Background: an optimization exercise with open tools, aiming at small area. Do not read the settings as production practice.
In this exercise RTL edits were held to simulation tests only and were not proved equivalent to the original.
The series may have gaps, and a smaller design here may also do less where the tests do not look.
Power is estimated from default activity; no workload was simulated.

===== run.sh =====
#!/bin/bash
# synth_recipe.tcl (not shown) runs the flow's synth.tcl, then flattens the netlist and writes it again
# the make line also repeats each setting of config.mk as NAME=value (left out here)
make -C /OpenROAD-flow-scripts/flow DESIGN_CONFIG=/design/flow/config.mk WORK_HOME=/design/flow/orfs CLKGATE_MAP_FILE= SYNTH_SCRIPT=/design/flow/synth_recipe.tcl finish

===== config.mk =====
export PLATFORM = sky130hd
export DESIGN_NAME = BobTop
export DESIGN_NICKNAME = BobTop
export VERILOG_FILES = /design/flow/design.v
export SDC_FILE = /design/flow/constraint.sdc
export NUM_CORES = 4
export LEC_CHECK = 0
export CAP_MARGIN = 20
export CORE_MARGIN = 2
export CORE_UTILIZATION = 45
export SLEW_MARGIN = 20

===== constraint.sdc =====
create_clock -name core_clock -period 40.0 [get_ports {clock}]
set_input_delay 8.0000 -clock core_clock [delete_from_list [all_inputs] [get_ports {clock}]]
set_output_delay 8.0000 -clock core_clock [all_outputs]
set_load 0.01 [all_outputs]

===== design.v =====
`default_nettype none
module BobTop (
	clock,
	reset,
	rx,
	runway_override,
	emergency_override,
	tx,
	framing_error,
	runway_active,
	emergency,
	receiving,
	sending
);
	input wire clock;
	input wire reset;
	input wire rx;
	input wire [1:0] runway_override;
	input wire emergency_override;
	output wire tx;
	output wire framing_error;
	output wire [1:0] runway_active;
	output wire emergency;
	output wire receiving;
	output wire sending;
	wire [7:0] uart_rx_data;
	wire [7:0] uart_tx_data;
	wire uart_rx_valid;
	wire uart_tx_ready;
	wire uart_tx_send;
	UartRX #(
		.CLK_HZ(25000000),
		.BAUD_RATE(115200)
	) receiver(
		.clock(clock),
		.reset(reset),
		.rx(rx),
		.data(uart_rx_data),
		.done(uart_rx_valid),
		.framing_error(framing_error),
		.receiving(receiving)
	);
	UartTX #(
		.CLK_HZ(25000000),
		.BAUD_RATE(115200)
	) transmitter(
		.clock(clock),
		.reset(reset),
		.send(uart_tx_send),
		.data(uart_tx_data),
		.tx(tx),
		.ready(uart_tx_ready),
		.sending(sending)
	);
	reg [1:0] ro_temp;
	reg [1:0] ro_sync;
	reg eo_temp;
	reg eo_sync;
	always @(posedge clock) begin
		ro_temp <= runway_override;
		eo_temp <= emergency_override;
		ro_sync <= ro_temp;
		eo_sync <= eo_temp;
	end
	Bob bobby(
		.clock(clock),
		.reset(reset),
		.uart_rx_data(uart_rx_data),
		.uart_rx_valid(uart_rx_valid),
		.uart_tx_data(uart_tx_data),
		.uart_tx_ready(uart_tx_ready),
		.uart_tx_send(uart_tx_send),
		.runway_active(runway_active),
		.runway_override(ro_sync),
		.emergency_out(emergency),
		.emergency_override(eo_sync)
	);
endmodule
module Bob (
	clock,
	reset,
	uart_rx_data,
	uart_rx_valid,
	runway_override,
	emergency_override,
	uart_tx_data,
	uart_tx_ready,
	uart_tx_send,
	runway_active,
	emergency_out
);
	input wire clock;
	input wire reset;
	input wire [7:0] uart_rx_data;
	input wire uart_rx_valid;
	input wire [1:0] runway_override;
	input wire emergency_override;
	output wire [7:0] uart_tx_data;
	input wire uart_tx_ready;
	output wire uart_tx_send;
	output wire [1:0] runway_active;
	output wire emergency_out;
	wire [7:0] uart_request;
	wire uart_rd_request;
	wire uart_empty;
	wire runway_id;
	wire lock;
	wire unlock;
	reg [3:0] cleared_id_to_lock;
	wire sel_takeoff_id_lock;
	wire [9:0] runway;
	wire queue_takeoff_plane;
	wire unqueue_takeoff_plane;
	wire [3:0] cleared_takeoff_id;
	wire takeoff_fifo_full;
	wire takeoff_fifo_empty;
	wire queue_landing_plane;
	wire unqueue_landing_plane;
	wire [3:0] cleared_landing_id;
	wire landing_fifo_full;
	wire landing_fifo_empty;
	wire send_hold;
	wire send_say_ag;
	wire send_divert;
	wire send_divert_landing;
	wire send_valid_id;
	wire send_invalid_id;
	wire [1:0] send_clear;
	reg [7:0] reply_to_send;
	wire send_reply;
	wire queue_reply;
	wire reply_fifo_full;
	wire reply_fifo_empty;
	reg emergency;
	wire set_emergency;
	wire unset_emergency;
	reg [3:0] emergency_id;
	FIFO #(
		.WIDTH(8),
		.DEPTH(4)
	) uart_requests(
		.clock(clock),
		.reset(reset),
		.data_in(uart_rx_data),
		.we(uart_rx_valid),
		.re(uart_rd_request),
		.data_out({uart_request[7-:4], uart_request[3-:3], uart_request[0]}),
		.full(),
		.empty(uart_empty)
	);
	FIFO #(
		.WIDTH(4),
		.DEPTH(8)
	) takeoff_fifo(
		.clock(clock),
		.reset(reset),
		.data_in(uart_request[7-:4]),
		.we(queue_takeoff_plane),
		.re(unqueue_takeoff_plane),
		.data_out(cleared_takeoff_id),
		.full(takeoff_fifo_full),
		.empty(takeoff_fifo_empty)
	);
	FIFO #(
		.WIDTH(4),
		.DEPTH(8)
	) landing_fifo(
		.clock(clock),
		.reset(reset),
		.data_in(uart_request[7-:4]),
		.we(queue_landing_plane),
		.re(unqueue_landing_plane),
		.data_out(cleared_landing_id),
		.full(landing_fifo_full),
		.empty(landing_fifo_empty)
	);
	wire [3:0] new_id;
	reg [3:0] id_in;
	wire sel_diverted_id;
	wire take_id;
	wire release_id;
	wire id_full;
	wire [15:0] all_id;
	always @(*)
		if (sel_diverted_id)
			id_in = cleared_landing_id;
		else
			id_in = uart_request[7-:4];
	AircraftIDManager id_manager(
		.clock(clock),
		.reset(reset),
		.id_in(id_in),
		.release_id(release_id),
		.take_id(take_id),
		.id_out(new_id),
		.all_id(all_id),
		.full(id_full)
	);
	ReadRequestFsm fsm(
		.emergency(emergency_out),
		.clock(clock),
		.reset(reset),
		.uart_empty(uart_empty),
		.uart_request(uart_request),
		.takeoff_fifo_full(takeoff_fifo_full),
		.landing_fifo_full(landing_fifo_full),
		.takeoff_fifo_empty(takeoff_fifo_empty),
		.landing_fifo_empty(landing_fifo_empty),
		.reply_fifo_full(reply_fifo_full),
		.runway_active(runway_active),
		.all_id(all_id),
		.id_full(id_full),
		.emergency_id(emergency_id),
		.runway(runway),
		.uart_rd_request(uart_rd_request),
		.queue_takeoff_plane(queue_takeoff_plane),
		.queue_landing_plane(queue_landing_plane),
		.unqueue_takeoff_plane(unqueue_takeoff_plane),
		.unqueue_landing_plane(unqueue_landing_plane),
		.send_clear(send_clear),
		.send_hold(send_hold),
		.send_say_ag(send_say_ag),
		.send_divert(send_divert),
		.send_divert_landing(send_divert_landing),
		.send_invalid_id(send_invalid_id),
		.send_valid_id(send_valid_id),
		.queue_reply(queue_reply),
		.lock(lock),
		.unlock(unlock),
		.runway_id(runway_id),
		.set_emergency(set_emergency),
		.unset_emergency(unset_emergency),
		.take_id(take_id),
		.release_id(release_id),
		.sel_takeoff_id_lock(sel_takeoff_id_lock),
		.sel_diverted_id(sel_diverted_id)
	);
	always @(posedge clock)
		if (reset)
			reply_to_send <= 0;
		else if (send_clear[0] ^ send_clear[1]) begin
			if (send_clear[0]) begin
				reply_to_send[7-:4] <= cleared_takeoff_id;
				reply_to_send[3-:3] <= 3'b011;
				reply_to_send[0] <= runway_id;
			end
			else if (send_clear[1]) begin
				reply_to_send[7-:4] <= cleared_landing_id;
				reply_to_send[3-:3] <= 3'b011;
				reply_to_send[0] <= runway_id;
			end
		end
		else if (send_hold) begin
			reply_to_send[7-:4] <= uart_request[7-:4];
			reply_to_send[3-:3] <= 3'b100;
			reply_to_send[0] <= 1'b0;
		end
		else if (send_say_ag) begin
			reply_to_send[7-:4] <= uart_request[7-:4];
			reply_to_send[3-:3] <= 3'b101;
			reply_to_send[0] <= 1'b0;
		end
		else if (send_divert) begin
			reply_to_send[7-:4] <= uart_request[7-:4];
			reply_to_send[3-:3] <= 3'b110;
			reply_to_send[0] <= 1'b0;
		end
		else if (send_divert_landing) begin
			reply_to_send[7-:4] <= cleared_landing_id;
			reply_to_send[3-:3] <= 3'b110;
			reply_to_send[0] <= 1'b0;
		end
		else if (send_invalid_id) begin
			reply_to_send[7-:4] <= 4'd0;
			reply_to_send[3-:3] <= 3'b111;
			reply_to_send[0] <= 1'b1;
		end
		else if (send_valid_id) begin
			reply_to_send[7-:4] <= new_id;
			reply_to_send[3-:3] <= 3'b111;
			reply_to_send[0] <= 1'b0;
		end
	FIFO #(
		.WIDTH(8),
		.DEPTH(4)
	) uart_replies(
		.clock(clock),
		.reset(reset),
		.data_in(reply_to_send),
		.we(queue_reply),
		.re(send_reply),
		.data_out(uart_tx_data),
		.full(reply_fifo_full),
		.empty(reply_fifo_empty)
	);
	SendReplyFsm reply_fsm(
		.clock(clock),
		.reset(reset),
		.uart_tx_ready(uart_tx_ready),
		.reply_fifo_empty(reply_fifo_empty),
		.send_reply(send_reply),
		.uart_tx_send(uart_tx_send)
	);
	always @(*)
		if (sel_takeoff_id_lock)
			cleared_id_to_lock = cleared_takeoff_id;
		else
			cleared_id_to_lock = cleared_landing_id;
	RunwayManager runway_manager(
		.clock(clock),
		.reset(reset),
		.plane_id_unlock(uart_request[7-:4]),
		.plane_id_lock(cleared_id_to_lock),
		.runway_id(runway_id),
		.lock(lock),
		.unlock(unlock),
		.runway_active(runway_active),
		.runway_override(runway_override),
		.runway(runway)
	);
	always @(posedge clock)
		if (reset) begin
			emergency_id <= 4'd0;
			emergency <= 1'b0;
		end
		else if (set_emergency) begin
			emergency_id <= uart_request[7-:4];
			emergency <= 1'b1;
		end
		else if (unset_emergency)
			emergency <= 1'b0;
	assign emergency_out = emergency | emergency_override;
endmodule
module ReadRequestFsm (
	clock,
	reset,
	uart_empty,
	uart_request,
	takeoff_fifo_full,
	landing_fifo_full,
	takeoff_fifo_empty,
	landing_fifo_empty,
	reply_fifo_full,
	runway_active,
	emergency,
	all_id,
	id_full,
	emergency_id,
	runway,
	uart_rd_request,
	queue_takeoff_plane,
	queue_landing_plane,
	unqueue_takeoff_plane,
	unqueue_landing_plane,
	send_clear,
	send_hold,
	send_say_ag,
	send_divert,
	send_divert_landing,
	send_invalid_id,
	send_valid_id,
	queue_reply,
	lock,
	unlock,
	runway_id,
	set_emergency,
	unset_emergency,
	take_id,
	release_id,
	sel_takeoff_id_lock,
	sel_diverted_id
);
	input wire clock;
	input wire reset;
	input wire uart_empty;
	input wire [7:0] uart_request;
	input wire takeoff_fifo_full;
	input wire landing_fifo_full;
	input wire takeoff_fifo_empty;
	input wire landing_fifo_empty;
	input wire reply_fifo_full;
	input wire [1:0] runway_active;
	input wire emergency;
	input wire [15:0] all_id;
	input wire id_full;
	input wire [3:0] emergency_id;
	input wire [9:0] runway;
	output reg uart_rd_request;
	output reg queue_takeoff_plane;
	output reg queue_landing_plane;
	output reg unqueue_takeoff_plane;
	output reg unqueue_landing_plane;
	output reg [1:0] send_clear;
	output reg send_hold;
	output reg send_say_ag;
	output reg send_divert;
	output reg send_divert_landing;
	output reg send_invalid_id;
	output reg send_valid_id;
	output reg queue_reply;
	output reg lock;
	output reg unlock;
	output reg runway_id;
	output reg set_emergency;
	output reg unset_emergency;
	output reg take_id;
	output reg release_id;
	output reg sel_takeoff_id_lock;
	output reg sel_diverted_id;
	wire [3:0] plane_id;
	wire [2:0] msg_type;
	wire [1:0] msg_action;
	reg takeoff_first;
	reg reverse_takeoff_first;
	assign plane_id = uart_request[7-:4];
	assign msg_type = uart_request[3-:3];
	assign msg_action = uart_request[0];
	reg [2:0] state;
	reg [2:0] next_state;
	always @(*) begin
		uart_rd_request = 1'b0;
		queue_takeoff_plane = 1'b0;
		queue_landing_plane = 1'b0;
		unqueue_takeoff_plane = 1'b0;
		unqueue_landing_plane = 1'b0;
		send_clear = 2'b00;
		send_hold = 1'b0;
		send_say_ag = 1'b0;
		send_divert = 1'b0;
		send_divert_landing = 1'b0;
		send_invalid_id = 1'b0;
		send_valid_id = 1'b0;
		queue_reply = 1'b0;
		lock = 1'b0;
		unlock = 1'b0;
		runway_id = 1'b0;
		set_emergency = 1'b0;
		unset_emergency = 1'b0;
		take_id = 1'b0;
		release_id = 1'b0;
		sel_takeoff_id_lock = 1'b0;
		sel_diverted_id = 1'b0;
		reverse_takeoff_first = 1'b0;
		next_state = 3'b000;
		case (state)
			3'b000:
				if (uart_empty) begin
					if (emergency) begin
						if (!landing_fifo_empty) begin
							next_state = 3'b110;
							unqueue_landing_plane = 1'b1;
						end
						else
							next_state = 3'b000;
					end
					else if (runway_active != 2'b11) begin
						if (!takeoff_fifo_empty && !landing_fifo_empty) begin
							if (takeoff_first) begin
								next_state = 3'b100;
								unqueue_takeoff_plane = 1'b1;
							end
							else begin
								next_state = 3'b101;
								unqueue_landing_plane = 1'b1;
							end
						end
						else if (!takeoff_fifo_empty) begin
							next_state = 3'b100;
							unqueue_takeoff_plane = 1'b1;
						end
						else if (!landing_fifo_empty) begin
							next_state = 3'b101;
							unqueue_landing_plane = 1'b1;
						end
						else
							next_state = 3'b000;
					end
					else
						next_state = 3'b000;
				end
				else begin
					next_state = 3'b001;
					uart_rd_request = 1'b1;
				end
			3'b001:
				if (msg_type == 3'b000) begin
					if (all_id[plane_id]) begin
						next_state = 3'b010;
						if (msg_action == 1'b0) begin
							if (takeoff_fifo_full) begin
								send_divert = 1'b1;
								release_id = 1'b1;
							end
							else begin
								queue_takeoff_plane = 1'b1;
								send_hold = 1'b1;
							end
						end
						else if (msg_action == 1'b1) begin
							if (landing_fifo_full || emergency) begin
								send_divert = 1'b1;
								release_id = 1'b1;
							end
							else begin
								queue_landing_plane = 1'b1;
								send_hold = 1'b1;
							end
						end
					end
					else
						next_state = 3'b011;
				end
				else if (msg_type == 3'b001) begin
					if (all_id[plane_id]) begin
						next_state = 3'b011;
						if (!msg_action) begin
							if ((runway[4-:4] == plane_id) && runway[0])
								release_id = 1'b1;
							unlock = 1'b1;
							runway_id = 1'b0;
						end
						else if (msg_action) begin
							if ((runway[9-:4] == plane_id) && runway[5])
								release_id = 1'b1;
							unlock = 1'b1;
							runway_id = 1'b1;
						end
					end
					else
						next_state = 3'b011;
				end
				else if (msg_type == 3'b010) begin
					if (msg_action == 1'b1) begin
						if (!landing_fifo_empty) begin
							next_state = 3'b110;
							unqueue_landing_plane = 1'b1;
						end
						else
							next_state = 3'b000;
						set_emergency = 1'b1;
					end
					else if (msg_action == 1'b0) begin
						next_state = 3'b011;
						if (emergency_id == plane_id)
							unset_emergency = 1'b1;
						release_id = 1'b1;
					end
				end
				else if (msg_type == 3'b111) begin
					next_state = 3'b010;
					if (id_full)
						send_invalid_id = 1'b1;
					else begin
						send_valid_id = 1'b1;
						take_id = 1'b1;
					end
				end
				else begin
					next_state = 3'b010;
					send_say_ag = 1'b1;
				end
			3'b010:
				if (reply_fifo_full)
					next_state = 3'b010;
				else begin
					next_state = 3'b011;
					queue_reply = 1'b1;
				end
			3'b011:
				if (emergency) begin
					if (!landing_fifo_empty) begin
						next_state = 3'b110;
						unqueue_landing_plane = 1'b1;
					end
					else
						next_state = 3'b000;
				end
				else if (runway_active != 2'b11) begin
					if (!takeoff_fifo_empty && !landing_fifo_empty) begin
						if (takeoff_first) begin
							next_state = 3'b100;
							unqueue_takeoff_plane = 1'b1;
							reverse_takeoff_first = 1'b1;
						end
						else begin
							next_state = 3'b101;
							unqueue_landing_plane = 1'b1;
							reverse_takeoff_first = 1'b1;
						end
					end
					else if (!takeoff_fifo_empty) begin
						next_state = 3'b100;
						unqueue_takeoff_plane = 1'b1;
					end
					else if (!landing_fifo_empty) begin
						next_state = 3'b101;
						unqueue_landing_plane = 1'b1;
					end
					else
						next_state = 3'b000;
				end
				else
					next_state = 3'b000;
			3'b100: begin
				next_state = 3'b111;
				sel_takeoff_id_lock = 1'b1;
				if (!runway_active[0]) begin
					runway_id = 1'b0;
					lock = 1'b1;
					send_clear = 2'b01;
				end
				else if (!runway_active[1]) begin
					runway_id = 1'b1;
					lock = 1'b1;
					send_clear = 2'b01;
				end
			end
			3'b101: begin
				next_state = 3'b111;
				if (!runway_active[0]) begin
					runway_id = 1'b0;
					lock = 1'b1;
					send_clear = 2'b10;
				end
				else if (!runway_active[1]) begin
					runway_id = 1'b1;
					lock = 1'b1;
					send_clear = 2'b10;
				end
			end
			3'b110: begin
				next_state = 3'b111;
				send_divert_landing = 1'b1;
				sel_diverted_id = 1'b1;
				release_id = 1'b1;
			end
			3'b111: begin
				next_state = 3'b000;
				queue_reply = 1'b1;
			end
			default: next_state = 3'b000;
		endcase
	end
	always @(posedge clock)
		if (reset)
			state <= 3'b000;
		else
			state <= next_state;
	always @(posedge clock)
		if (reset)
			takeoff_first <= 1'b0;
		else if (reverse_takeoff_first)
			takeoff_first <= ~takeoff_first;
endmodule
module SendReplyFsm (
	clock,
	reset,
	uart_tx_ready,
	reply_fifo_empty,
	send_reply,
	uart_tx_send
);
	input wire clock;
	input wire reset;
	input wire uart_tx_ready;
	input wire reply_fifo_empty;
	output reg send_reply;
	output reg uart_tx_send;
	reg state;
	reg next_state;
	always @(*) begin
		send_reply = 1'b0;
		uart_tx_send = 1'b0;
		case (state)
			1'd0:
				if (reply_fifo_empty || !uart_tx_ready)
					next_state = 1'd0;
				else begin
					next_state = 1'd1;
					send_reply = 1'b1;
				end
			1'd1: begin
				next_state = 1'd0;
				uart_tx_send = 1'b1;
			end
			default: next_state = 1'd0;
		endcase
	end
	always @(posedge clock)
		if (reset)
			state <= 1'd0;
		else
			state <= next_state;
endmodule
module FIFO (
	clock,
	reset,
	data_in,
	we,
	re,
	data_out,
	full,
	empty
);
	parameter signed [31:0] WIDTH = 8;
	parameter signed [31:0] DEPTH = 4;
	input wire clock;
	input wire reset;
	input wire [WIDTH - 1:0] data_in;
	input wire we;
	input wire re;
	output reg [WIDTH - 1:0] data_out;
	output wire full;
	output wire empty;
	reg [(DEPTH * WIDTH) - 1:0] queue;
	reg [$clog2(DEPTH):0] count;
	reg [$clog2(DEPTH) - 1:0] put_ptr;
	reg [$clog2(DEPTH) - 1:0] get_ptr;
	assign empty = count == 0;
	assign full = count == DEPTH;
	always @(posedge clock)
		if (reset) begin
			count <= 0;
			get_ptr <= 0;
			put_ptr <= 0;
			data_out <= 0;
		end
		else if ((re && !empty) && we) begin
			data_out <= queue[get_ptr * WIDTH+:WIDTH];
			get_ptr <= get_ptr + 1;
			queue[put_ptr * WIDTH+:WIDTH] <= data_in;
			put_ptr <= put_ptr + 1;
		end
		else if (re && !empty) begin
			data_out <= queue[get_ptr * WIDTH+:WIDTH];
			get_ptr <= get_ptr + 1;
			count <= count - 1;
		end
		else if (we && !full) begin
			queue[put_ptr * WIDTH+:WIDTH] <= data_in;
			put_ptr <= put_ptr + 1;
			count <= count + 1;
		end
endmodule
module RunwayManager (
	clock,
	reset,
	plane_id_unlock,
	plane_id_lock,
	runway_id,
	lock,
	unlock,
	runway_override,
	runway_active,
	runway
);
	input wire clock;
	input wire reset;
	input wire [3:0] plane_id_unlock;
	input wire [3:0] plane_id_lock;
	input wire runway_id;
	input wire lock;
	input wire unlock;
	input wire [1:0] runway_override;
	output wire [1:0] runway_active;
	output reg [9:0] runway;
	assign runway_active[0] = runway[0] | runway_override[0];
	assign runway_active[1] = runway[5] | runway_override[1];
	always @(posedge clock)
		if (reset)
			runway <= 1'sb0;
		else if (lock && !unlock) begin
			if (runway_id) begin
				runway[9-:4] <= plane_id_lock;
				runway[5] <= 1'b1;
			end
			else begin
				runway[4-:4] <= plane_id_lock;
				runway[0] <= 1'b1;
			end
		end
		else if (!lock && unlock) begin
			if (runway_id) begin
				if (plane_id_unlock == runway[9-:4])
					runway[5] <= 1'b0;
			end
			else if (plane_id_unlock == runway[4-:4])
				runway[0] <= 1'b0;
		end
endmodule
module AircraftIDManager (
	clock,
	reset,
	id_in,
	release_id,
	take_id,
	id_out,
	all_id,
	full
);
	input wire clock;
	input wire reset;
	input wire [3:0] id_in;
	input wire release_id;
	input wire take_id;
	output wire [3:0] id_out;
	output wire [15:0] all_id;
	output wire full;
	reg [15:0] taken_id;
	reg [3:0] id_avail;
	assign all_id = taken_id;
	assign id_out = id_avail;
	assign full = taken_id == 16'hffff;
	always @(*) begin
		id_avail = 4'd0;
		case (1'b0)
			taken_id[0]: id_avail = 4'd0;
			taken_id[1]: id_avail = 4'd1;
			taken_id[2]: id_avail = 4'd2;
			taken_id[3]: id_avail = 4'd3;
			taken_id[4]: id_avail = 4'd4;
			taken_id[5]: id_avail = 4'd5;
			taken_id[6]: id_avail = 4'd6;
			taken_id[7]: id_avail = 4'd7;
			taken_id[8]: id_avail = 4'd8;
			taken_id[9]: id_avail = 4'd9;
			taken_id[10]: id_avail = 4'd10;
			taken_id[11]: id_avail = 4'd11;
			taken_id[12]: id_avail = 4'd12;
			taken_id[13]: id_avail = 4'd13;
			taken_id[14]: id_avail = 4'd14;
			taken_id[15]: id_avail = 4'd15;
			default: id_avail = 4'd0;
		endcase
	end
	always @(posedge clock)
		if (reset)
			taken_id <= 1'sb0;
		else if (release_id)
			taken_id[id_in] <= 1'b0;
		else if (take_id && !full)
			taken_id[id_avail] <= 1'b1;
endmodule
`default_nettype none
module UartRX (
	clock,
	reset,
	rx,
	data,
	done,
	framing_error,
	receiving
);
	parameter signed [31:0] CLK_HZ = 25000000;
	parameter signed [31:0] BAUD_RATE = 115200;
	input wire clock;
	input wire reset;
	input wire rx;
	output reg [7:0] data;
	output wire done;
	output wire framing_error;
	output wire receiving;
	wire start;
	wire tick;
	BaudRateGenerator #(
		.CLK_HZ(CLK_HZ),
		.BAUD_RATE(BAUD_RATE)
	) conductor(
		.clock(clock),
		.reset(reset),
		.start_rx(start),
		.start_tx(1'b0),
		.tick(tick)
	);
	wire collect_data;
	wire en_data_counter;
	wire clear_data_counter;
	reg [3:0] data_counter;
	wire done_data;
	always @(posedge clock)
		if (reset)
			data <= 1'sb0;
		else if (collect_data && tick) begin
			data <= data >> 1;
			data[7] <= rx;
		end
	assign done_data = data_counter == 4'd8;
	always @(posedge clock)
		if (reset || clear_data_counter)
			data_counter <= 1'sb0;
		else if (en_data_counter && tick)
			data_counter <= data_counter + 1'b1;
	UartRXFsm fsm(
		.clock(clock),
		.reset(reset),
		.tick(tick),
		.rx(rx),
		.done_data(done_data),
		.start(start),
		.collect_data(collect_data),
		.en_data_counter(en_data_counter),
		.clear_data_counter(clear_data_counter),
		.framing_error(framing_error),
		.done(done),
		.receiving(receiving)
	);
endmodule
module UartRXFsm (
	clock,
	reset,
	tick,
	rx,
	done_data,
	start,
	collect_data,
	en_data_counter,
	clear_data_counter,
	framing_error,
	done,
	receiving
);
	input wire clock;
	input wire reset;
	input wire tick;
	input wire rx;
	input wire done_data;
	output reg start;
	output reg collect_data;
	output reg en_data_counter;
	output reg clear_data_counter;
	output reg framing_error;
	output reg done;
	output reg receiving;
	reg [1:0] state;
	reg [1:0] next_state;
	always @(*) begin
		start = 1'b0;
		collect_data = 1'b0;
		en_data_counter = 1'b0;
		clear_data_counter = 1'b0;
		framing_error = 1'b0;
		done = 1'b0;
		receiving = 1'b0;
		next_state = 2'd0;
		case (state)
			2'd0:
				if (!rx) begin
					next_state = 2'd1;
					start = 1'b1;
				end
				else
					next_state = 2'd0;
			2'd1:
				if (tick && rx)
					next_state = 2'd0;
				else if (tick && !rx)
					next_state = 2'd2;
				else
					next_state = 2'd1;
			2'd2: begin
				if (tick && !done_data) begin
					next_state = 2'd2;
					collect_data = 1'b1;
					en_data_counter = 1'b1;
				end
				else if (tick && done_data) begin
					if (!rx) begin
						next_state = 2'd3;
						framing_error = 1'b1;
					end
					else begin
						next_state = 2'd0;
						clear_data_counter = 1'b1;
						done = 1'b1;
					end
				end
				else
					next_state = 2'd2;
				receiving = 1'b1;
			end
			2'd3: begin
				if (tick && rx) begin
					next_state = 2'd0;
					clear_data_counter = 1'b1;
				end
				else if (tick && !rx)
					next_state = 2'd3;
				framing_error = 1'b1;
			end
			default: next_state = 2'd0;
		endcase
	end
	always @(posedge clock)
		if (reset)
			state <= 2'd0;
		else
			state <= next_state;
endmodule
`default_nettype none
module UartTX (
	clock,
	reset,
	send,
	data,
	tx,
	ready,
	sending
);
	parameter signed [31:0] CLK_HZ = 25000000;
	parameter signed [31:0] BAUD_RATE = 115200;
	input wire clock;
	input wire reset;
	input wire send;
	input wire [7:0] data;
	output reg tx;
	output wire ready;
	output wire sending;
	wire start;
	wire tick;
	BaudRateGenerator #(
		.CLK_HZ(CLK_HZ),
		.BAUD_RATE(BAUD_RATE)
	) conductor(
		.clock(clock),
		.reset(reset),
		.start_rx(1'b0),
		.start_tx(start),
		.tick(tick)
	);
	wire en_data_counter;
	reg [3:0] data_counter;
	wire done_data;
	wire clear_data_counter;
	assign done_data = data_counter == 4'd8;
	always @(posedge clock)
		if (reset || clear_data_counter)
			data_counter <= 1'sb0;
		else if (en_data_counter && tick)
			data_counter <= data_counter + 1;
	reg [7:0] saved_data;
	reg data_bit;
	wire send_data;
	always @(posedge clock)
		if (reset)
			saved_data <= 1'sb0;
		else if (start)
			saved_data <= data;
		else if (send_data && tick)
			saved_data <= saved_data >> 1;
	always @(posedge clock)
		if (reset || start)
			data_bit <= 1'b0;
		else if (send_data && tick)
			data_bit <= saved_data[0];
	wire send_start_bit;
	wire send_stop_bit;
	always @(posedge clock)
		if (reset)
			tx <= 1'b1;
		else if (send_start_bit)
			tx <= 1'b0;
		else if (send_data)
			tx <= data_bit;
		else if (send_stop_bit)
			tx <= 1'b1;
		else
			tx <= 1'b1;
	UartTXFsm fsm(
		.clock(clock),
		.reset(reset),
		.send(send),
		.tick(tick),
		.done_data(done_data),
		.start(start),
		.send_start_bit(send_start_bit),
		.send_data(send_data),
		.send_stop_bit(send_stop_bit),
		.en_data_counter(en_data_counter),
		.clear_data_counter(clear_data_counter),
		.ready(ready),
		.sending(sending)
	);
endmodule
module UartTXFsm (
	clock,
	reset,
	send,
	tick,
	done_data,
	start,
	send_start_bit,
	send_data,
	send_stop_bit,
	en_data_counter,
	clear_data_counter,
	ready,
	sending
);
	input wire clock;
	input wire reset;
	input wire send;
	input wire tick;
	input wire done_data;
	output reg start;
	output reg send_start_bit;
	output reg send_data;
	output reg send_stop_bit;
	output reg en_data_counter;
	output reg clear_data_counter;
	output reg ready;
	output reg sending;
	reg [1:0] state;
	reg [1:0] next_state;
	always @(*) begin
		start = 1'b0;
		send_start_bit = 1'b0;
		send_data = 1'b0;
		send_stop_bit = 1'b0;
		en_data_counter = 1'b0;
		clear_data_counter = 1'b0;
		ready = 1'b0;
		sending = 1'b0;
		next_state = 2'd0;
		case (state)
			2'd0:
				if (send) begin
					next_state = 2'd1;
					start = 1'b1;
					send_start_bit = 1'b1;
				end
				else begin
					next_state = 2'd0;
					ready = 1'b1;
				end
			2'd1: begin
				if (tick) begin
					next_state = 2'd2;
					send_data = 1'b1;
					en_data_counter = 1'b1;
				end
				else begin
					next_state = 2'd1;
					send_start_bit = 1'b1;
				end
				sending = 1'b1;
			end
			2'd2: begin
				if (tick && done_data) begin
					next_state = 2'd3;
					send_stop_bit = 1'b1;
					clear_data_counter = 1'b1;
				end
				else begin
					next_state = 2'd2;
					send_data = 1'b1;
					en_data_counter = 1'b1;
				end
				sending = 1'b1;
			end
			2'd3: begin
				if (tick) begin
					next_state = 2'd0;
					ready = 1'b1;
				end
				else begin
					next_state = 2'd3;
					send_stop_bit = 1'b1;
				end
				sending = 1'b1;
			end
			default: next_state = 2'd0;
		endcase
	end
	always @(posedge clock)
		if (reset)
			state <= 2'd0;
		else
			state <= next_state;
endmodule
`default_nettype none
module BaudRateGenerator (
	clock,
	reset,
	start_rx,
	start_tx,
	tick
);
	parameter signed [31:0] CLK_HZ = 25000000;
	parameter signed [31:0] BAUD_RATE = 115200;
	input wire clock;
	input wire reset;
	input wire start_rx;
	input wire start_tx;
	output wire tick;
	parameter signed [31:0] DIVISOR = CLK_HZ / BAUD_RATE;
	reg [$clog2(DIVISOR) + 1:0] clockCount;
	assign tick = clockCount == DIVISOR;
	always @(posedge clock)
		if (reset | tick)
			clockCount <= 1'sb0;
		else if (start_rx)
			clockCount <= DIVISOR / 2;
		else if (start_tx)
			clockCount <= 1'sb0;
		else
			clockCount <= clockCount + 1'b1;
endmodule

### I/O nets highlighted, run 1

Scale bar: 50 microns.
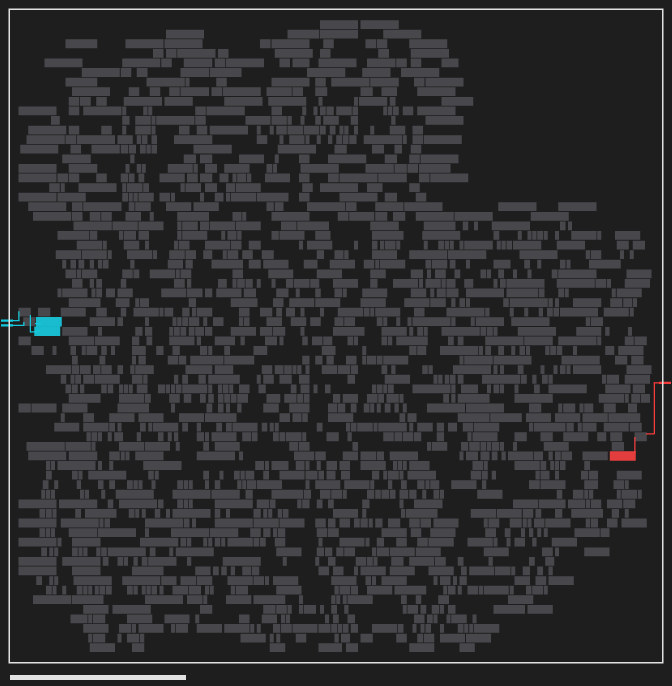
[`runway_override`] cyan | direction: input | edge: left | end cells: 2 | wire: 18.4 microns
[`tx`] red | direction: output | edge: right | end cells: 1 | wire: 22.8 microns

### Cell classes on the final placement, run 1

Scale bar: 50 microns. Fill, decap, tap and diode cells in grey.
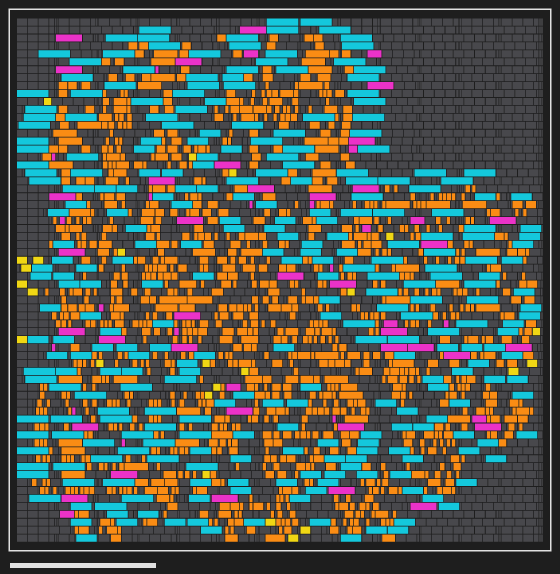
[sequential cells] cyan | cells: 286 | share of their area: 44%
[remaining logic cells] orange | cells: 1101 | share of their area: 48%
[clock drivers and dummy loads] magenta | cells: 59 | share of their area: 6.8%
[remaining buffers and delay cells] yellow | cells: 24 | share of their area: 1.3%
final instance area: 16300 sq um
fin util: 50.5%
FP Rows: 66

### The metal 2 layer, run 1

Scale bar: 50 microns.
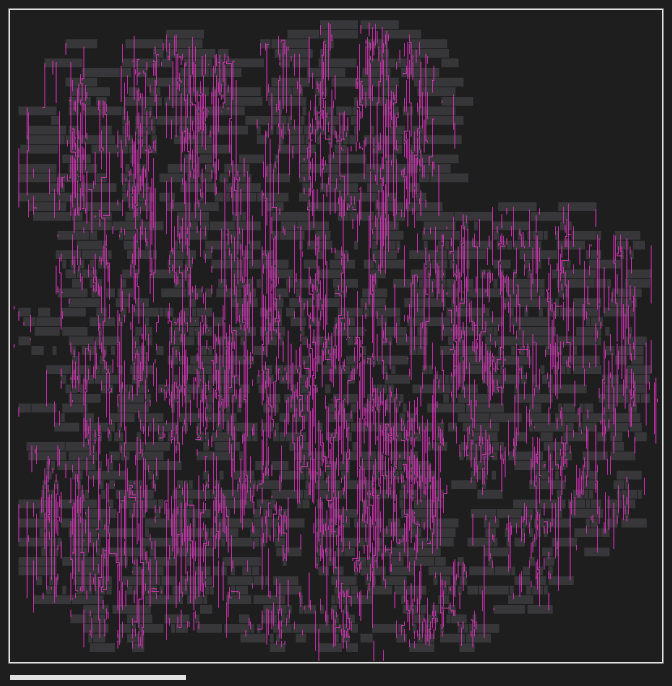
nets with wire on the layer: 1183
longest straight run: 49.0 microns
main direction: vertical
share of all routed wire: 46%
wire length on this layer: 15000 microns
met2 GRT Util: 31.1%
Post-Route WL: 32800 microns

==> flow_summary_export.csv, run 1 <==
group,metric,value,unit
synth,ys_seq_area_share,47.5,%
synth,ys_async_sr_fraction,0,%
timing,maxSlewViolCount,0,
worst_setup_path,crit_path_start_kind,"primary input",
synth,synth_warnings,13,
min_path,hold_depth,0,
clocking,clk_pin_slew,50,ps
routing,drc,0,
worst_setup_path,cp_num_cells,4,
synth,synth_fa_ha_area_share,4.28,%
synth,synth_edf_count,128,
worst_setup_path,endpoint_kind,"primary output",
synth,yosys_register_bits,286,
routing,route.met3.wl,1250,microns
routing,drt_first_pass_iters,5,
clocking,tritoncts,"yes",
power_and_ir_drop,p_comb,144,uW
placement,placed_cell_area,15200,sq um
global_routing,grt_max_degree,68,
placement,placed_cells,1853,
worst_setup_path,r2r-end,"bobby.landing_fifo.count[3]$_SDFFE_PP0P_",
timing,final.min_clock_period,17390,ps
worst_setup_path,endpoint,"framing_error",
global_routing,antenna_found_initial,0,
worst_setup_path,required,32000,ps
clocking,clk_latency,520,ps
power_and_ir_drop,p_int,568,uW
global_routing,grt_usage,19.6,%
worst_setup_path,critPathMaxStageDelay,530,ps
routing,drt_iter0_drc,702,
timing,hold_slack,327,ps
worst_setup_path,r2r_cells,9,
global_routing,grt_util_met1,28.1,%
outcome,status,"complete, no violations",
worst_setup_path,ff2ff_setup_slack,36060,ps
routing,wl_met1,16000,microns
clocking,cts-hold-fix-buffers,0,
worst_setup_path,cp_max_fo,7,
power_and_ir_drop,power.density,48.7,nW/um^2
floorplanning,die_y,185,microns
layout,nNetsFinal,1501,
timing,max_slew_margin,24.3,%
min_path,worst_hold_path_type,"reg -> reg",
layout,final_common_cell,"dfxtp_1",
clocking,cts_setup_buffers,0,
routing,route.met2.wl,15000,microns
placement,gp_routability_congestion,0.846,
clocking,cts.sinks,286,
worst_setup_path,path_delay_family,"buffers and inverters",
placement,dp_hpwl,22000,microns
routing,postRouteAntennaNets,0,
worst_setup_path,crit_arrival,9390,ps
min_path,min-delay-start,"ro_temp[1]$_DFF_P_",
timing,worst_slew_pin_slew,1130,ps
worst_setup_path,cp.buffers_inverters,2,
power_and_ir_drop,switching_share,28.7,%
worst_setup_path,crit_path_start,"rx",
clocking,cts_max_level,2,
worst_setup_path,critPathSlowestCell,"clkdlybuf4s50_1",
timing,hold_viol,0,
[run 1: synthesized netlist by cell type (all sizes together), types with 3 or more instances]
library cell  count  area share [%]
a211oi           27             1.6
a21o              7            0.36
a21oi            48             1.7
a221oi            3            0.18
a22o             63             3.7
a22oi             4            0.27
a311oi            4            0.36
a31o              4            0.24
a31oi             5            0.21
a32o              7            0.48
a41oi             6            0.41
and2             11            0.47
and3             12            0.51
and3b             4            0.24
and4              3            0.18
buf              22            0.86
clkbuf           38            0.97
dfxtp           158              21
edfxtp          128              26
fa                4            0.54
ha               44             3.7
inv             120             3.1
mux2              4            0.31
mux2i            52             3.5
mux4             36             5.5
nand2           144             3.7
nand2b            6            0.25
nand3            51             1.7
nand3b            4            0.23
nand4            17            0.72
nor2            154             4.0
nor2b            11            0.47
nor3             37             1.3
nor3b             7            0.39
nor4              8            0.69
o2111ai           3            0.18
o211ai            3            0.15
o21a              3            0.15
o21ai            81             2.7
or2               3            0.13
or3               6            0.25
xnor2            39             2.4
xor2             26             1.6
[run 1: cell type report]
cell class	instances	area (sq um)
multi-input cells	980	7050
repair buffers	24	208
well taps	442	553
fillers	3019	16000
flip-flops and latches	286	7010
clock inverters	8	46.3
inverters	121	454
clock buffers	51	1030
### Met3 routing, run 1

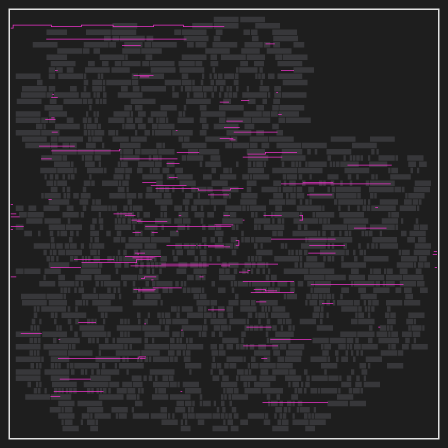

## Run 2: files that changed since run 1, shown whole
==> design.v <==
`default_nettype none
module BobTop (
	clock,
	reset,
	rx,
	runway_override,
	emergency_override,
	tx,
	framing_error,
	runway_active,
	emergency,
	receiving,
	sending
);
	input wire clock;
	input wire reset;
	input wire rx;
	input wire [1:0] runway_override;
	input wire emergency_override;
	output reg tx;
	output wire framing_error;
	output wire [1:0] runway_active;
	output wire emergency;
	output wire receiving;
	output wire sending;
	reg [1:0] ro_temp;
	reg [1:0] ro_sync;
	reg eo_temp;
	reg eo_sync;
	always @(posedge clock) begin
		ro_temp <= runway_override;
		eo_temp <= emergency_override;
		ro_sync <= ro_temp;
		eo_sync <= eo_temp;
	end
	localparam [7:0] B0 = 8'h00;
	localparam [7:0] B108 = 8'h48;
	localparam [7:0] B217 = 8'h73;
	localparam [3:0] R_IDLE = 4'd0;
	localparam [3:0] R_START = 4'd1;
	localparam [3:0] R_D0 = 4'd2;
	localparam [3:0] R_D7 = 4'd9;
	localparam [3:0] R_STOP = 4'd10;
	localparam [3:0] R_FERR = 4'd11;
	localparam [3:0] R_IDLE8 = 4'd12;
	localparam [3:0] R_START8 = 4'd13;
	reg [7:0] rxb;
	reg [3:0] rph;
	reg [7:0] rdata;
	wire rtick = rxb == B217;
	wire r_idle = (rph == R_IDLE) | (rph == R_IDLE8);
	wire r_data = (rph >= R_D0) && (rph <= R_D7);
	wire r_stop = rph == R_STOP;
	wire r_ferr = rph == R_FERR;
	always @(posedge clock)
		if (reset | rtick)
			rxb <= B0;
		else if (r_idle & ~rx)
			rxb <= B108;
		else
			rxb <= {rxb[6:0], ~(rxb[7] ^ rxb[5] ^ rxb[4] ^ rxb[3])};
	always @(posedge clock)
		if (reset)
			rph <= R_IDLE;
		else
			case (rph)
				R_IDLE:
					if (~rx)
						rph <= R_START;
				R_IDLE8:
					if (~rx)
						rph <= R_START8;
				R_START:
					if (rtick)
						rph <= rx ? R_IDLE : R_D0;
				R_START8:
					if (rtick)
						rph <= rx ? R_IDLE8 : R_STOP;
				R_STOP:
					if (rtick)
						rph <= rx ? R_IDLE : R_FERR;
				R_FERR:
					if (~rtick)
						rph <= R_IDLE8;
					else if (rx)
						rph <= R_IDLE;
				default:
					if (rtick)
						rph <= rph + 4'd1;
			endcase
	always @(posedge clock)
		if (r_data & rtick)
			rdata <= {rx, rdata[7:1]};
	wire rdone = r_stop & rtick & rx;
	assign framing_error = r_ferr | (r_stop & rtick & ~rx);
	assign receiving = r_data | r_stop;
	localparam [2:0] S_IDLE = 3'b000;
	localparam [2:0] S_DECODE = 3'b001;
	localparam [2:0] S_QUEUE = 3'b010;
	localparam [2:0] S_SCHED = 3'b011;
	localparam [2:0] S_CLR_T = 3'b100;
	localparam [2:0] S_CLR_L = 3'b101;
	localparam [2:0] S_DIV_L = 3'b110;
	localparam [2:0] S_Q2 = 3'b111;
	reg [2:0] state;
	wire st_idle = state == S_IDLE;
	wire st_decode = state == S_DECODE;
	wire st_queue = state == S_QUEUE;
	wire st_sched = state == S_SCHED;
	wire st_clr_t = state == S_CLR_T;
	wire st_clr_l = state == S_CLR_L;
	wire st_div_l = state == S_DIV_L;
	wire st_q2 = state == S_Q2;
	reg [31:0] rq;
	reg [2:0] qc;
	reg qpend;
	wire q_empty = qc == 3'd0;
	wire q_full = qc[2];
	wire q_pop = st_idle & ~q_empty;
	wire q_push = rdone & (~q_full | q_pop);
	always @(posedge clock)
		if (reset)
			qc <= 3'd0;
		else
			qc <= qc + {2'b00, q_push} - {2'b00, q_pop};
	always @(posedge clock)
		qpend <= q_push;
	always @(posedge clock)
		if (qpend)
			rq <= {rq[23:0], rdata};
	wire [1:0] q_rd = qc[1:0] - {1'b0, qpend};
	wire [7:0] req = rq[q_rd * 8+:8];
	wire [3:0] req_id = req[7:4];
	wire [2:0] req_type = req[3:1];
	wire req_act = req[0];
	reg [31:0] tq;
	reg [3:0] tc;
	reg [31:0] lq;
	reg [3:0] lc;
	wire t_ne = tc != 4'd0;
	wire l_ne = lc != 4'd0;
	wire t_full = tc[3];
	wire l_full = lc[3];
	wire [3:0] t_id = tq[tc[2:0] * 4+:4];
	wire [3:0] l_id = lq[lc[2:0] * 4+:4];
	reg [15:0] taken;
	wire id_full = &taken;
	reg [3:0] id_avail;
	integer i;
	always @(*) begin
		id_avail = 4'd0;
		for (i = 15; i >= 0; i = i - 1)
			if (!taken[i])
				id_avail = i;
	end
	wire held = taken[req_id];
	reg [1:0] rw_act;
	reg [3:0] rw_id0;
	reg [3:0] rw_id1;
	assign runway_active = rw_act | ro_sync;
	wire [3:0] rw_id_sel = req_act ? rw_id1 : rw_id0;
	wire rw_match = rw_id_sel == req_id;
	wire rw_act_sel = req_act ? rw_act[1] : rw_act[0];
	reg emerg;
	reg [3:0] emerg_id;
	assign emergency = emerg | eo_sync;
	reg tfirst;
	reg [27:0] pq;
	reg [2:0] pc;
	wire p_full = pc[2];
	wire p_ne = pc != 3'd0;
	reg [6:0] rts;
	wire is_req = req_type == 3'b000;
	wire is_decl = req_type == 3'b001;
	wire is_emer = req_type == 3'b010;
	wire is_idp = req_type == 3'b111;
	wire ra_free = runway_active != 2'b11;
	reg [2:0] nstate;
	reg pop_t;
	reg pop_l;
	reg push_t;
	reg push_l;
	reg toggle;
	reg release_id;
	reg take_id;
	reg set_em;
	reg unset_em;
	reg unlock;
	reg lock;
	reg lock_rw;
	reg queue_reply;
	reg set_rts;
	reg [6:0] new_rts;
	always @(*) begin
		nstate = S_IDLE;
		pop_t = 1'b0;
		pop_l = 1'b0;
		push_t = 1'b0;
		push_l = 1'b0;
		toggle = 1'b0;
		release_id = 1'b0;
		take_id = 1'b0;
		set_em = 1'b0;
		unset_em = 1'b0;
		unlock = 1'b0;
		lock = 1'b0;
		lock_rw = runway_active[0];
		queue_reply = 1'b0;
		set_rts = 1'b0;
		new_rts = {req_id, 3'b100};
		case (state)
			S_IDLE, S_SCHED:
				if (st_idle & ~q_empty)
					nstate = S_DECODE;
				else if (emergency) begin
					if (l_ne) begin
						nstate = S_DIV_L;
						pop_l = 1'b1;
					end
				end
				else if (ra_free) begin
					if (t_ne & l_ne) begin
						toggle = st_sched;
						if (tfirst) begin
							nstate = S_CLR_T;
							pop_t = 1'b1;
						end
						else begin
							nstate = S_CLR_L;
							pop_l = 1'b1;
						end
					end
					else if (t_ne) begin
						nstate = S_CLR_T;
						pop_t = 1'b1;
					end
					else if (l_ne) begin
						nstate = S_CLR_L;
						pop_l = 1'b1;
					end
				end
			S_DECODE:
				if (is_req) begin
					if (held) begin
						nstate = S_QUEUE;
						set_rts = 1'b1;
						if (req_act ? (l_full | emergency) : t_full) begin
							new_rts = {req_id, 3'b110};
							release_id = 1'b1;
						end
						else begin
							new_rts = {req_id, 3'b100};
							push_t = ~req_act;
							push_l = req_act;
						end
					end
					else
						nstate = S_SCHED;
				end
				else if (is_decl) begin
					nstate = S_SCHED;
					if (held) begin
						unlock = rw_match;
						release_id = rw_match & rw_act_sel;
					end
				end
				else if (is_emer) begin
					if (req_act) begin
						set_em = 1'b1;
						if (l_ne) begin
							nstate = S_DIV_L;
							pop_l = 1'b1;
						end
					end
					else begin
						nstate = S_SCHED;
						unset_em = emerg_id == req_id;
						release_id = 1'b1;
					end
				end
				else if (is_idp) begin
					nstate = S_QUEUE;
					set_rts = 1'b1;
					if (id_full)
						new_rts = 7'b0000_001;
					else begin
						new_rts = {id_avail, 3'b111};
						take_id = 1'b1;
					end
				end
				else begin
					nstate = S_QUEUE;
					set_rts = 1'b1;
					new_rts = {req_id, 3'b101};
				end
			S_QUEUE:
				if (p_full)
					nstate = S_QUEUE;
				else begin
					nstate = S_SCHED;
					queue_reply = 1'b1;
				end
			S_CLR_T, S_CLR_L: begin
				nstate = S_Q2;
				lock = ra_free;
				set_rts = ra_free;
				new_rts = {(st_clr_t ? t_id : l_id), 2'b01, runway_active[0]};
			end
			S_DIV_L: begin
				nstate = S_Q2;
				set_rts = 1'b1;
				new_rts = {l_id, 3'b110};
				release_id = 1'b1;
			end
			S_Q2: begin
				nstate = S_IDLE;
				queue_reply = 1'b1;
			end
		endcase
	end
	always @(posedge clock)
		if (reset)
			state <= S_IDLE;
		else
			state <= nstate;
	always @(posedge clock)
		if (reset)
			tfirst <= 1'b0;
		else if (toggle)
			tfirst <= ~tfirst;
	always @(posedge clock)
		if (reset)
			tc <= 4'd0;
		else if (push_t)
			tc <= tc + 4'd1;
		else if (pop_t)
			tc <= tc - 4'd1;
	always @(posedge clock)
		if (push_t)
			tq <= {tq[27:0], req_id};
	always @(posedge clock)
		if (reset)
			lc <= 4'd0;
		else if (push_l)
			lc <= lc + 4'd1;
		else if (pop_l)
			lc <= lc - 4'd1;
	always @(posedge clock)
		if (push_l)
			lq <= {lq[27:0], req_id};
	wire [3:0] rel_id = st_div_l ? l_id : req_id;
	always @(posedge clock)
		if (reset)
			taken <= 16'd0;
		else if (release_id)
			taken[rel_id] <= 1'b0;
		else if (take_id)
			taken[id_avail] <= 1'b1;
	always @(posedge clock)
		if (reset)
			rw_act <= 2'b00;
		else if (lock)
			rw_act[lock_rw] <= 1'b1;
		else if (unlock)
			rw_act[req_act] <= 1'b0;
	always @(posedge clock)
		if (lock & ~lock_rw)
			rw_id0 <= st_clr_t ? t_id : l_id;
	always @(posedge clock)
		if (lock & lock_rw)
			rw_id1 <= st_clr_t ? t_id : l_id;
	always @(posedge clock)
		if (reset)
			emerg <= 1'b0;
		else if (set_em)
			emerg <= 1'b1;
		else if (unset_em)
			emerg <= 1'b0;
	always @(posedge clock)
		if (set_em)
			emerg_id <= req_id;
	always @(posedge clock)
		if (reset)
			rts <= 7'd0;
		else if (set_rts)
			rts <= new_rts;
	localparam [3:0] T_IDLE = 4'd0;
	localparam [3:0] T_LOAD = 4'd1;
	localparam [3:0] T_START = 4'd2;
	localparam [3:0] T_D0 = 4'd3;
	localparam [3:0] T_D7 = 4'd10;
	localparam [3:0] T_STOP = 4'd11;
	reg [7:0] txb;
	reg [3:0] tph;
	reg [6:0] tsave;
	wire ttick = txb == B217;
	wire t_idle = tph == T_IDLE;
	wire t_load = tph == T_LOAD;
	wire t_start = tph == T_START;
	wire t_data = (tph >= T_D0) && (tph <= T_D7);
	wire t_stop = tph == T_STOP;
	wire p_pop = (t_idle | (t_stop & ttick)) & p_ne;
	wire p_push = queue_reply & (~p_full | p_pop);
	always @(posedge clock)
		if (reset)
			pc <= 3'd0;
		else
			pc <= pc + {2'b00, p_push} - {2'b00, p_pop};
	always @(posedge clock)
		if (p_push)
			pq <= {pq[20:0], rts};
	wire [1:0] p_rd = pc[1:0] - 2'd1;
	always @(posedge clock)
		if (p_pop)
			tsave <= pq[p_rd * 7+:7];
	always @(posedge clock)
		if (t_idle | t_load | ttick)
			txb <= B0;
		else
			txb <= {txb[6:0], ~(txb[7] ^ txb[5] ^ txb[4] ^ txb[3])};
	always @(posedge clock)
		if (reset)
			tph <= T_IDLE;
		else if (t_idle) begin
			if (p_pop)
				tph <= T_LOAD;
		end
		else if (t_load)
			tph <= T_START;
		else if (ttick) begin
			if (t_stop)
				tph <= p_pop ? T_LOAD : T_IDLE;
			else
				tph <= tph + 4'd1;
		end
	wire [2:0] tcode = tsave[2:0];
	wire [2:0] ttype = tcode[2] ? tcode : (tcode[1] ? 3'b011 : {3{tcode[0]}});
	wire [7:0] tbyte = {tsave[6:3], ttype, ~tcode[2] & tcode[0]};
	wire [2:0] tbit = tph[2:0] - T_D0[2:0];
	always @(posedge clock)
		if (reset)
			tx <= 1'b1;
		else if (t_load | t_start)
			tx <= 1'b0;
		else if (t_data & ~((tph == T_D7) & ttick))
			tx <= tbyte[tbit];
		else
			tx <= 1'b1;
	assign sending = ~(t_idle | t_load);
endmodule
==> config.mk <==
export PLATFORM = sky130hd
export DESIGN_NAME = BobTop
export DESIGN_NICKNAME = BobTop
export VERILOG_FILES = /design/flow/design.v
export SDC_FILE = /design/flow/constraint.sdc
export NUM_CORES = 4
export LEC_CHECK = 0
export CAP_MARGIN = 20
export CORE_MARGIN = 2
export CORE_UTILIZATION = 45
export CTS_BUF_LIST = sky130_fd_sc_hd__clkbuf_8
export CTS_CLUSTER_DIAMETER = 60
export CTS_CLUSTER_SIZE = 16
export SLEW_MARGIN = 20
### Met3 routing, run 2

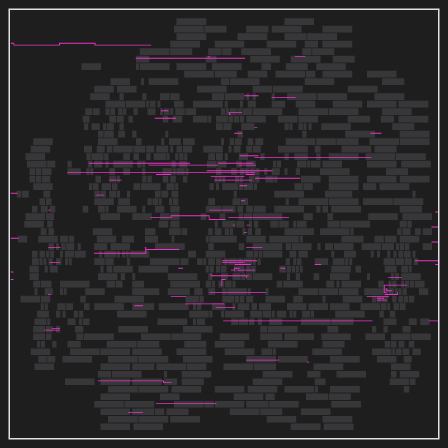
nets with wire on the layer: 51
main direction: horizontal
grt met3 use: 2.40%
Post-Route WL: 20800 microns
via count of the routed design: 6357

==> run 2 against run 1 <==
Net effect:
- still clean
- cell count is 43% lower
- total power is 17% lower
- synthesized cell count is 45% lower
- maximum frequency is 0.69% lower
- critical path type unchanged
- highest routed layer unchanged
==> flow_summary_export.csv, run 2 <==
group,metric,value,unit
layout,largestClassByArea,"sequential cells",
placement,placed_cells,1056,
placement,placed_cell_area,10600,sq um
layout,nonClkBufAreaFrac,1.49,%
synth,synth_warnings,1,
layout,clkbuf_count,21,
synth,synth_top_area_share,44.1,%
global_routing,antenna_found_initial,0,
min_path,worst_hold_path_type,"reg -> reg",
placement,dp_hpwl,14300,microns
worst_setup_path,r2r_cells,14,
power_and_ir_drop,power.density,59.8,nW/um^2
synth,avgSynthCellArea,13.0,sq um
routing,postRouteAntennaNets,0,
synth,synth_cell_type_count,76,
routing,route.met3.wl,810,microns
clocking,clk_latency,550,ps
synth,ys_async_sr_fraction,0,%
worst_setup_path,endpoint_kind,"primary output",
power_and_ir_drop,p_int,435,uW
routing,drt_iter0_drc,523,
layout,n_all_inverters,34,
synth,ys_seq_area_share,58.9,%
worst_setup_path,crit_path_start_kind,"primary input",
timing,max_slew_margin,39.2,%
timing,worst_slew_pin_slew,902,ps
layout,multi_input_area_share,35.5,%
synth,yosysMostFrequentCell,"edfxtp_1",
layout,fillerInstances,1985,
layout,final_common_cell,"edfxtp_1",
floorplanning,io_pins,13,
outcome,status,"complete, no violations",
clocking,cts-hold-fix-buffers,0,
worst_setup_path,cp_max_fo,6,
timing,fin_skew,23.6,ps
worst_setup_path,required,32000,ps
routing,route.met2.wl,10300,microns
layout,regArea,6060,sq um
floorplanning,num_rows,55,
worst_setup_path,crit_arrival,9510,ps
clocking,cts.sinks,227,
layout,signal_buffers,16,
layout,postLayoutCellArea,11100,sq um
clocking,clk_pin_slew,100,ps
timing,rsz0062_at_grt,"no",
floorplanning,tap_cells,285,
synth,yosys_register_bits,227,
layout,multi_input_area,3930,sq um
timing,period_share,43.8,%
global_routing,grt_pass1_vias,6461,
power_and_ir_drop,seqPwrFrac,46.7,%
synth,synth_edf_count,151,
layout,seq_cells,227,
floorplanning,die_y,155,microns
clocking,cts_setup_buffers,0,
power_and_ir_drop,p_comb,206,uW
clocking,tritoncts,"yes",
min_path,hold_depth,0,
synth,synth_top_cell_by_area,"edfxtp_1",
layout,seq_area_share,54.7,%
placement,gp_routability_congestion,0.905,
synth,synth_area_leaders,"edfxtp_1 44%, dfxtp_1 15%, mux4_2 7.0%",
routing,drt_first_pass_iters,5,
timing,final.min_clock_period,17510,ps
layout,final-clk-cell-share,3.98,%
power_and_ir_drop,vdd_ir_drop_max,0.0309,mV
layout,nNetsFinal,828,
global_routing,grt_max_degree,48,
timing,maxSlewViolCount,0,
clocking,cts_max_level,1,
timing,hold_viol,0,
timing,hold_slack,349,ps
routing,drc,0,
routing,wl_met1,9330,microns
global_routing,met2_usage,30.6,%
routing,highest_layer,"met4",
power_and_ir_drop,switching_share,34.3,%
synth,yosys-top-cells-count,"151 x edfxtp_1, 76 x dfxtp_1, 57 x nor2_1, 43 x nand2_1, 38 x a21oi_1",
layout,multi_input_gates,495,
power_and_ir_drop,power_leakage,3.75,nW
### Congestion heat map, run 2

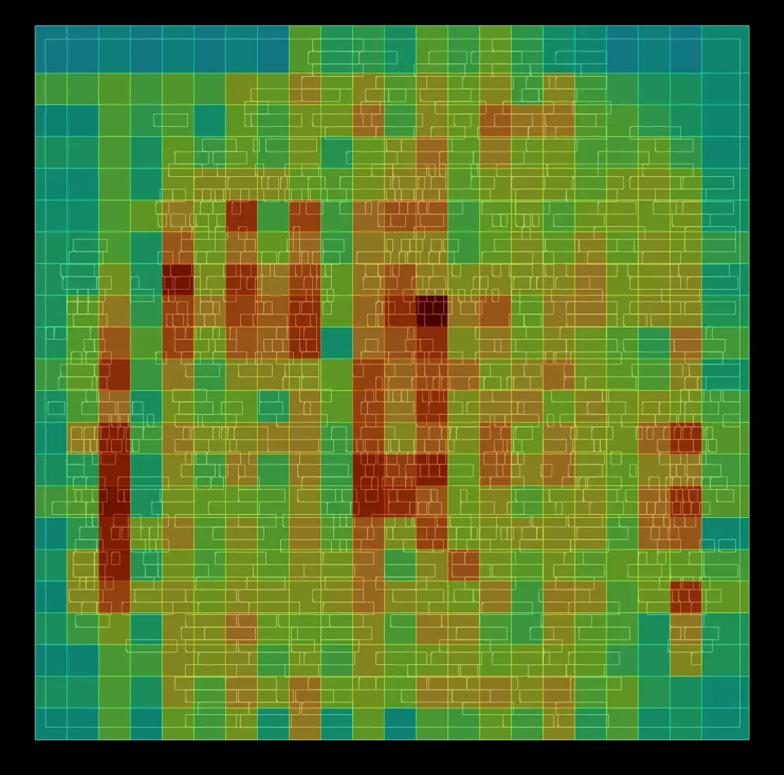
GR peak layer: met2
GRT Total Usage: 17.6%
met1 usage: 23.4%
fin util: 49.0%
WL per Instance: 19.0 microns

-- run 2: cell count changes in the layout (fill, tap and decap cells not counted), moves of 41 or more --
cell	before	now
nor2_1	144	57
o21ai_0	78	22
a22o_1	63	0
dfxtp_1	158	76
inv_1	115	37
nand2_1	143	43
nand3_1	51	10
-- run 2: critical path: stages --
cell             delay (ps)
clkdlybuf4s50_1         500
inv_1                   190
nand2_1                  90
nor2_1                   90
o21a_1                  120
clkdlybuf4s50_1         530
-- run 2: cells by family (layout without fill, tap and decap cells) --
kind of cell	after synthesis	count (layout)	share of synthesized area (%)
adders and majority gates	27	27	3.58
and+or+nand+nor	216	216	10.7
muxes	67	67	10.5
xor gates and xnor gates	30	30	2.74
buffers and inverters	71	87	2.97
DFF	227	227	58.9
AOI/OAI and AO/OA	155	155	10.6
-- run 2: worst paths after layout --
kind	startpoint	endpoint	slack, ps
worst max-delay path	rx	framing_error	22490
worst min-delay path	ro_temp[1]$_DFF_P_	ro_sync[1]$_DFF_P_	350
worst max register to register	qpend$_DFF_P_	tc[3]$_SDFFE_PP0P_	35510
worst min register to register	ro_temp[1]$_DFF_P_	ro_sync[1]$_DFF_P_	350
### Full-chip view from the flow's report step, run 2

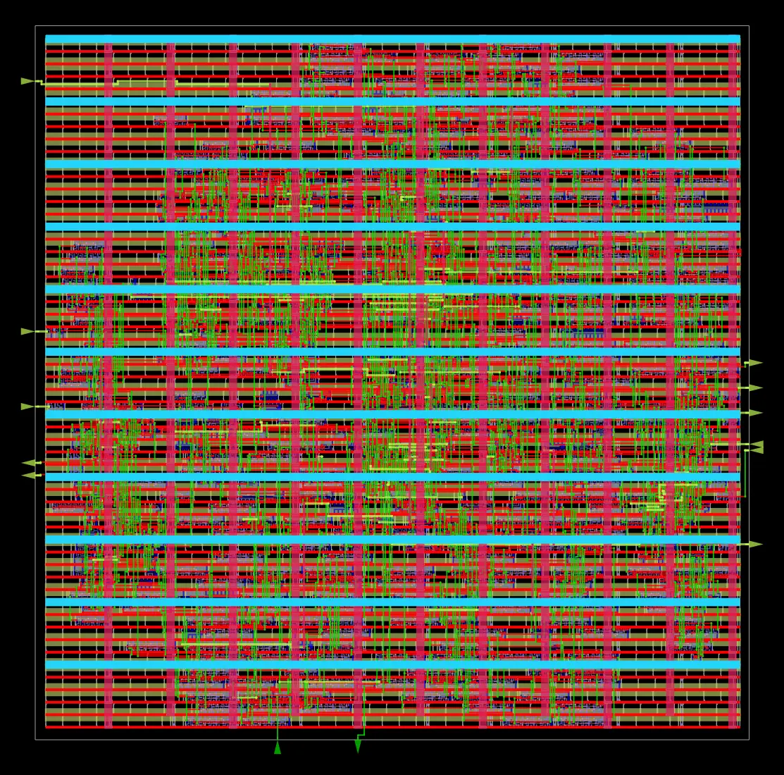

==> run 2 -> run 3 <==
--- a/config.mk
+++ b/config.mk
@@ -8,7 +8,4 @@
 export CAP_MARGIN = 20
 export CORE_MARGIN = 2
 export CORE_UTILIZATION = 45
-export CTS_BUF_LIST = sky130_fd_sc_hd__clkbuf_8
-export CTS_CLUSTER_DIAMETER = 60
-export CTS_CLUSTER_SIZE = 16
 export SLEW_MARGIN = 20
### Full-chip view from the flow's report step, run 3

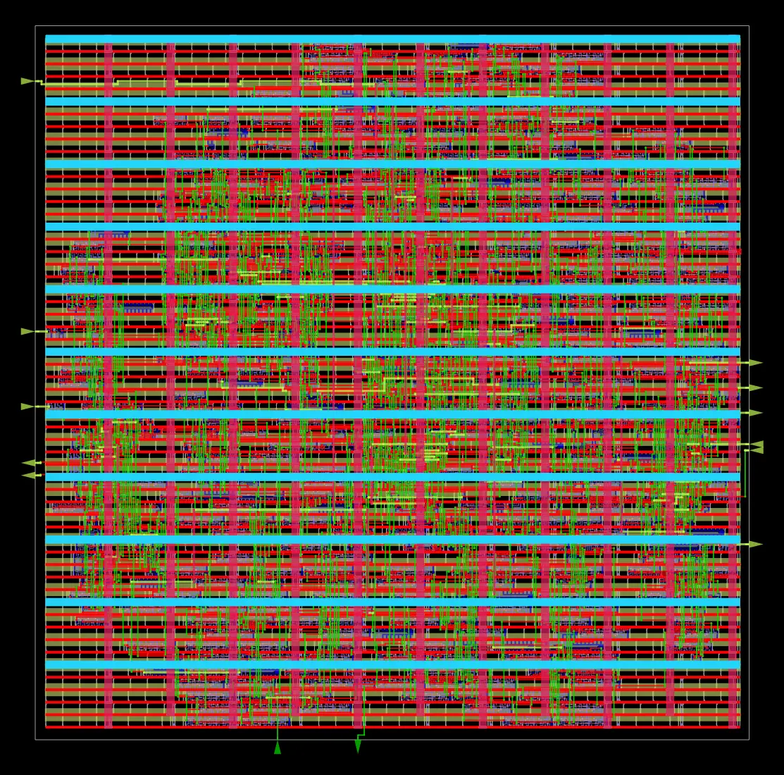
FP Rows: 55
fin util: 50.7%

### The metal 2 layer, run 3

Scale bar: 50 microns.
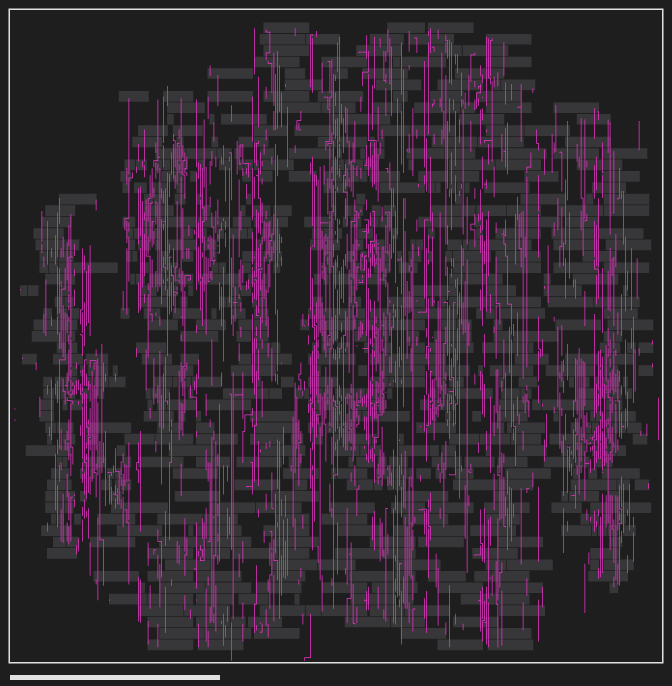
Post-Route WL: 21100 microns
via count of the routed design: 6439
met2 GRT Util: 30.2%

==> run 3 against run 2 <==
Net effect:
- still clean on timing, DRC and antenna
- count of clock-buffer cells in the layout rose by 15
- synthesized area did not move
- register-to-register slack got worse by 20 ps
- sequential power barely moved
- final area rose by 3.4%
- clock skew fell by 6.7 ps
- clock power rose by 59%
- critical path depth did not move
==> flow_summary_export.csv, run 3 <==
group,metric,value,unit
synth,yosysMostFrequentCell,"edfxtp_1",
synth,avgSynthCellArea,13.0,sq um
synth,synth_top_family_by_area,"simple AND/OR/NAND/NOR gates",
floorplanning,die_y,155,microns
clocking,cts_setup_buffers,0,
timing,fin_skew,17.0,ps
outcome,status,"complete, no violations",
power_and_ir_drop,vdd_ir_drop_max,0.0316,mV
synth,synth_top_area_share,44.1,%
power_and_ir_drop,power.density,65.2,nW/um^2
routing,drt_first_pass_iters,5,
clocking,cts.sinks,227,
floorplanning,start_util,45.6,%
routing,wl_per_cell,19.2,microns
clocking,cts_resized,0,
worst_setup_path,crit_path_start,"rx",
timing,max_slew_margin,30.7,%
routing,avgViaCountPerCell,5.84,
timing,period_share,43.8,%
min_path,worst_hold_path_type,"reg -> reg",
synth,yosys.area_share.simple,10.7,%
routing,drc,0,
clocking,cts-hold-fix-buffers,0,
placement,gp_routability_congestion,0.905,
min_path,min-delay-start,"ro_temp[1]$_DFF_P_",
layout,postLayoutCellArea,11500,sq um
floorplanning,io_pins,13,
layout,regArea,6060,sq um
synth,ys_async_sr_fraction,0,%
worst_setup_path,endpoint_kind,"primary output",
floorplanning,design.core.area,22600,sq um
layout,nNetsFinal,831,
routing,postRouteAntennaNets,0,
clocking,clk_pin_slew,60,ps
synth,synth_fa_ha_area_share,3.58,%
timing,fmax,0.0571,GHz
synth,synth_area_leaders,"edfxtp_1 44%, dfxtp_1 15%, mux4_2 7.0%",
synth,synthXorXnorAreaFrac,2.74,%
synth,synth_warnings,1,
clocking,cts_max_level,1,
worst_setup_path,required,32000,ps
worst_setup_path,r2r-start,"qpend$_DFF_P_",
global_routing,antenna_found_initial,0,
worst_setup_path,cp_max_fo,6,
power_and_ir_drop,power_leakage,3.92,nW
synth,synth_top_cell_by_area,"edfxtp_1",
synth,ys_seq_area_share,58.9,%
placement,placed_cells,1056,
placement,dp_hpwl,14300,microns
synth,yosys_register_bits,227,
timing,worst_slew_pin_slew,1040,ps
worst_setup_path,crit_path_start_kind,"primary input",
layout,drive_gt1_share,12.6,%
layout,diodes,0,
clocking,clk_latency,520,ps
timing,setup_viol,0,
layout,multi_input_area,3930,sq um
clocking,tritoncts,"yes",
global_routing,grt_max_degree,48,
timing,maxSlewViolCount,0,
worst_setup_path,path_class,"in -> out",
layout,syn_to_final_growth,11.3,%
synth,synth_cell_type_count,76,
synth,synth_mux_area_share,10.5,%
global_routing,grt.overflow.total,0,
synth,postSynthCellCount,793,
timing,hold_slack,337,ps
routing,drt_iter0_drc,508,
timing,hold_viol,0,
layout,final_common_cell,"edfxtp_1",
timing,layout_setup_ws,22490,ps
global_routing,grt_pass1_vias,6540,
global_routing,grt_usage,17.8,%
layout,fillerInstances,1939,
synth,yosys-top-cells-count,"151 x edfxtp_1, 76 x dfxtp_1, 57 x nor2_1, 43 x nand2_1, 38 x a21oi_1",
synth,synth_compound_area_share,10.6,%
clocking,cts_root_buf,"clkbuf_16",
synth,synth_edf_count,151,
placement,placed_cell_area,10600,sq um
worst_setup_path,crit_arrival,9510,ps
timing,final.min_clock_period,17510,ps
power_and_ir_drop,power.total,747,uW
timing,rsz0062_at_grt,"no",
run 3: cell counts after synthesis:
Identical to the previous run, type by type.
run 3: worst paths after layout:
kind | end | slack [ps] | cells after the start
min reg2reg | ro_sync[1]$_DFF_P_ | 340 | 0
max | framing_error | 22490 | 6
max reg2reg | tc[3]$_SDFFE_PP0P_ | 35490 | 14
min | ro_sync[1]$_DFF_P_ | 340 | 0
run 3: per-layer routing:
layer  part of all wire [%]  GRT usage (%)  vias to the layer above
li1                       -              -                     3011
met1                     45           23.9                     3238
met2                     49           30.2                      156
met3                    3.7           2.42                       34
met4                    2.6           5.42                        0
met5                      0              0                        -
run 3: layout make-up:
type                       instances  area share (%)
tap                              285            3.11
inverter                          34            1.11
sequential                       227            52.9
timing repair buffer              15            1.20
clock buffer                      36            6.49
clock inverter                    10           0.929
multi-input combinational        495            34.3
run 3: critical path, stage by stage:
cell	delay [ps]
clkdlybuf4s50_1	490
inv_1	190
nand2_1	90
nor2_1	90
o21a_1	120
clkdlybuf4s50_1	530
run 3: power by group:
group | switching [mW] | internal, mW
Sequential | 0.0269 | 0.283
Combinational | 0.118 | 0.0853
Clock | 0.0909 | 0.142
Total | 0.236 | 0.511
### Congestion heat map, run 3

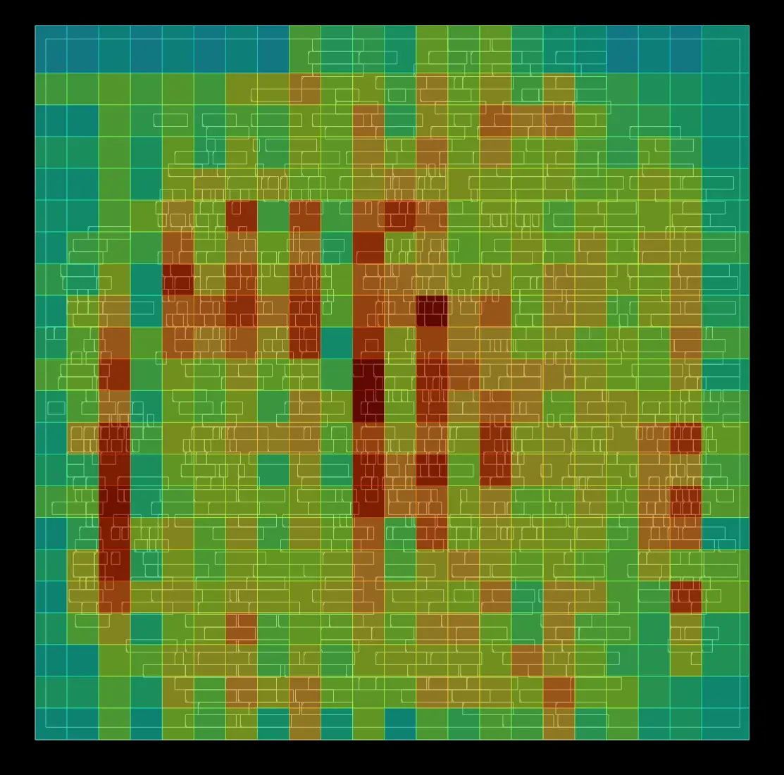

==> run 3 -> run 4 <==
--- a/config.mk
+++ b/config.mk
@@ -8,4 +8,7 @@
 export CAP_MARGIN = 20
 export CORE_MARGIN = 2
 export CORE_UTILIZATION = 45
+export CTS_BUF_LIST = sky130_fd_sc_hd__clkbuf_4
+export CTS_CLUSTER_DIAMETER = 50
+export CTS_CLUSTER_SIZE = 10
 export SLEW_MARGIN = 20
### Congestion heat map, run 4

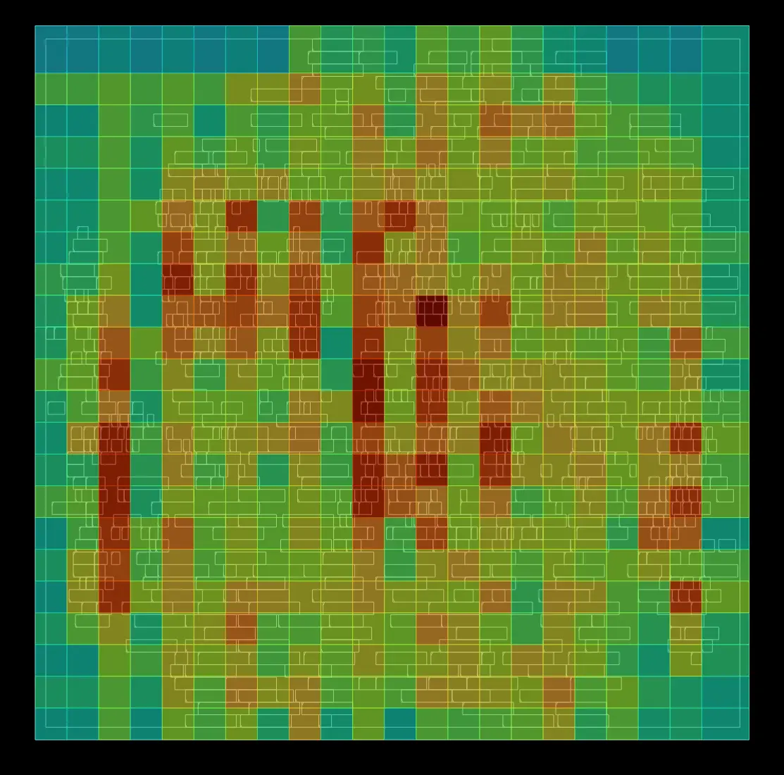
GRT Total Usage: 17.7%
WL per Instance: 19.0 microns
met2 GRT Util: 30.3%
met1 usage: 23.8%
fin util: 48.9%

### Full-chip view from the flow's report step, run 4

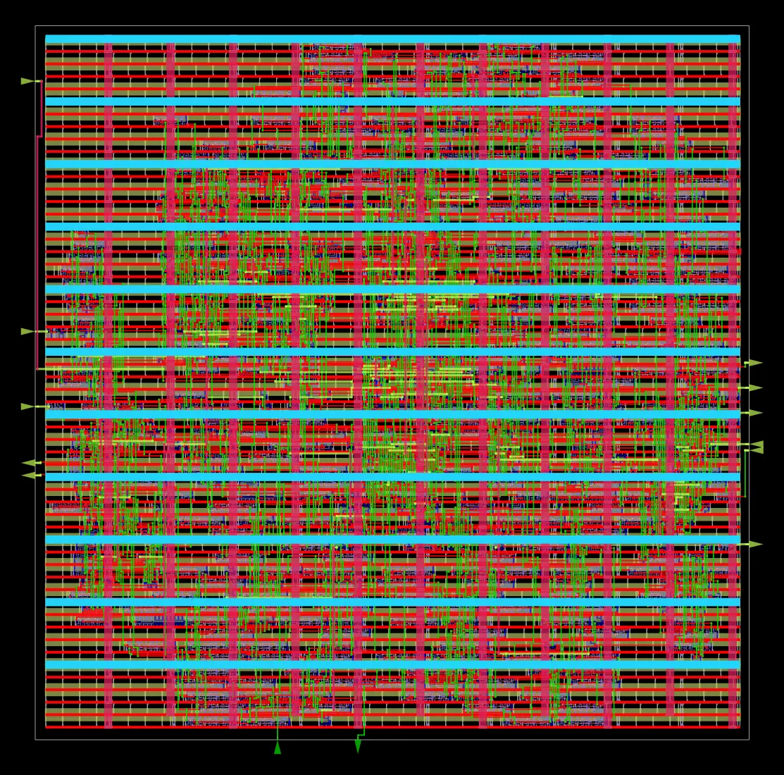
die area: 24100 sq um
Die W: 155 microns
final instance area: 11000 sq um

==> run 4 against run 3 <==
Net effect:
- still clean
- sequential cell count unchanged
- routed wire length increased by 0.26%
- clock power down 42%
- critical path type unchanged
- largest power group unchanged
==> flow_summary_export.csv, run 4 <==
group,metric,value,unit
power_and_ir_drop,power_leakage,3.74,nW
synth,synth_edf_count,151,
min_path,whs_endpoint,"eo_sync$_DFF_P_",
layout,drive_gt1_share,13.6,%
timing,hold_viol,0,
power_and_ir_drop,p_comb,206,uW
worst_setup_path,required,32000,ps
worst_setup_path,path_class,"in -> out",
routing,route.met3.wl,816,microns
power_and_ir_drop,maxPowerGroup,"sequential cells",
timing,rsz0062_at_grt,"no",
worst_setup_path,ff2ff_setup_slack,35450,ps
power_and_ir_drop,pg_clk,136,uW
worst_setup_path,cp_max_fo,6,
synth,synth_area_leaders,"edfxtp_1 44%, dfxtp_1 15%, mux4_2 7.0%",
floorplanning,io_pins,13,
worst_setup_path,r2r-end,"tc[3]$_SDFFE_PP0P_",
synth,syn_nets,826,
clocking,clk_latency,680,ps
min_path,min-delay-start,"eo_temp$_DFF_P_",
power_and_ir_drop,power.density,59.0,nW/um^2
power_and_ir_drop,p_int,426,uW
clocking,cts_max_level,1,
global_routing,grt_most_used_layer,"met2",
worst_setup_path,endpoint_kind,"primary output",
synth,synth_cell_type_count,76,
clocking,cts_root_buf,"clkbuf_4",
global_routing,grt_use_met3,2.45,%
routing,highest_layer,"met4",
layout,final_common_cell,"edfxtp_1",
timing,period_share,43.7,%
power_and_ir_drop,power.total,652,uW
floorplanning,num_rows,55,
synth,synth_warnings,1,
timing,setup_viol,0,
power_and_ir_drop,clock_power_share,20.9,%
routing,avgViaCountPerCell,5.80,
routing,route.met2.wl,10400,microns
synth,yosys-top-cells-count,"151 x edfxtp_1, 76 x dfxtp_1, 57 x nor2_1, 43 x nand2_1, 38 x a21oi_1",
layout,final_cells,1112,
routing,wl_met1,9450,microns
placement,dp_hpwl,14300,microns
global_routing,grt_pass1_vias,6545,
placement,placed_cell_area,10600,sq um
placement,gp_routability_congestion,0.905,
worst_setup_path,r2r-start,"qpend$_DFF_P_",
clocking,clk_pin_slew,100,ps
synth,synthFlopType,"edfxtp_1",
timing,max_slew_margin,39.1,%
floorplanning,start_util,45.6,%
power_and_ir_drop,switching_share,34.6,%
synth,synth_top_area_share,44.1,%
timing,fin_skew,24.8,ps
placement,placed_cells,1056,
global_routing,antenna_found_initial,1,
routing,num_vias,6449,
floorplanning,design.core.area,22600,sq um
routing,postRouteAntennaNets,0,
timing,layout_setup_ws,22500,ps
synth,yosys_register_bits,227,
power_and_ir_drop,p_sw,225,uW
global_routing,grt.overflow.total,0,
power_and_ir_drop,seqPwrFrac,47.5,%
outcome,status,"complete, no violations",
power_and_ir_drop,seq_cell_power,309,uW
min_path,hold_depth,0,
worst_setup_path,crit_path_start_kind,"primary input",
clocking,cts.sinks,227,
routing,drc,0,
layout,syn_to_final_growth,7.29,%
timing,worst_slew_pin_slew,904,ps
routing,routed_wirelength,21200,microns
worst_setup_path,r2r_cells,14,
timing,hold_slack,353,ps
timing,maxSlewViolCount,0,
clocking,cts-hold-fix-buffers,0,
timing,final.min_clock_period,17500,ps
worst_setup_path,crit_arrival,9500,ps
layout,top_regs,"lq x32, rq x32, tq x32",
power_and_ir_drop,vdd_ir_drop_max,0.0227,mV
clocking,cts_setup_buffers,0,
synth,synth_top_cell_by_area,"edfxtp_1",
global_routing,grt_max_degree,48,
synth,ys_async_sr_fraction,0,%
synth,avgSynthCellArea,13.0,sq um
clocking,tritoncts,"yes",
synth,ys_seq_area_share,58.9,%
timing,fmax,0.0572,GHz
synth,yosysMostFrequentCell,"edfxtp_1",
layout,nNetsFinal,836,
power_and_ir_drop,combPwrFrac,31.7,%
routing,drt_first_pass_iters,6,
[run 4: worst max-delay path by stage]
stage	cells past startpoint	to	slack, ps	startpoint
detailed placement	6	framing_error	22500	rx
CTS	6	framing_error	22500	rx
global placement	6	framing_error	22520	rx
floorplan	4	framing_error	23600	rx
global route	6	framing_error	22410	rx
finish	6	framing_error	22500	rx
[run 4: final cells by class]
type	count	area, sq um
well taps	285	357
fillers	1983	11500
flip-flops and latches	227	6060
clock inverters	11	80.1
inverters	34	128
clock buffers	43	323
repair buffers	16	165
multi-input cells	495	3930
diodes	1	2.50
[run 4: worst max-delay path: stages]
cell,delay [ps]
clkdlybuf4s50_1,480
inv_1,180
nand2_1,90
nor2_1,90
o21a_1,120
clkdlybuf4s50_1,530
[run 4: cell families (layout without fill, tap and decap cells)]
kind of cell,count (synthesis),after routing,synth area share (%)
flops,227,227,58.9
simple gates,216,216,10.7
compound gates,155,155,10.6
buf+inv,71,104,2.97
mux,67,67,10.5
xor+xnor,30,30,2.74
fa+ha+maj,27,27,3.58
other cells,0,1,0
### The metal 2 layer, run 4

Scale bar: 50 microns.
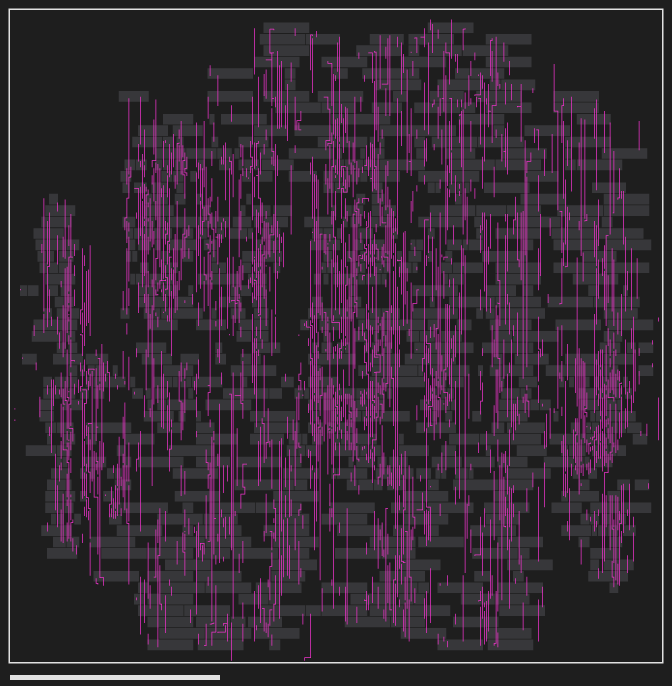

==> run 4 -> run 5 <==
==> flow/run.sh (new file) <==
#!/bin/bash
# Own flow: the standard synthesis, then an area-oriented re-mapping of its
# combinational logic (registers kept as they are), then the standard layout.
# Each tool's output goes to a log file of its own in this folder.
set -euo pipefail
W=$(pwd)
R=$W/orfs/results/${FLOW_PLATFORM}/BobTop/base
L=$W/orfs/logs/${FLOW_PLATFORM}/BobTop/base
LIB=$FLOW_HOME/platforms/${FLOW_PLATFORM}/lib/sky130_fd_sc_hd__tt_025C_1v80.lib
YOSYS=$FLOW_HOME/../tools/install/yosys/bin/yosys
[[ -x $YOSYS ]] || YOSYS=yosys

bash standard.sh synth > $W/flow_synth.log 2>&1

# re-map the combinational logic for area
cp $R/1_2_yosys.v $W/synth_standard.v
DU=$(grep -m1 "abc -script" $L/1_2_yosys.log | grep -o -- "-dont_use [^ ]*" | tr '\n' ' ')
sed "s|@LIB@|$LIB|g; s|@DU@|$DU|g; s|@IN@|$W/synth_standard.v|g; s|@OUT@|$W/synth_resyn.v|g; s|@ABC@|$W/flow/area.abc|g" \
  flow/resyn.ys > $W/resyn.ys
$YOSYS -s $W/resyn.ys > $W/flow_resyn.log 2>&1
cp $W/synth_resyn.v $R/1_2_yosys.v

bash standard.sh finish > $W/flow_finish.log 2>&1
==> flow/area.abc (new file) <==
strash
&get -n
&deepsyn -T 60
&put
dch -f
map -a
==> flow/resyn.ys (new file) <==
read_liberty -ignore_miss_func @LIB@
blackbox sky130_fd_sc_hd__*df* sky130_fd_sc_hd__*dl* sky130_fd_sc_hd__conb*
read_verilog @IN@
hierarchy -top BobTop
stat -liberty @LIB@
flatten
opt -purge
abc -liberty @LIB@ @DU@ -script @ABC@
read_liberty -lib -overwrite @LIB@
hierarchy -top BobTop
opt_clean -purge
hilomap -singleton -hicell sky130_fd_sc_hd__conb_1 HI -locell sky130_fd_sc_hd__conb_1 LO
insbuf -buf sky130_fd_sc_hd__buf_4 A X
splitnets
opt_clean -purge
check -assert
stat -liberty @LIB@
write_verilog -noattr -noexpr -nohex -nodec @OUT@
==> standard.sh (new file) <==
#!/bin/bash
# synth_recipe.tcl (not shown) runs the flow's synth.tcl, then flattens the netlist and writes it again
# the make line also repeats each setting of config.mk as NAME=value (left out here)
make -C /OpenROAD-flow-scripts/flow DESIGN_CONFIG=/design/flow/config.mk WORK_HOME=/design/flow/orfs CLKGATE_MAP_FILE= SYNTH_SCRIPT=/design/flow/synth_recipe.tcl "${@:-finish}"
removed: run.sh
### The metal 2 layer, run 5

Scale bar: 50 microns.
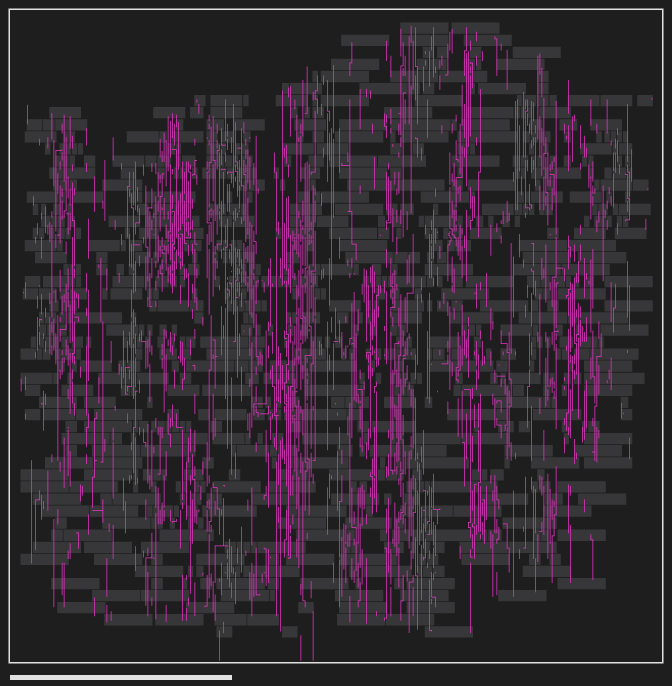
wire length on this layer: 8560 microns
nets with wire on the layer: 778
longest straight run: 43.9 microns
Post-Route WL: 19100 microns
via count of the routed design: 6466
met2 GRT Util: 28.7%

==> run 5 against run 4 <==
Net effect:
- die area decreased by 10%
- first-iteration DRC count decreased by 33%
- still clean
- routed wire length decreased by 9.8%
- combinational power decreased by 42%
==> flow_summary_export.csv, run 5 <==
group,metric,value,unit
floorplanning,num_rows,52,
clocking,cts-hold-fix-buffers,0,
placement,gp_routability_congestion,0.893,
worst_setup_path,cp.buffers_inverters,2,
layout,nNetsFinal,928,
global_routing,grt_pass1_vias,6308,
floorplanning,die_width,147,microns
clocking,clk_pin_slew,110,ps
power_and_ir_drop,switching_share,31.8,%
timing,hold_slack,338,ps
power_and_ir_drop,combPwrFrac,21.7,%
timing,layout_setup_ws,22470,ps
placement,placed_cell_area,9740,sq um
clocking,cts.sinks,227,
min_path,hold_depth,0,
clocking,cts_root_buf,"clkbuf_4",
routing,wl_per_cell,15.7,microns
worst_setup_path,required,32000,ps
worst_setup_path,r2r-end,"tc[0]$_SDFFE_PP0P_",
clocking,cts_setup_buffers,0,
layout,drive_gt1_share,7.52,%
layout,fin_util,50.3,%
power_and_ir_drop,maxPowerGroup,"sequential cells",
global_routing,antenna_found_initial,1,
routing,drt_iter0_drc,336,
worst_setup_path,critPathMaxStageDelay,560,ps
worst_setup_path,crit_path_start_kind,"primary input",
routing,drt_first_pass_iters,5,
timing,hold_viol,0,
placement,dp_slack,22490,ps
power_and_ir_drop,clock_power_share,24.6,%
synth,postSynthCellCount,872,
worst_setup_path,path_delay_family,"buffers and inverters",
timing,worst_slew_pin_slew,1060,ps
layout,final_common_cell,"edfxtp_1",
power_and_ir_drop,seqPwrFrac,53.7,%
worst_setup_path,path_class,"in -> out",
synth,syn_nets,878,
routing,avgViaCountPerCell,5.32,
power_and_ir_drop,p_int,377,uW
timing,period_share,43.8,%
layout,multi_input_area,2680,sq um
worst_setup_path,cp_num_cells,4,
min_path,min-delay-start,"ro_temp[0]$_DFF_P_",
synth,synth_warnings,1,
power_and_ir_drop,p_comb,120,uW
placement,dp_hpwl,13400,microns
worst_setup_path,ff2ff_setup_slack,34640,ps
worst_setup_path,cp_common_cell,"clkdlybuf4s50_1",
layout,layout_common_cells,"151 x edfxtp_1, 143 x nor2_1, 123 x clkinv_1",
min_path,worst_hold_path_type,"reg -> reg",
global_routing,grt_max_degree,36,
power_and_ir_drop,vdd_ir_drop_max,0.0225,mV
timing,rsz0062_at_grt,"no",
routing,postRouteAntennaNets,0,
min_path,whs_endpoint,"ro_sync[0]$_DFF_P_",
floorplanning,die_y,147,microns
floorplanning,design.core.area,20200,sq um
layout,top_regs,"lq x32, rq x32, tq x32",
worst_setup_path,crit_chain,"clkdlybuf4s50_1 -> or2_2 -> a21boi_0 -> clkdlybuf4s50_1",
worst_setup_path,endpoint,"framing_error",
power_and_ir_drop,power.total,553,uW
layout,syn_to_final_growth,10.5,%
worst_setup_path,critPathSlowestCell,"clkdlybuf4s50_1",
power_and_ir_drop,seq_cell_power,297,uW
layout,regArea,6060,sq um
floorplanning,dieArea,21600,sq um
timing,setup_viol,0,
clocking,clk_latency,670,ps
layout,fillerInstances,1876,
global_routing,grt_usage,18.1,%
clocking,clockBufferDepth,3,
flow_run,maxCapViolations,0,
clocking,tritoncts,"yes",
floorplanning,start_util,45.6,%
power_and_ir_drop,power_leakage,3.36,nW
global_routing,grt_pass1_wl,31700,microns
worst_setup_path,cp_max_fo,5,
power_and_ir_drop,p_sw,176,uW
routing,drc,0,
global_routing,grt.overflow.total,0,
floorplanning,io_pins,13,
worst_setup_path,crit_path_start,"rx",
worst_setup_path,crit_arrival,9530,ps
worst_setup_path,endpoint_kind,"primary output",
power_and_ir_drop,power.density,54.5,nW/um^2
timing,max_slew_margin,28.2,%
timing,fmax,0.0571,GHz
placement,portBuffers,12,
clocking,numCtsBuffers,28,
clocking,cts_max_level,1,
worst_setup_path,r2r-start,"qpend$_DFF_P_",
placement,placed_cells,1162,
synth,avgSynthCellArea,10.5,sq um
power_and_ir_drop,pg_clk,136,uW
timing,maxSlewViolCount,0,
outcome,status,"complete, no violations",
synth,syn-cell-area,9190,sq um
timing,final.min_clock_period,17530,ps
clocking,cts_resized,0,
worst_setup_path,r2r_cells,23,
timing,tns,0,ps
timing,fin_skew,33.6,ps
### Full-chip view from the flow's report step, run 5

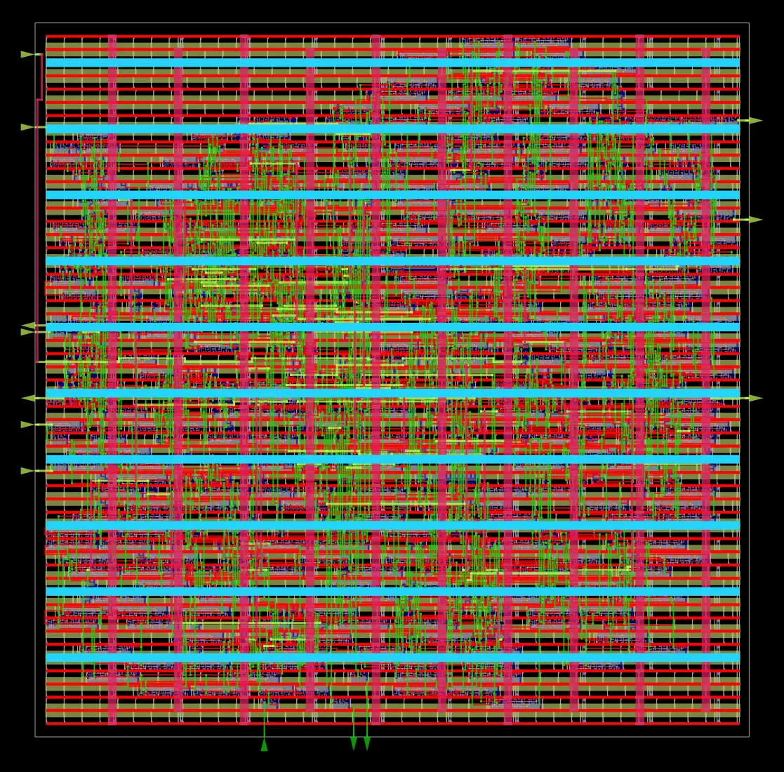
final std cells w/o fill: 1216
final instance area: 10200 sq um

## run 5: area by class of cell
| class | instances | area share (%) |
|---|---|---|
| repair buffers | 22 | 2.12 |
| well taps | 270 | 3.33 |
| clock inverters | 6 | 0.555 |
| flip-flops and latches | 227 | 59.7 |
| diodes | 2 | 0.0493 |
| inverters | 121 | 4.47 |
| multi-input cells | 522 | 26.4 |
| clock buffers | 46 | 3.40 |
## run 5: worst register-to-register path, cell delays in order (launching register included)
cell       delay [ps]
dfxtp_1           330
buf_4             360
nor2_1            140
o21ai_0           590
clkinv_1          300
nor2_1            310
clkinv_1          210
o21ai_0           240
buf_4             200
clkinv_1          240
nor2_1            330
a22oi_1           120
o2111ai_1         110
nand3_1           120
nand2_1            90
clkinv_1           90
nand2_1           130
clkinv_1          110
nand2_1           120
clkinv_1          460
buf_16            360
nor2_1            100
nor2_1             50
a211oi_1          170
## run 5: metal layers
layer	vias to the layer above	track usage, %	routed length (microns)	part of all wire [%]
met3	45	3.11	949	5.0
met1	3053	25.5	8990	47
met5	-	0	0	0
met4	0	5.82	610	3.2
met2	139	28.7	8560	45
li1	3229	-	-	-
### Congestion heat map, run 5

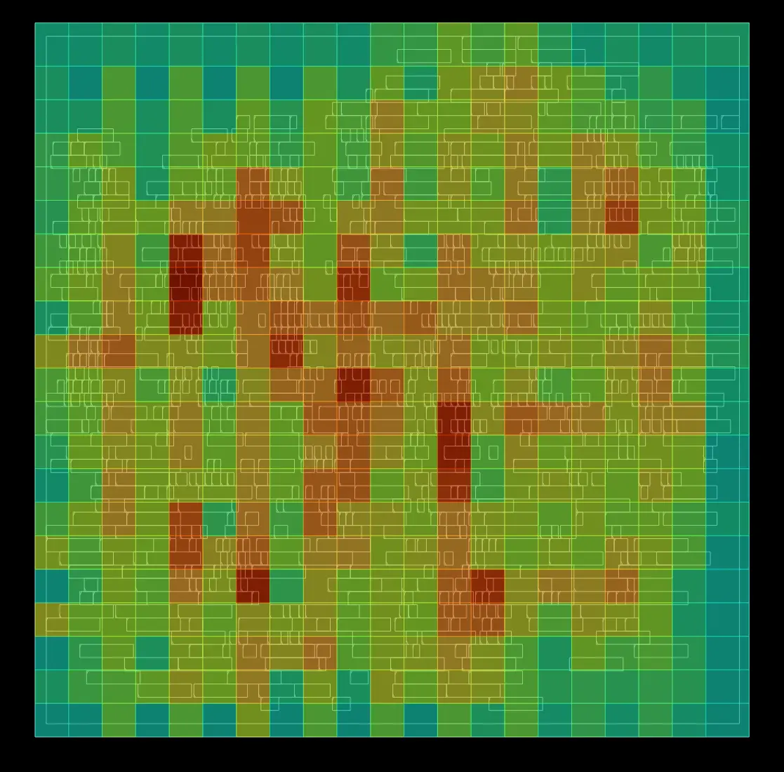

==> run 5 -> run 6 <==
--- a/flow/run.sh
+++ b/flow/run.sh
@@ -20,4 +20,9 @@
 $YOSYS -s $W/resyn.ys > $W/flow_resyn.log 2>&1
 cp $W/synth_resyn.v $R/1_2_yosys.v
 
-bash standard.sh finish > $W/flow_finish.log 2>&1
+# clock tree of small buffers without dummy loads; port buffers of the
+# smallest buffer
+CTS="-sink_clustering_enable -repair_clock_nets -dont_use_dummy_load"
+CTS="$CTS -sink_clustering_size 10 -sink_clustering_max_diameter 50"
+CTS="$CTS -buf_list sky130_fd_sc_hd__clkbuf_4"
+bash standard.sh "CTS_ARGS=$CTS" "BUFFER_PORTS_ARGS=-buffer_cell sky130_fd_sc_hd__buf_1" finish > $W/flow_finish.log 2>&1
==> flow/area.abc (replaced) <==
strash
dc2
&get -n
&deepsyn -T 60 -S 7
&dch -f
&nf -a -R 2000 -E 1000
&put
### Congestion heat map, run 6

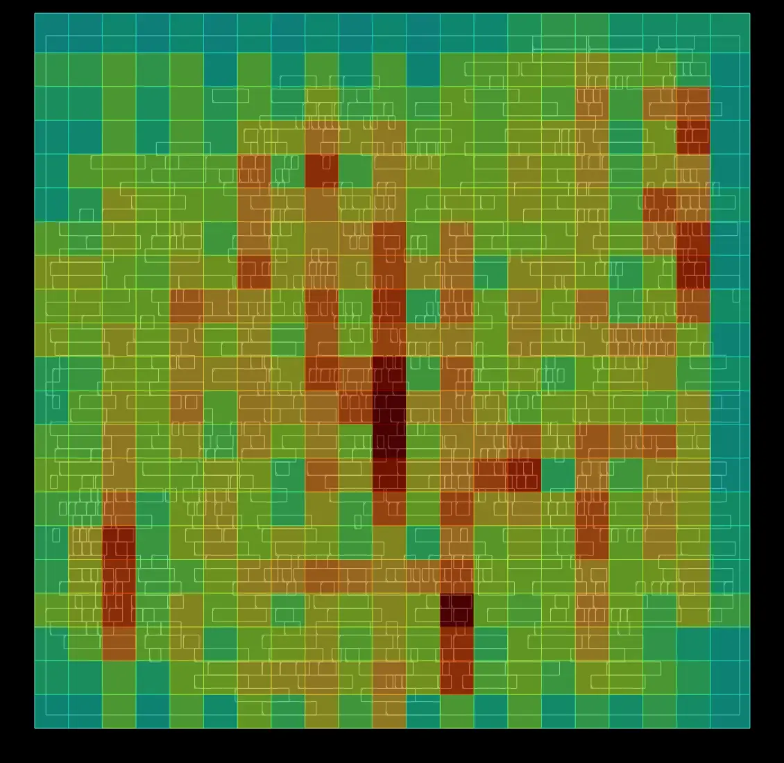
grt met3 use: 2.81%
GRT Total Usage: 17.8%
WL per Instance: 17.8 microns
met1 usage: 24.2%

### I/O nets highlighted, run 6

Scale bar: 50 microns.
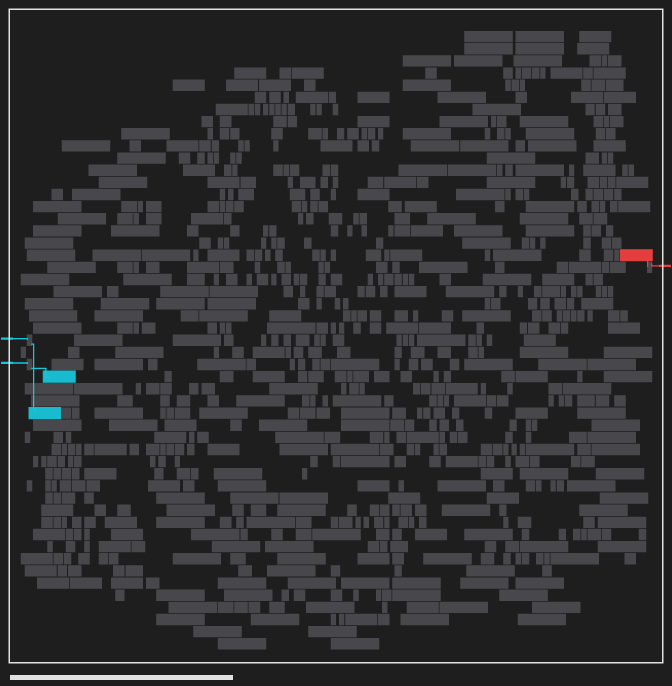
port bufs: 12
io pins: 13

==> run 6 against run 5 <==
Net effect:
- maximum frequency up 6.0%
- sequential power down 1%
- synthesized area decreased by 1.2%
- final area is 4.5% lower
- clock power decreased by 25%
- worst setup slack improved by 990 ps
- critical path type unchanged
- critical endpoint unchanged
- highest routed layer unchanged
==> flow_summary_export.csv, run 6 <==
group,metric,value,unit
timing,layout_setup_ws,23470,ps
clocking,cts.sinks,227,
power_and_ir_drop,vdd_ir_drop_max,0.0201,mV
layout,fillerInstances,1814,
outcome,status,"complete, no violations",
routing,route.met2.wl,8970,microns
layout,nNetsFinal,802,
clocking,cts_root_buf,"clkbuf_4",
worst_setup_path,cp_max_fo,8,
floorplanning,die_y,146,microns
timing,rsz0062_at_grt,"no",
clocking,tritoncts,"yes",
timing,max_slew_margin,30.3,%
routing,drc,0,
min_path,hold_depth,0,
placement,dp_slack,23470,ps
floorplanning,die_width,146,microns
routing,avgViaCountPerCell,5.79,
routing,postRouteAntennaNets,0,
routing,num_vias,6137,
power_and_ir_drop,power_leakage,3.10,nW
min_path,whs_endpoint,"ro_sync[1]$_DFF_P_",
worst_setup_path,path_class,"in -> out",
worst_setup_path,required,32000,ps
layout,syn_to_final_growth,6.79,%
clocking,numCtsBuffers,28,
worst_setup_path,crit_path_start,"rx",
synth,postSynthCellCount,751,
clocking,clk_latency,650,ps
global_routing,antenna_found_initial,1,
timing,maxSlewViolCount,0,
routing,routed_wirelength,18800,microns
worst_setup_path,r2r-start,"qpend$_DFF_P_",
timing,fin_skew,24.9,ps
timing,final.min_clock_period,16530,ps
flow_run,maxCapViolations,0,
worst_setup_path,endpoint,"framing_error",
worst_setup_path,ff2ff_setup_slack,34440,ps
timing,hold_viol,0,
worst_setup_path,endpoint_kind,"primary output",
global_routing,met2_usage,29.5,%
min_path,min-delay-start,"ro_temp[1]$_DFF_P_",
min_path,worst_hold_path_type,"reg -> reg",
power_and_ir_drop,power.density,48.4,nW/um^2
worst_setup_path,r2r_cells,18,
floorplanning,design.core.area,19700,sq um
clocking,clk_pin_slew,90,ps
clocking,clockBufferDepth,3,
worst_setup_path,crit_arrival,8530,ps
global_routing,grt_max_degree,51,
routing,drt_iter0_drc,424,
power_and_ir_drop,power.total,470,uW
synth,syn_nets,757,
clocking,cts-hold-fix-buffers,0,
timing,fmax,0.0605,GHz
worst_setup_path,r2r-end,"taken[14]$_SDFFE_PP0P_",
layout,top_regs,"lq x32, rq x32, tq x32",
floorplanning,start_util,46.2,%
layout,drive_gt1_share,4.53,%
placement,placed_cells,1031,
layout,fin_util,49.3,%
layout,postLayoutCellArea,9700,sq um
clocking,cts_setup_buffers,0,
timing,tns,0,ps
clocking,cts_resized,0,
layout,final_cells,1060,
routing,drt_first_pass_iters,5,
placement,gp_routability_congestion,0.873,
timing,worst_slew_pin_slew,1050,ps
routing,wl_met1,8690,microns
synth,syn-cell-area,9080,sq um
## run 6: changes by cell type in the layout (fill, tap and decap cells not counted), sizes merged, moves of 12 or more
cell           previous run  this run
nor2                    143        88
clkdlybuf4s50            12         0
clkbuf                   46        29
a22oi                    30         5
a211oi                    3        16
and2                      0        20
clkinv                  126        24
o21ai                    52        30
nor2b                     0        16
a21oi                    53        38
nand2                   100        60
nor3                     21        38
## run 6: where the power goes
part	switching (mW)	leakage (nW)	internal [mW]	total (mW)
logic	0.0496	0.979	0.0248	0.0745
clock network	0.0701	0.129	0.0321	0.102
registers	0.0159	1.99	0.277	0.293
total	0.136	3.10	0.334	0.470
## run 6: cell type report
| cell class | count | area (sq um) | area share [%] |
|---|---|---|---|
| diodes | 1 | 2.50 | 0.0258 |
| clock buffers | 28 | 210 | 2.17 |
| inverters | 25 | 93.8 | 0.968 |
| multi-input cells | 497 | 2920 | 30.1 |
| flip-flops and latches | 227 | 6060 | 62.5 |
| well taps | 265 | 332 | 3.42 |
| repair buffers | 17 | 83.8 | 0.865 |
## run 6: worst max-delay path, cell delays in order
cell and delay [ps]:
buf_1 150, o22ai_1 210, buf_1 170
### Cell classes on the final placement, run 6

Scale bar: 50 microns. Fill, decap, tap and diode cells in grey.
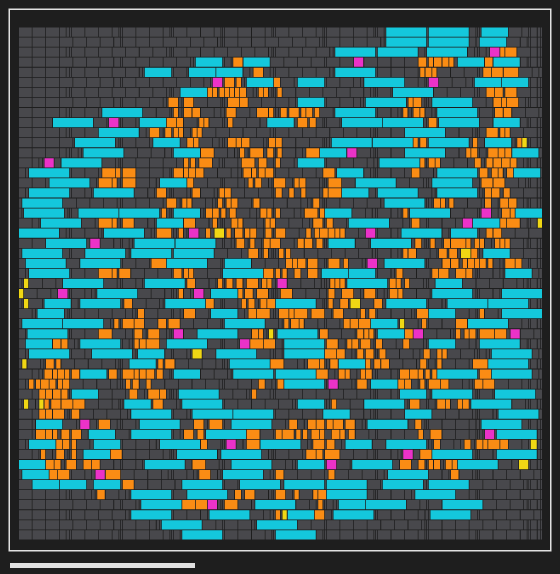

==> run 6 -> run 7 <==
--- a/design.v
+++ b/design.v
@@ -111,7 +111,7 @@
 	wire st_clr_l = state == S_CLR_L;
 	wire st_div_l = state == S_DIV_L;
 	wire st_q2 = state == S_Q2;
-	reg [31:0] rq;
+	reg [27:0] rq;
 	reg [2:0] qc;
 	reg qpend;
 	wire q_empty = qc == 3'd0;
@@ -124,14 +124,17 @@
 		else
 			qc <= qc + {2'b00, q_push} - {2'b00, q_pop};
 	always @(posedge clock)
-		qpend <= q_push;
-	always @(posedge clock)
-		if (qpend)
-			rq <= {rq[23:0], rdata};
-	wire [1:0] q_rd = qc[1:0] - {1'b0, qpend};
-	wire [7:0] req = rq[q_rd * 8+:8];
-	wire [3:0] req_id = req[7:4];
-	wire [2:0] req_type = req[3:1];
+		qpend <= rdone & q_full & q_pop;
+	wire [2:0] r_type = rdata[3:1];
+	wire r_other = r_type[2] | (r_type[1] & r_type[0]);
+	wire [6:0] r_ent = {rdata[7:4], r_other ? 2'b11 : r_type[1:0], r_other ? &r_type : rdata[0]};
+	always @(posedge clock)
+		if ((rdone & ~q_full) | qpend)
+			rq <= {rq[20:0], r_ent};
+	wire [1:0] q_rd = qc[1:0] | {2{qpend}};
+	wire [6:0] req = rq[q_rd * 7+:7];
+	wire [3:0] req_id = req[6:3];
+	wire [1:0] req_cls = req[2:1];
 	wire req_act = req[0];
 	reg [31:0] tq;
 	reg [3:0] tc;
@@ -170,10 +173,10 @@
 	wire p_full = pc[2];
 	wire p_ne = pc != 3'd0;
 	reg [6:0] rts;
-	wire is_req = req_type == 3'b000;
-	wire is_decl = req_type == 3'b001;
-	wire is_emer = req_type == 3'b010;
-	wire is_idp = req_type == 3'b111;
+	wire is_req = req_cls == 2'b00;
+	wire is_decl = req_cls == 2'b01;
+	wire is_emer = req_cls == 2'b10;
+	wire is_idp = req_act;
 	wire ra_free = runway_active != 2'b11;
 	reg [2:0] nstate;
 	reg pop_t;
@@ -380,9 +383,7 @@
 		if (set_em)
 			emerg_id <= req_id;
 	always @(posedge clock)
-		if (reset)
-			rts <= 7'd0;
-		else if (set_rts)
+		if (set_rts)
 			rts <= new_rts;
 	localparam [3:0] T_IDLE = 4'd0;
 	localparam [3:0] T_LOAD = 4'd1;
### Cell classes on the final placement, run 7

Scale bar: 50 microns. Fill, decap, tap and diode cells in grey.
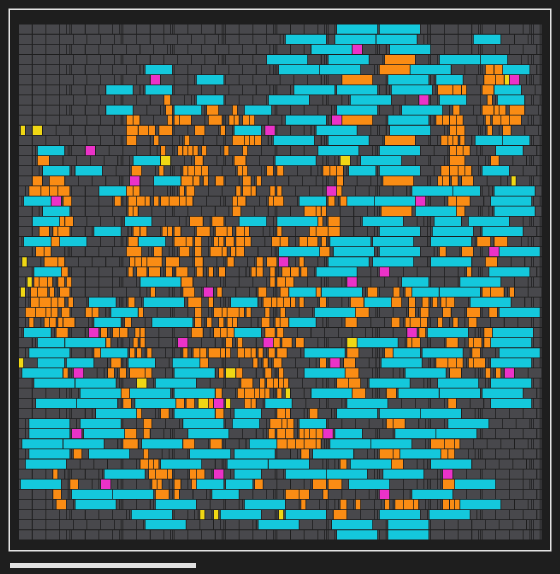
FP Rows: 51
fraction of area in registers: 62.4%
fin util: 49.3%
CORE AREA: 19500 sq um

==> run 7 against run 6 <==
Net effect:
- via count shrank 1.4%
- cell count is 2.5% lower
- register-to-register slack improved by 530 ps
- highest routed layer unchanged
- first-iteration DRC count up 17%
- sequential power grew 3%
- critical path depth stayed put
- maximum frequency up 0.48%
- critical path type unchanged
- clock power about the same
- utilization about the same
- clock skew increased by 45 ps
- largest cell class unchanged
- count of clock-buffer cells in the layout up 2
- worst setup slack gained 78 ps
- still clean on timing, DRC and antenna
==> flow_summary_export.csv, run 7 <==
group,metric,value,unit
timing,tns,0,ps
worst_setup_path,cp_max_fo,6,
global_routing,grt_pass1_wl,31000,microns
global_routing,grt_usage,18.0,%
synth,syn_nets,727,
layout,drive_gt1_share,6.12,%
routing,route.met2.wl,9200,microns
timing,setup_viol,0,
routing,postRouteAntennaNets,0,
layout,final_common_cell,"edfxtp_1",
worst_setup_path,crit_arrival,8450,ps
timing,fin_skew,69.8,ps
placement,portBuffers,12,
clocking,cts_setup_buffers,0,
clocking,cts-hold-fix-buffers,0,
clocking,cts_max_level,1,
worst_setup_path,crit_chain,"buf_1 -> a21oi_1 -> buf_1",
clocking,clk_pin_slew,100,ps
clocking,cts_resized,0,
placement,dp_hpwl,12900,microns
global_routing,grt_pass1_vias,5945,
synth,postSynthCellCount,721,
power_and_ir_drop,power.density,52.7,nW/um^2
worst_setup_path,required,32000,ps
clocking,tritoncts,"yes",
synth,avgSynthCellArea,12.5,sq um
placement,gp_routability_congestion,0.952,
routing,avgViaCountPerCell,5.85,
clocking,clk_latency,690,ps
floorplanning,start_util,46.0,%
timing,period_share,41.1,%
synth,syn-cell-area,8980,sq um
worst_setup_path,critPathSlowestCell,"buf_1",
routing,highest_layer,"met4",
power_and_ir_drop,maxPowerGroup,"sequential cells",
worst_setup_path,path_class,"in -> out",
layout,syn_to_final_growth,7.25,%
routing,drc,0,
timing,worst_slew_pin_slew,1090,ps
timing,maxSlewViolCount,0,
routing,route.met3.wl,895,microns
global_routing,grt_max_degree,37,
clocking,cts_root_buf,"clkbuf_4",
layout,nNetsFinal,776,
synth,synth_warnings,1,
routing,wl_per_cell,18.5,microns
worst_setup_path,endpoint_kind,"primary output",
floorplanning,die_y,145,microns
outcome,status,"complete, no violations",
power_and_ir_drop,seq_cell_power,303,uW
power_and_ir_drop,p_int,353,uW
floorplanning,dieArea,21100,sq um
power_and_ir_drop,combPwrFrac,19.9,%
placement,placed_cells,1003,
power_and_ir_drop,clock_power_share,20.5,%
routing,drt_iter0_drc,495,
floorplanning,io_pins,13,
power_and_ir_drop,switching_share,30.4,%
layout,top_regs,"lq x32, tq x32",
global_routing,antenna_found_initial,1,
power_and_ir_drop,seqPwrFrac,59.7,%
power_and_ir_drop,power_leakage,3.07,nW
timing,rsz0062_at_grt,"no",
min_path,worst_hold_path_type,"reg -> reg",
clocking,cts.sinks,223,
routing,drt_first_pass_iters,14,
timing,max_slew_margin,26.8,%
power_and_ir_drop,vdd_ir_drop_max,0.0229,mV
power_and_ir_drop,pg_clk,104,uW
worst_setup_path,critPathMaxStageDelay,160,ps
global_routing,grt.overflow.total,0,
worst_setup_path,cp_common_cell,"buf_1",
timing,final.min_clock_period,16450,ps
flow_run,maxCapViolations,0,
timing,hold_viol,0,
clocking,clockBufferDepth,3,
clocking,numCtsBuffers,30,
routing,wl_met1,8510,microns
worst_setup_path,crit_path_start_kind,"primary input",
timing,hold_slack,337,ps
layout,final_cells,1034,
layout,layout_common_cells,"154 x edfxtp_1, 70 x nor2_1, 69 x dfxtp_1",
timing,fmax,0.0608,GHz
floorplanning,die_width,145,microns
power_and_ir_drop,p_comb,101,uW
power_and_ir_drop,p_sw,154,uW
### Met3 routing, run 7

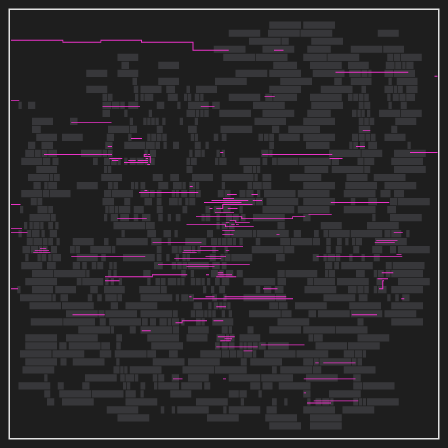
nets with wire on the layer: 67
main direction: horizontal
wire length on this layer: 895 microns
share of all routed wire: 4.7%
grt met3 use: 3.08%
Post-Route WL: 19100 microns
via count of the routed design: 6052

[run 7: final timing paths]
kind,startpoint,end,slack (ps),cells after the start
max,rx,framing_error,23550,3
min,eo_temp$_DFF_P_,eo_sync$_DFF_P_,340,0
max reg2reg,qc[0]$_SDFF_PP0_,taken[12]$_SDFFE_PP0P_,34970,17
min reg2reg,eo_temp$_DFF_P_,eo_sync$_DFF_P_,340,0
[run 7: metrics by stage]
stage	setup WS [ps]	util, %	instance area, sq um	power, mW
5_1_grt	23490	49.3	9630	0.534
2_1_floorplan	23800	-	8980	0.374
4_1_cts	23530	49.3	9620	0.510
3_5_place_dp	23540	48.1	9400	0.407
6_report	23550	49.3	9630	0.507
3_3_place_gp	23560	48.1	9400	0.402
[run 7: area by class of cell]
type,instances,area [sq um]
flip-flops and latches,223,6010
diodes,1,2.50
well taps,265,332
repair buffers,19,97.6
inverters,26,97.6
clock buffers,30,225
multi-input cells,470,2870
fillers,1762,9900
[run 7: worst max-delay path: cells and delay by family]
family          cells  cell delay [ps]
compound gates      1              150
buf+inv             2              310
[run 7: metal layers]
layer  GRT usage (%)  vias to the layer above
li1                -                     2870
met1            23.9                     2951
met2            30.0                      179
met3            3.08                       52
met4            5.93                        0
met5               0                        -
### I/O nets highlighted, run 7

Scale bar: 50 microns.
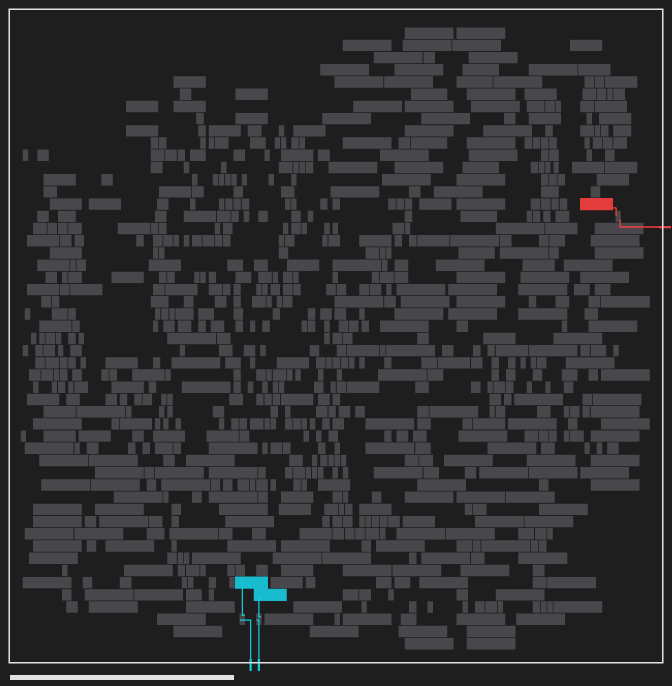

==> run 7 -> run 8 <==
--- a/flow/run.sh
+++ b/flow/run.sh
@@ -15,9 +15,23 @@
 # re-map the combinational logic for area
 cp $R/1_2_yosys.v $W/synth_standard.v
 DU=$(grep -m1 "abc -script" $L/1_2_yosys.log | grep -o -- "-dont_use [^ ]*" | tr '\n' ' ')
-sed "s|@LIB@|$LIB|g; s|@DU@|$DU|g; s|@IN@|$W/synth_standard.v|g; s|@OUT@|$W/synth_resyn.v|g; s|@ABC@|$W/flow/area.abc|g" \
-  flow/resyn.ys > $W/resyn.ys
-$YOSYS -s $W/resyn.ys > $W/flow_resyn.log 2>&1
+# three runs of the re-mapping with different deepsyn seeds; keep the smallest
+for k in 1 2 3; do
+  sed "s|-S 7|-S $k|" flow/area.abc > $W/area_$k.abc
+  sed "s|@LIB@|$LIB|g; s|@DU@|$DU|g; s|@IN@|$W/synth_standard.v|g; s|@OUT@|$W/synth_resyn_$k.v|g; s|@ABC@|$W/area_$k.abc|g" \
+    flow/resyn.ys > $W/resyn_$k.ys
+  $YOSYS -s $W/resyn_$k.ys > $W/flow_resyn_$k.log 2>&1 &
+done
+wait
+best=""; best_area=""
+for k in 1 2 3; do
+  a=$(grep "Chip area for module" $W/flow_resyn_$k.log | tail -1 | awk '{print $NF}')
+  if [[ -n "$a" && -s $W/synth_resyn_$k.v ]] && grep -q "Found and reported 0 problems" $W/flow_resyn_$k.log; then
+    if [[ -z "$best" ]] || awk -v a="$a" -v b="$best_area" 'BEGIN{exit !(a<b)}'; then best=$k; best_area=$a; fi
+  fi
+done
+echo "re-mapping runs: best $best with area $best_area" > $W/flow_resyn_choice.log
+cp $W/synth_resyn_$best.v $W/synth_resyn.v
 cp $W/synth_resyn.v $R/1_2_yosys.v
 
 # clock tree of small buffers without dummy loads; port buffers of the
### I/O nets highlighted, run 8

Scale bar: 50 microns.
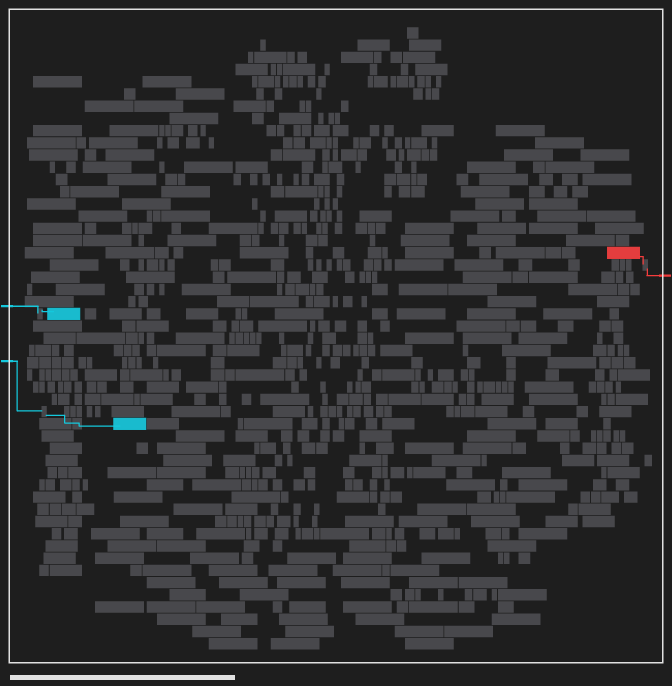
[`runway_override`] cyan | direction: input | edge: left | end cells: 2 | wire: 46.7 microns
[`tx`] red | direction: output | edge: right | end cells: 1 | wire: 7.10 microns

==> run 8 against run 7 <==
Net effect:
- still clean
- routed wire length is 0.98% lower
- register-to-register slack worse by 940 ps
- first-iteration DRC count is 1.2% lower
- count of clock-buffer cells in the layout is 2 lower
- maximum frequency is 2.1% lower
- die area hardly changed
- global-route usage is 0.19 points lower
- critical path depth is 1 higher
- largest power group unchanged
==> flow_summary_export.csv, run 8 <==
group,metric,value,unit
outcome,status,"complete, no violations",
worst_setup_path,required,32000,ps
synth,syn_nets,726,
clocking,tritoncts,"yes",
routing,drc,0,
clocking,clk_pin_slew,100,ps
global_routing,antenna_found_initial,1,
worst_setup_path,path_class,"in -> out",
clocking,cts-hold-fix-buffers,0,
timing,tns,0,ps
routing,postRouteAntennaNets,0,
global_routing,grt_usage,17.8,%
layout,syn_to_final_growth,6.97,%
layout,final_common_cell,"edfxtp_1",
global_routing,grt.overflow.total,0,
clocking,cts_setup_buffers,0,
timing,hold_viol,0,
worst_setup_path,cp_max_fo,6,
floorplanning,die_y,145,microns
clocking,numCtsBuffers,28,
synth,syn-cell-area,8970,sq um
synth,synth_warnings,1,
timing,hold_slack,336,ps
layout,nNetsFinal,772,
power_and_ir_drop,power.density,57.2,nW/um^2
layout,drive_gt1_share,5.63,%
placement,dp_slack,23190,ps
placement,placed_cells,1001,
routing,num_vias,6062,
flow_run,maxCapViolations,0,
layout,top_regs,"lq x32, tq x32",
layout,fin_util,49.1,%
timing,period_share,42.0,%
layout,final_cells,1030,
clocking,cts_max_level,1,
floorplanning,num_rows,51,
worst_setup_path,crit_chain,"buf_1 -> or3_1 -> o21ai_0 -> buf_1",
placement,gp_routability_congestion,0.951,
min_path,worst_hold_path_type,"reg -> reg",
clocking,clk_latency,660,ps
synth,avgSynthCellArea,12.5,sq um
routing,drt_iter0_drc,489,
clocking,clockBufferDepth,3,
routing,drt_first_pass_iters,6,
routing,routed_wirelength,18900,microns
timing,final.min_clock_period,16810,ps
worst_setup_path,cp_common_cell,"buf_1",
global_routing,grt_max_degree,40,
layout,layout_common_cells,"154 x edfxtp_1, 81 x nor2_1, 69 x dfxtp_1",
timing,maxSlewViolCount,0,
placement,portBuffers,12,
power_and_ir_drop,power.total,549,uW
global_routing,grt_pass1_wl,30700,microns
floorplanning,dieArea,21100,sq um
synth,postSynthCellCount,720,
routing,avgViaCountPerCell,5.89,
clocking,cts_resized,0,
floorplanning,io_pins,13,
worst_setup_path,crit_arrival,8810,ps
worst_setup_path,critPathMaxStageDelay,420,ps
global_routing,grt_pass1_vias,5956,
clocking,cts_root_buf,"clkbuf_4",
worst_setup_path,endpoint_kind,"primary output",
placement,dp_hpwl,12800,microns
worst_setup_path,crit_path_start_kind,"primary input",
layout,postLayoutCellArea,9600,sq um
timing,worst_slew_pin_slew,1140,ps
power_and_ir_drop,power_leakage,3.04,nW
power_and_ir_drop,vdd_ir_drop_max,0.0226,mV
timing,layout_setup_ws,23190,ps
routing,wl_per_cell,18.4,microns
timing,fmax,0.0595,GHz
floorplanning,design.core.area,19500,sq um
clocking,cts.sinks,223,
floorplanning,start_util,45.9,%
worst_setup_path,critPathSlowestCell,"or3_1",
timing,max_slew_margin,23.9,%
placement,placed_cell_area,9380,sq um
timing,rsz0062_at_grt,"no",
timing,fin_skew,78.8,ps
timing,setup_viol,0,
floorplanning,die_width,145,microns
### Cell classes on the final placement, run 8

Scale bar: 50 microns. Fill, decap, tap and diode cells in grey.
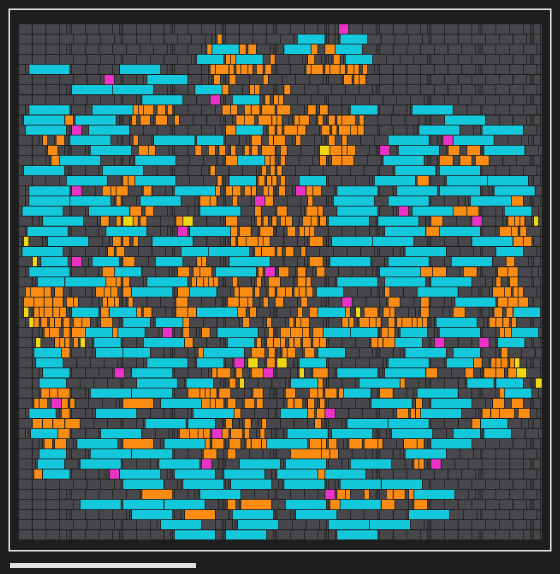
[sequential cells] cyan | cells: 223 | share of their area: 65%
[remaining buffers and delay cells] yellow | cells: 18 | share of their area: 0.99%
[clock-net drivers] magenta | cells: 28 | share of their area: 2.3%
[remaining logic cells] orange | cells: 495 | share of their area: 32%

[run 8: final cells by class]
cell class                 count  area, sq um
tap                          265          332
clock buffer                  28          210
multi-input combinational    474         2880
inverter                      21         78.8
fill                        1763         9930
sequential                   223         6010
timing repair buffer          18         91.3
antenna                        1         2.50
[run 8: final timing paths]
kind,start,endpoint,slack [ps],cells after the start
hold / removal,ro_temp[1]$_DFF_P_,ro_sync[1]$_DFF_P_,340,0
setup reg to reg,qc[0]$_SDFF_PP0_,taken[7]$_SDFFE_PP0P_,34030,16
setup / recovery,rx,framing_error,23190,4
hold reg to reg,ro_temp[1]$_DFF_P_,ro_sync[1]$_DFF_P_,340,0
[run 8: critical path, delay by kind of cell]
family	cells	cell delay (ps)
AND/OR/NAND/NOR	1	420
AO/OA/AOI/OAI	1	90
buffers and inverters	2	300
[run 8: layer usage]
metal	GRT usage [%]	vias up	wire length [microns]
li1	-	2881	-
met1	24.2	2952	8710
met2	27.9	180	8550
met3	2.96	49	1010
met4	8.33	0	660
met5	0	-	0
[run 8: report_power, final]
part / switching, mW / total, mW / internal (mW)
clock: 0.0686 / 0.101 / 0.0321
sequential: 0.0210 / 0.305 / 0.284
combinational: 0.0948 / 0.143 / 0.0480

==> layout pictures side by side <==
I/O nets highlighted.
Scale bar: 50 microns.
shot_01.png
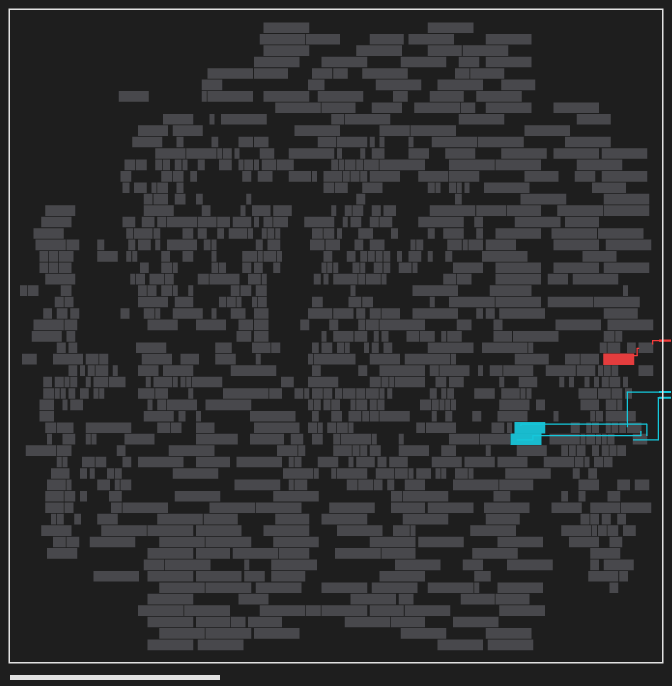
shot_02.png
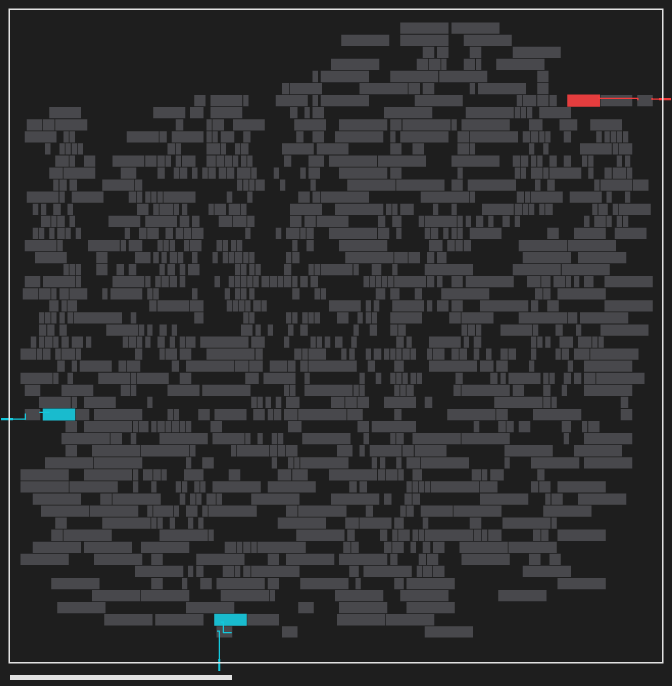
| from | picture |
|---|---|
| run 2 | shot_01.png |
| run 5 | shot_02.png |


## Gallery

The metal 2 layer.
Scale bar: 50 microns.
image #1
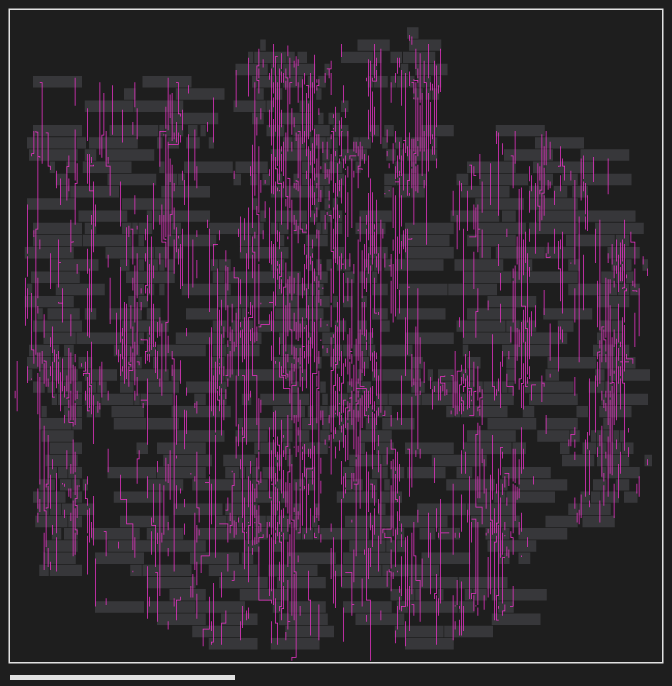
image #2
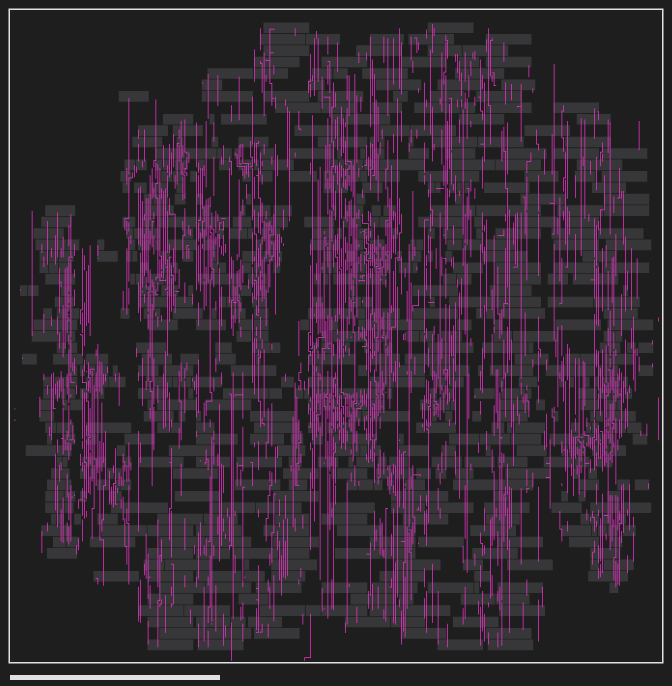
image #3
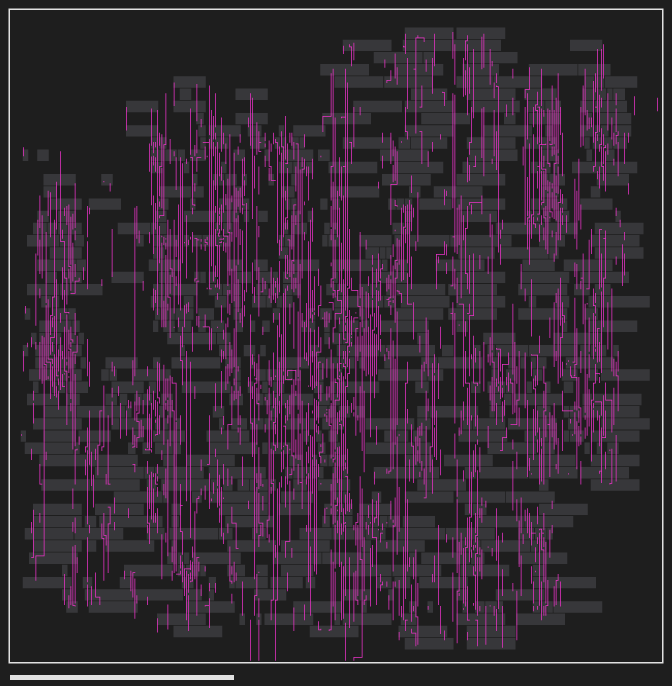
image #2: run 2
image #3: run 7
image #1: run 8

Key to image #3:
nets with wire on the layer: 684
share of all routed wire: 48%
longest straight run: 53.7 microns

static timing again, ports no longer ideal:
Ports are ideal in the flow. The routed layouts listed here were re-timed in OpenROAD.
Step 1, drivers: a clkbuf_16 drives clock and a buf_2 each remaining input, both assumed.
Step 2 also shifts input and output timing later by t, the mid clock arrival at the registers, as if the neighbouring blocks saw the same clock.
Three values: ideal ports, drivers, drivers and shift; two values: the first two.
run | shift t [ns] | setup WS [ns] | clock arrival spread, ns
run 1 | 0.558 | 22.609 / 22.586 / 22.586 | 0.024 / 0.024
run 2 | 0.579 | 22.488 / 22.468 / 22.468 | 0.024 / 0.024
run 3 | 0.560 | 22.486 / 22.467 / 22.467 | 0.017 / 0.017
run 4 | 0.704 | 22.504 / 22.485 / 22.485 | 0.025 / 0.025
run 5 | 0.693 | 22.475 / 22.455 / 22.455 | 0.033 / 0.034
run 6 | 0.679 | 23.468 / 23.449 / 23.449 | 0.030 / 0.030
run 7 | 0.690 | 23.546 / 23.527 / 23.527 | 0.070 / 0.070
run 8 | 0.656 | 23.188 / 23.164 / 23.164 | 0.079 / 0.079
After both steps every run listed still meets setup and hold. The setup slack of run 8, which loses most, moves by -0.024 ns with the drivers and by -0.024 ns with both steps.
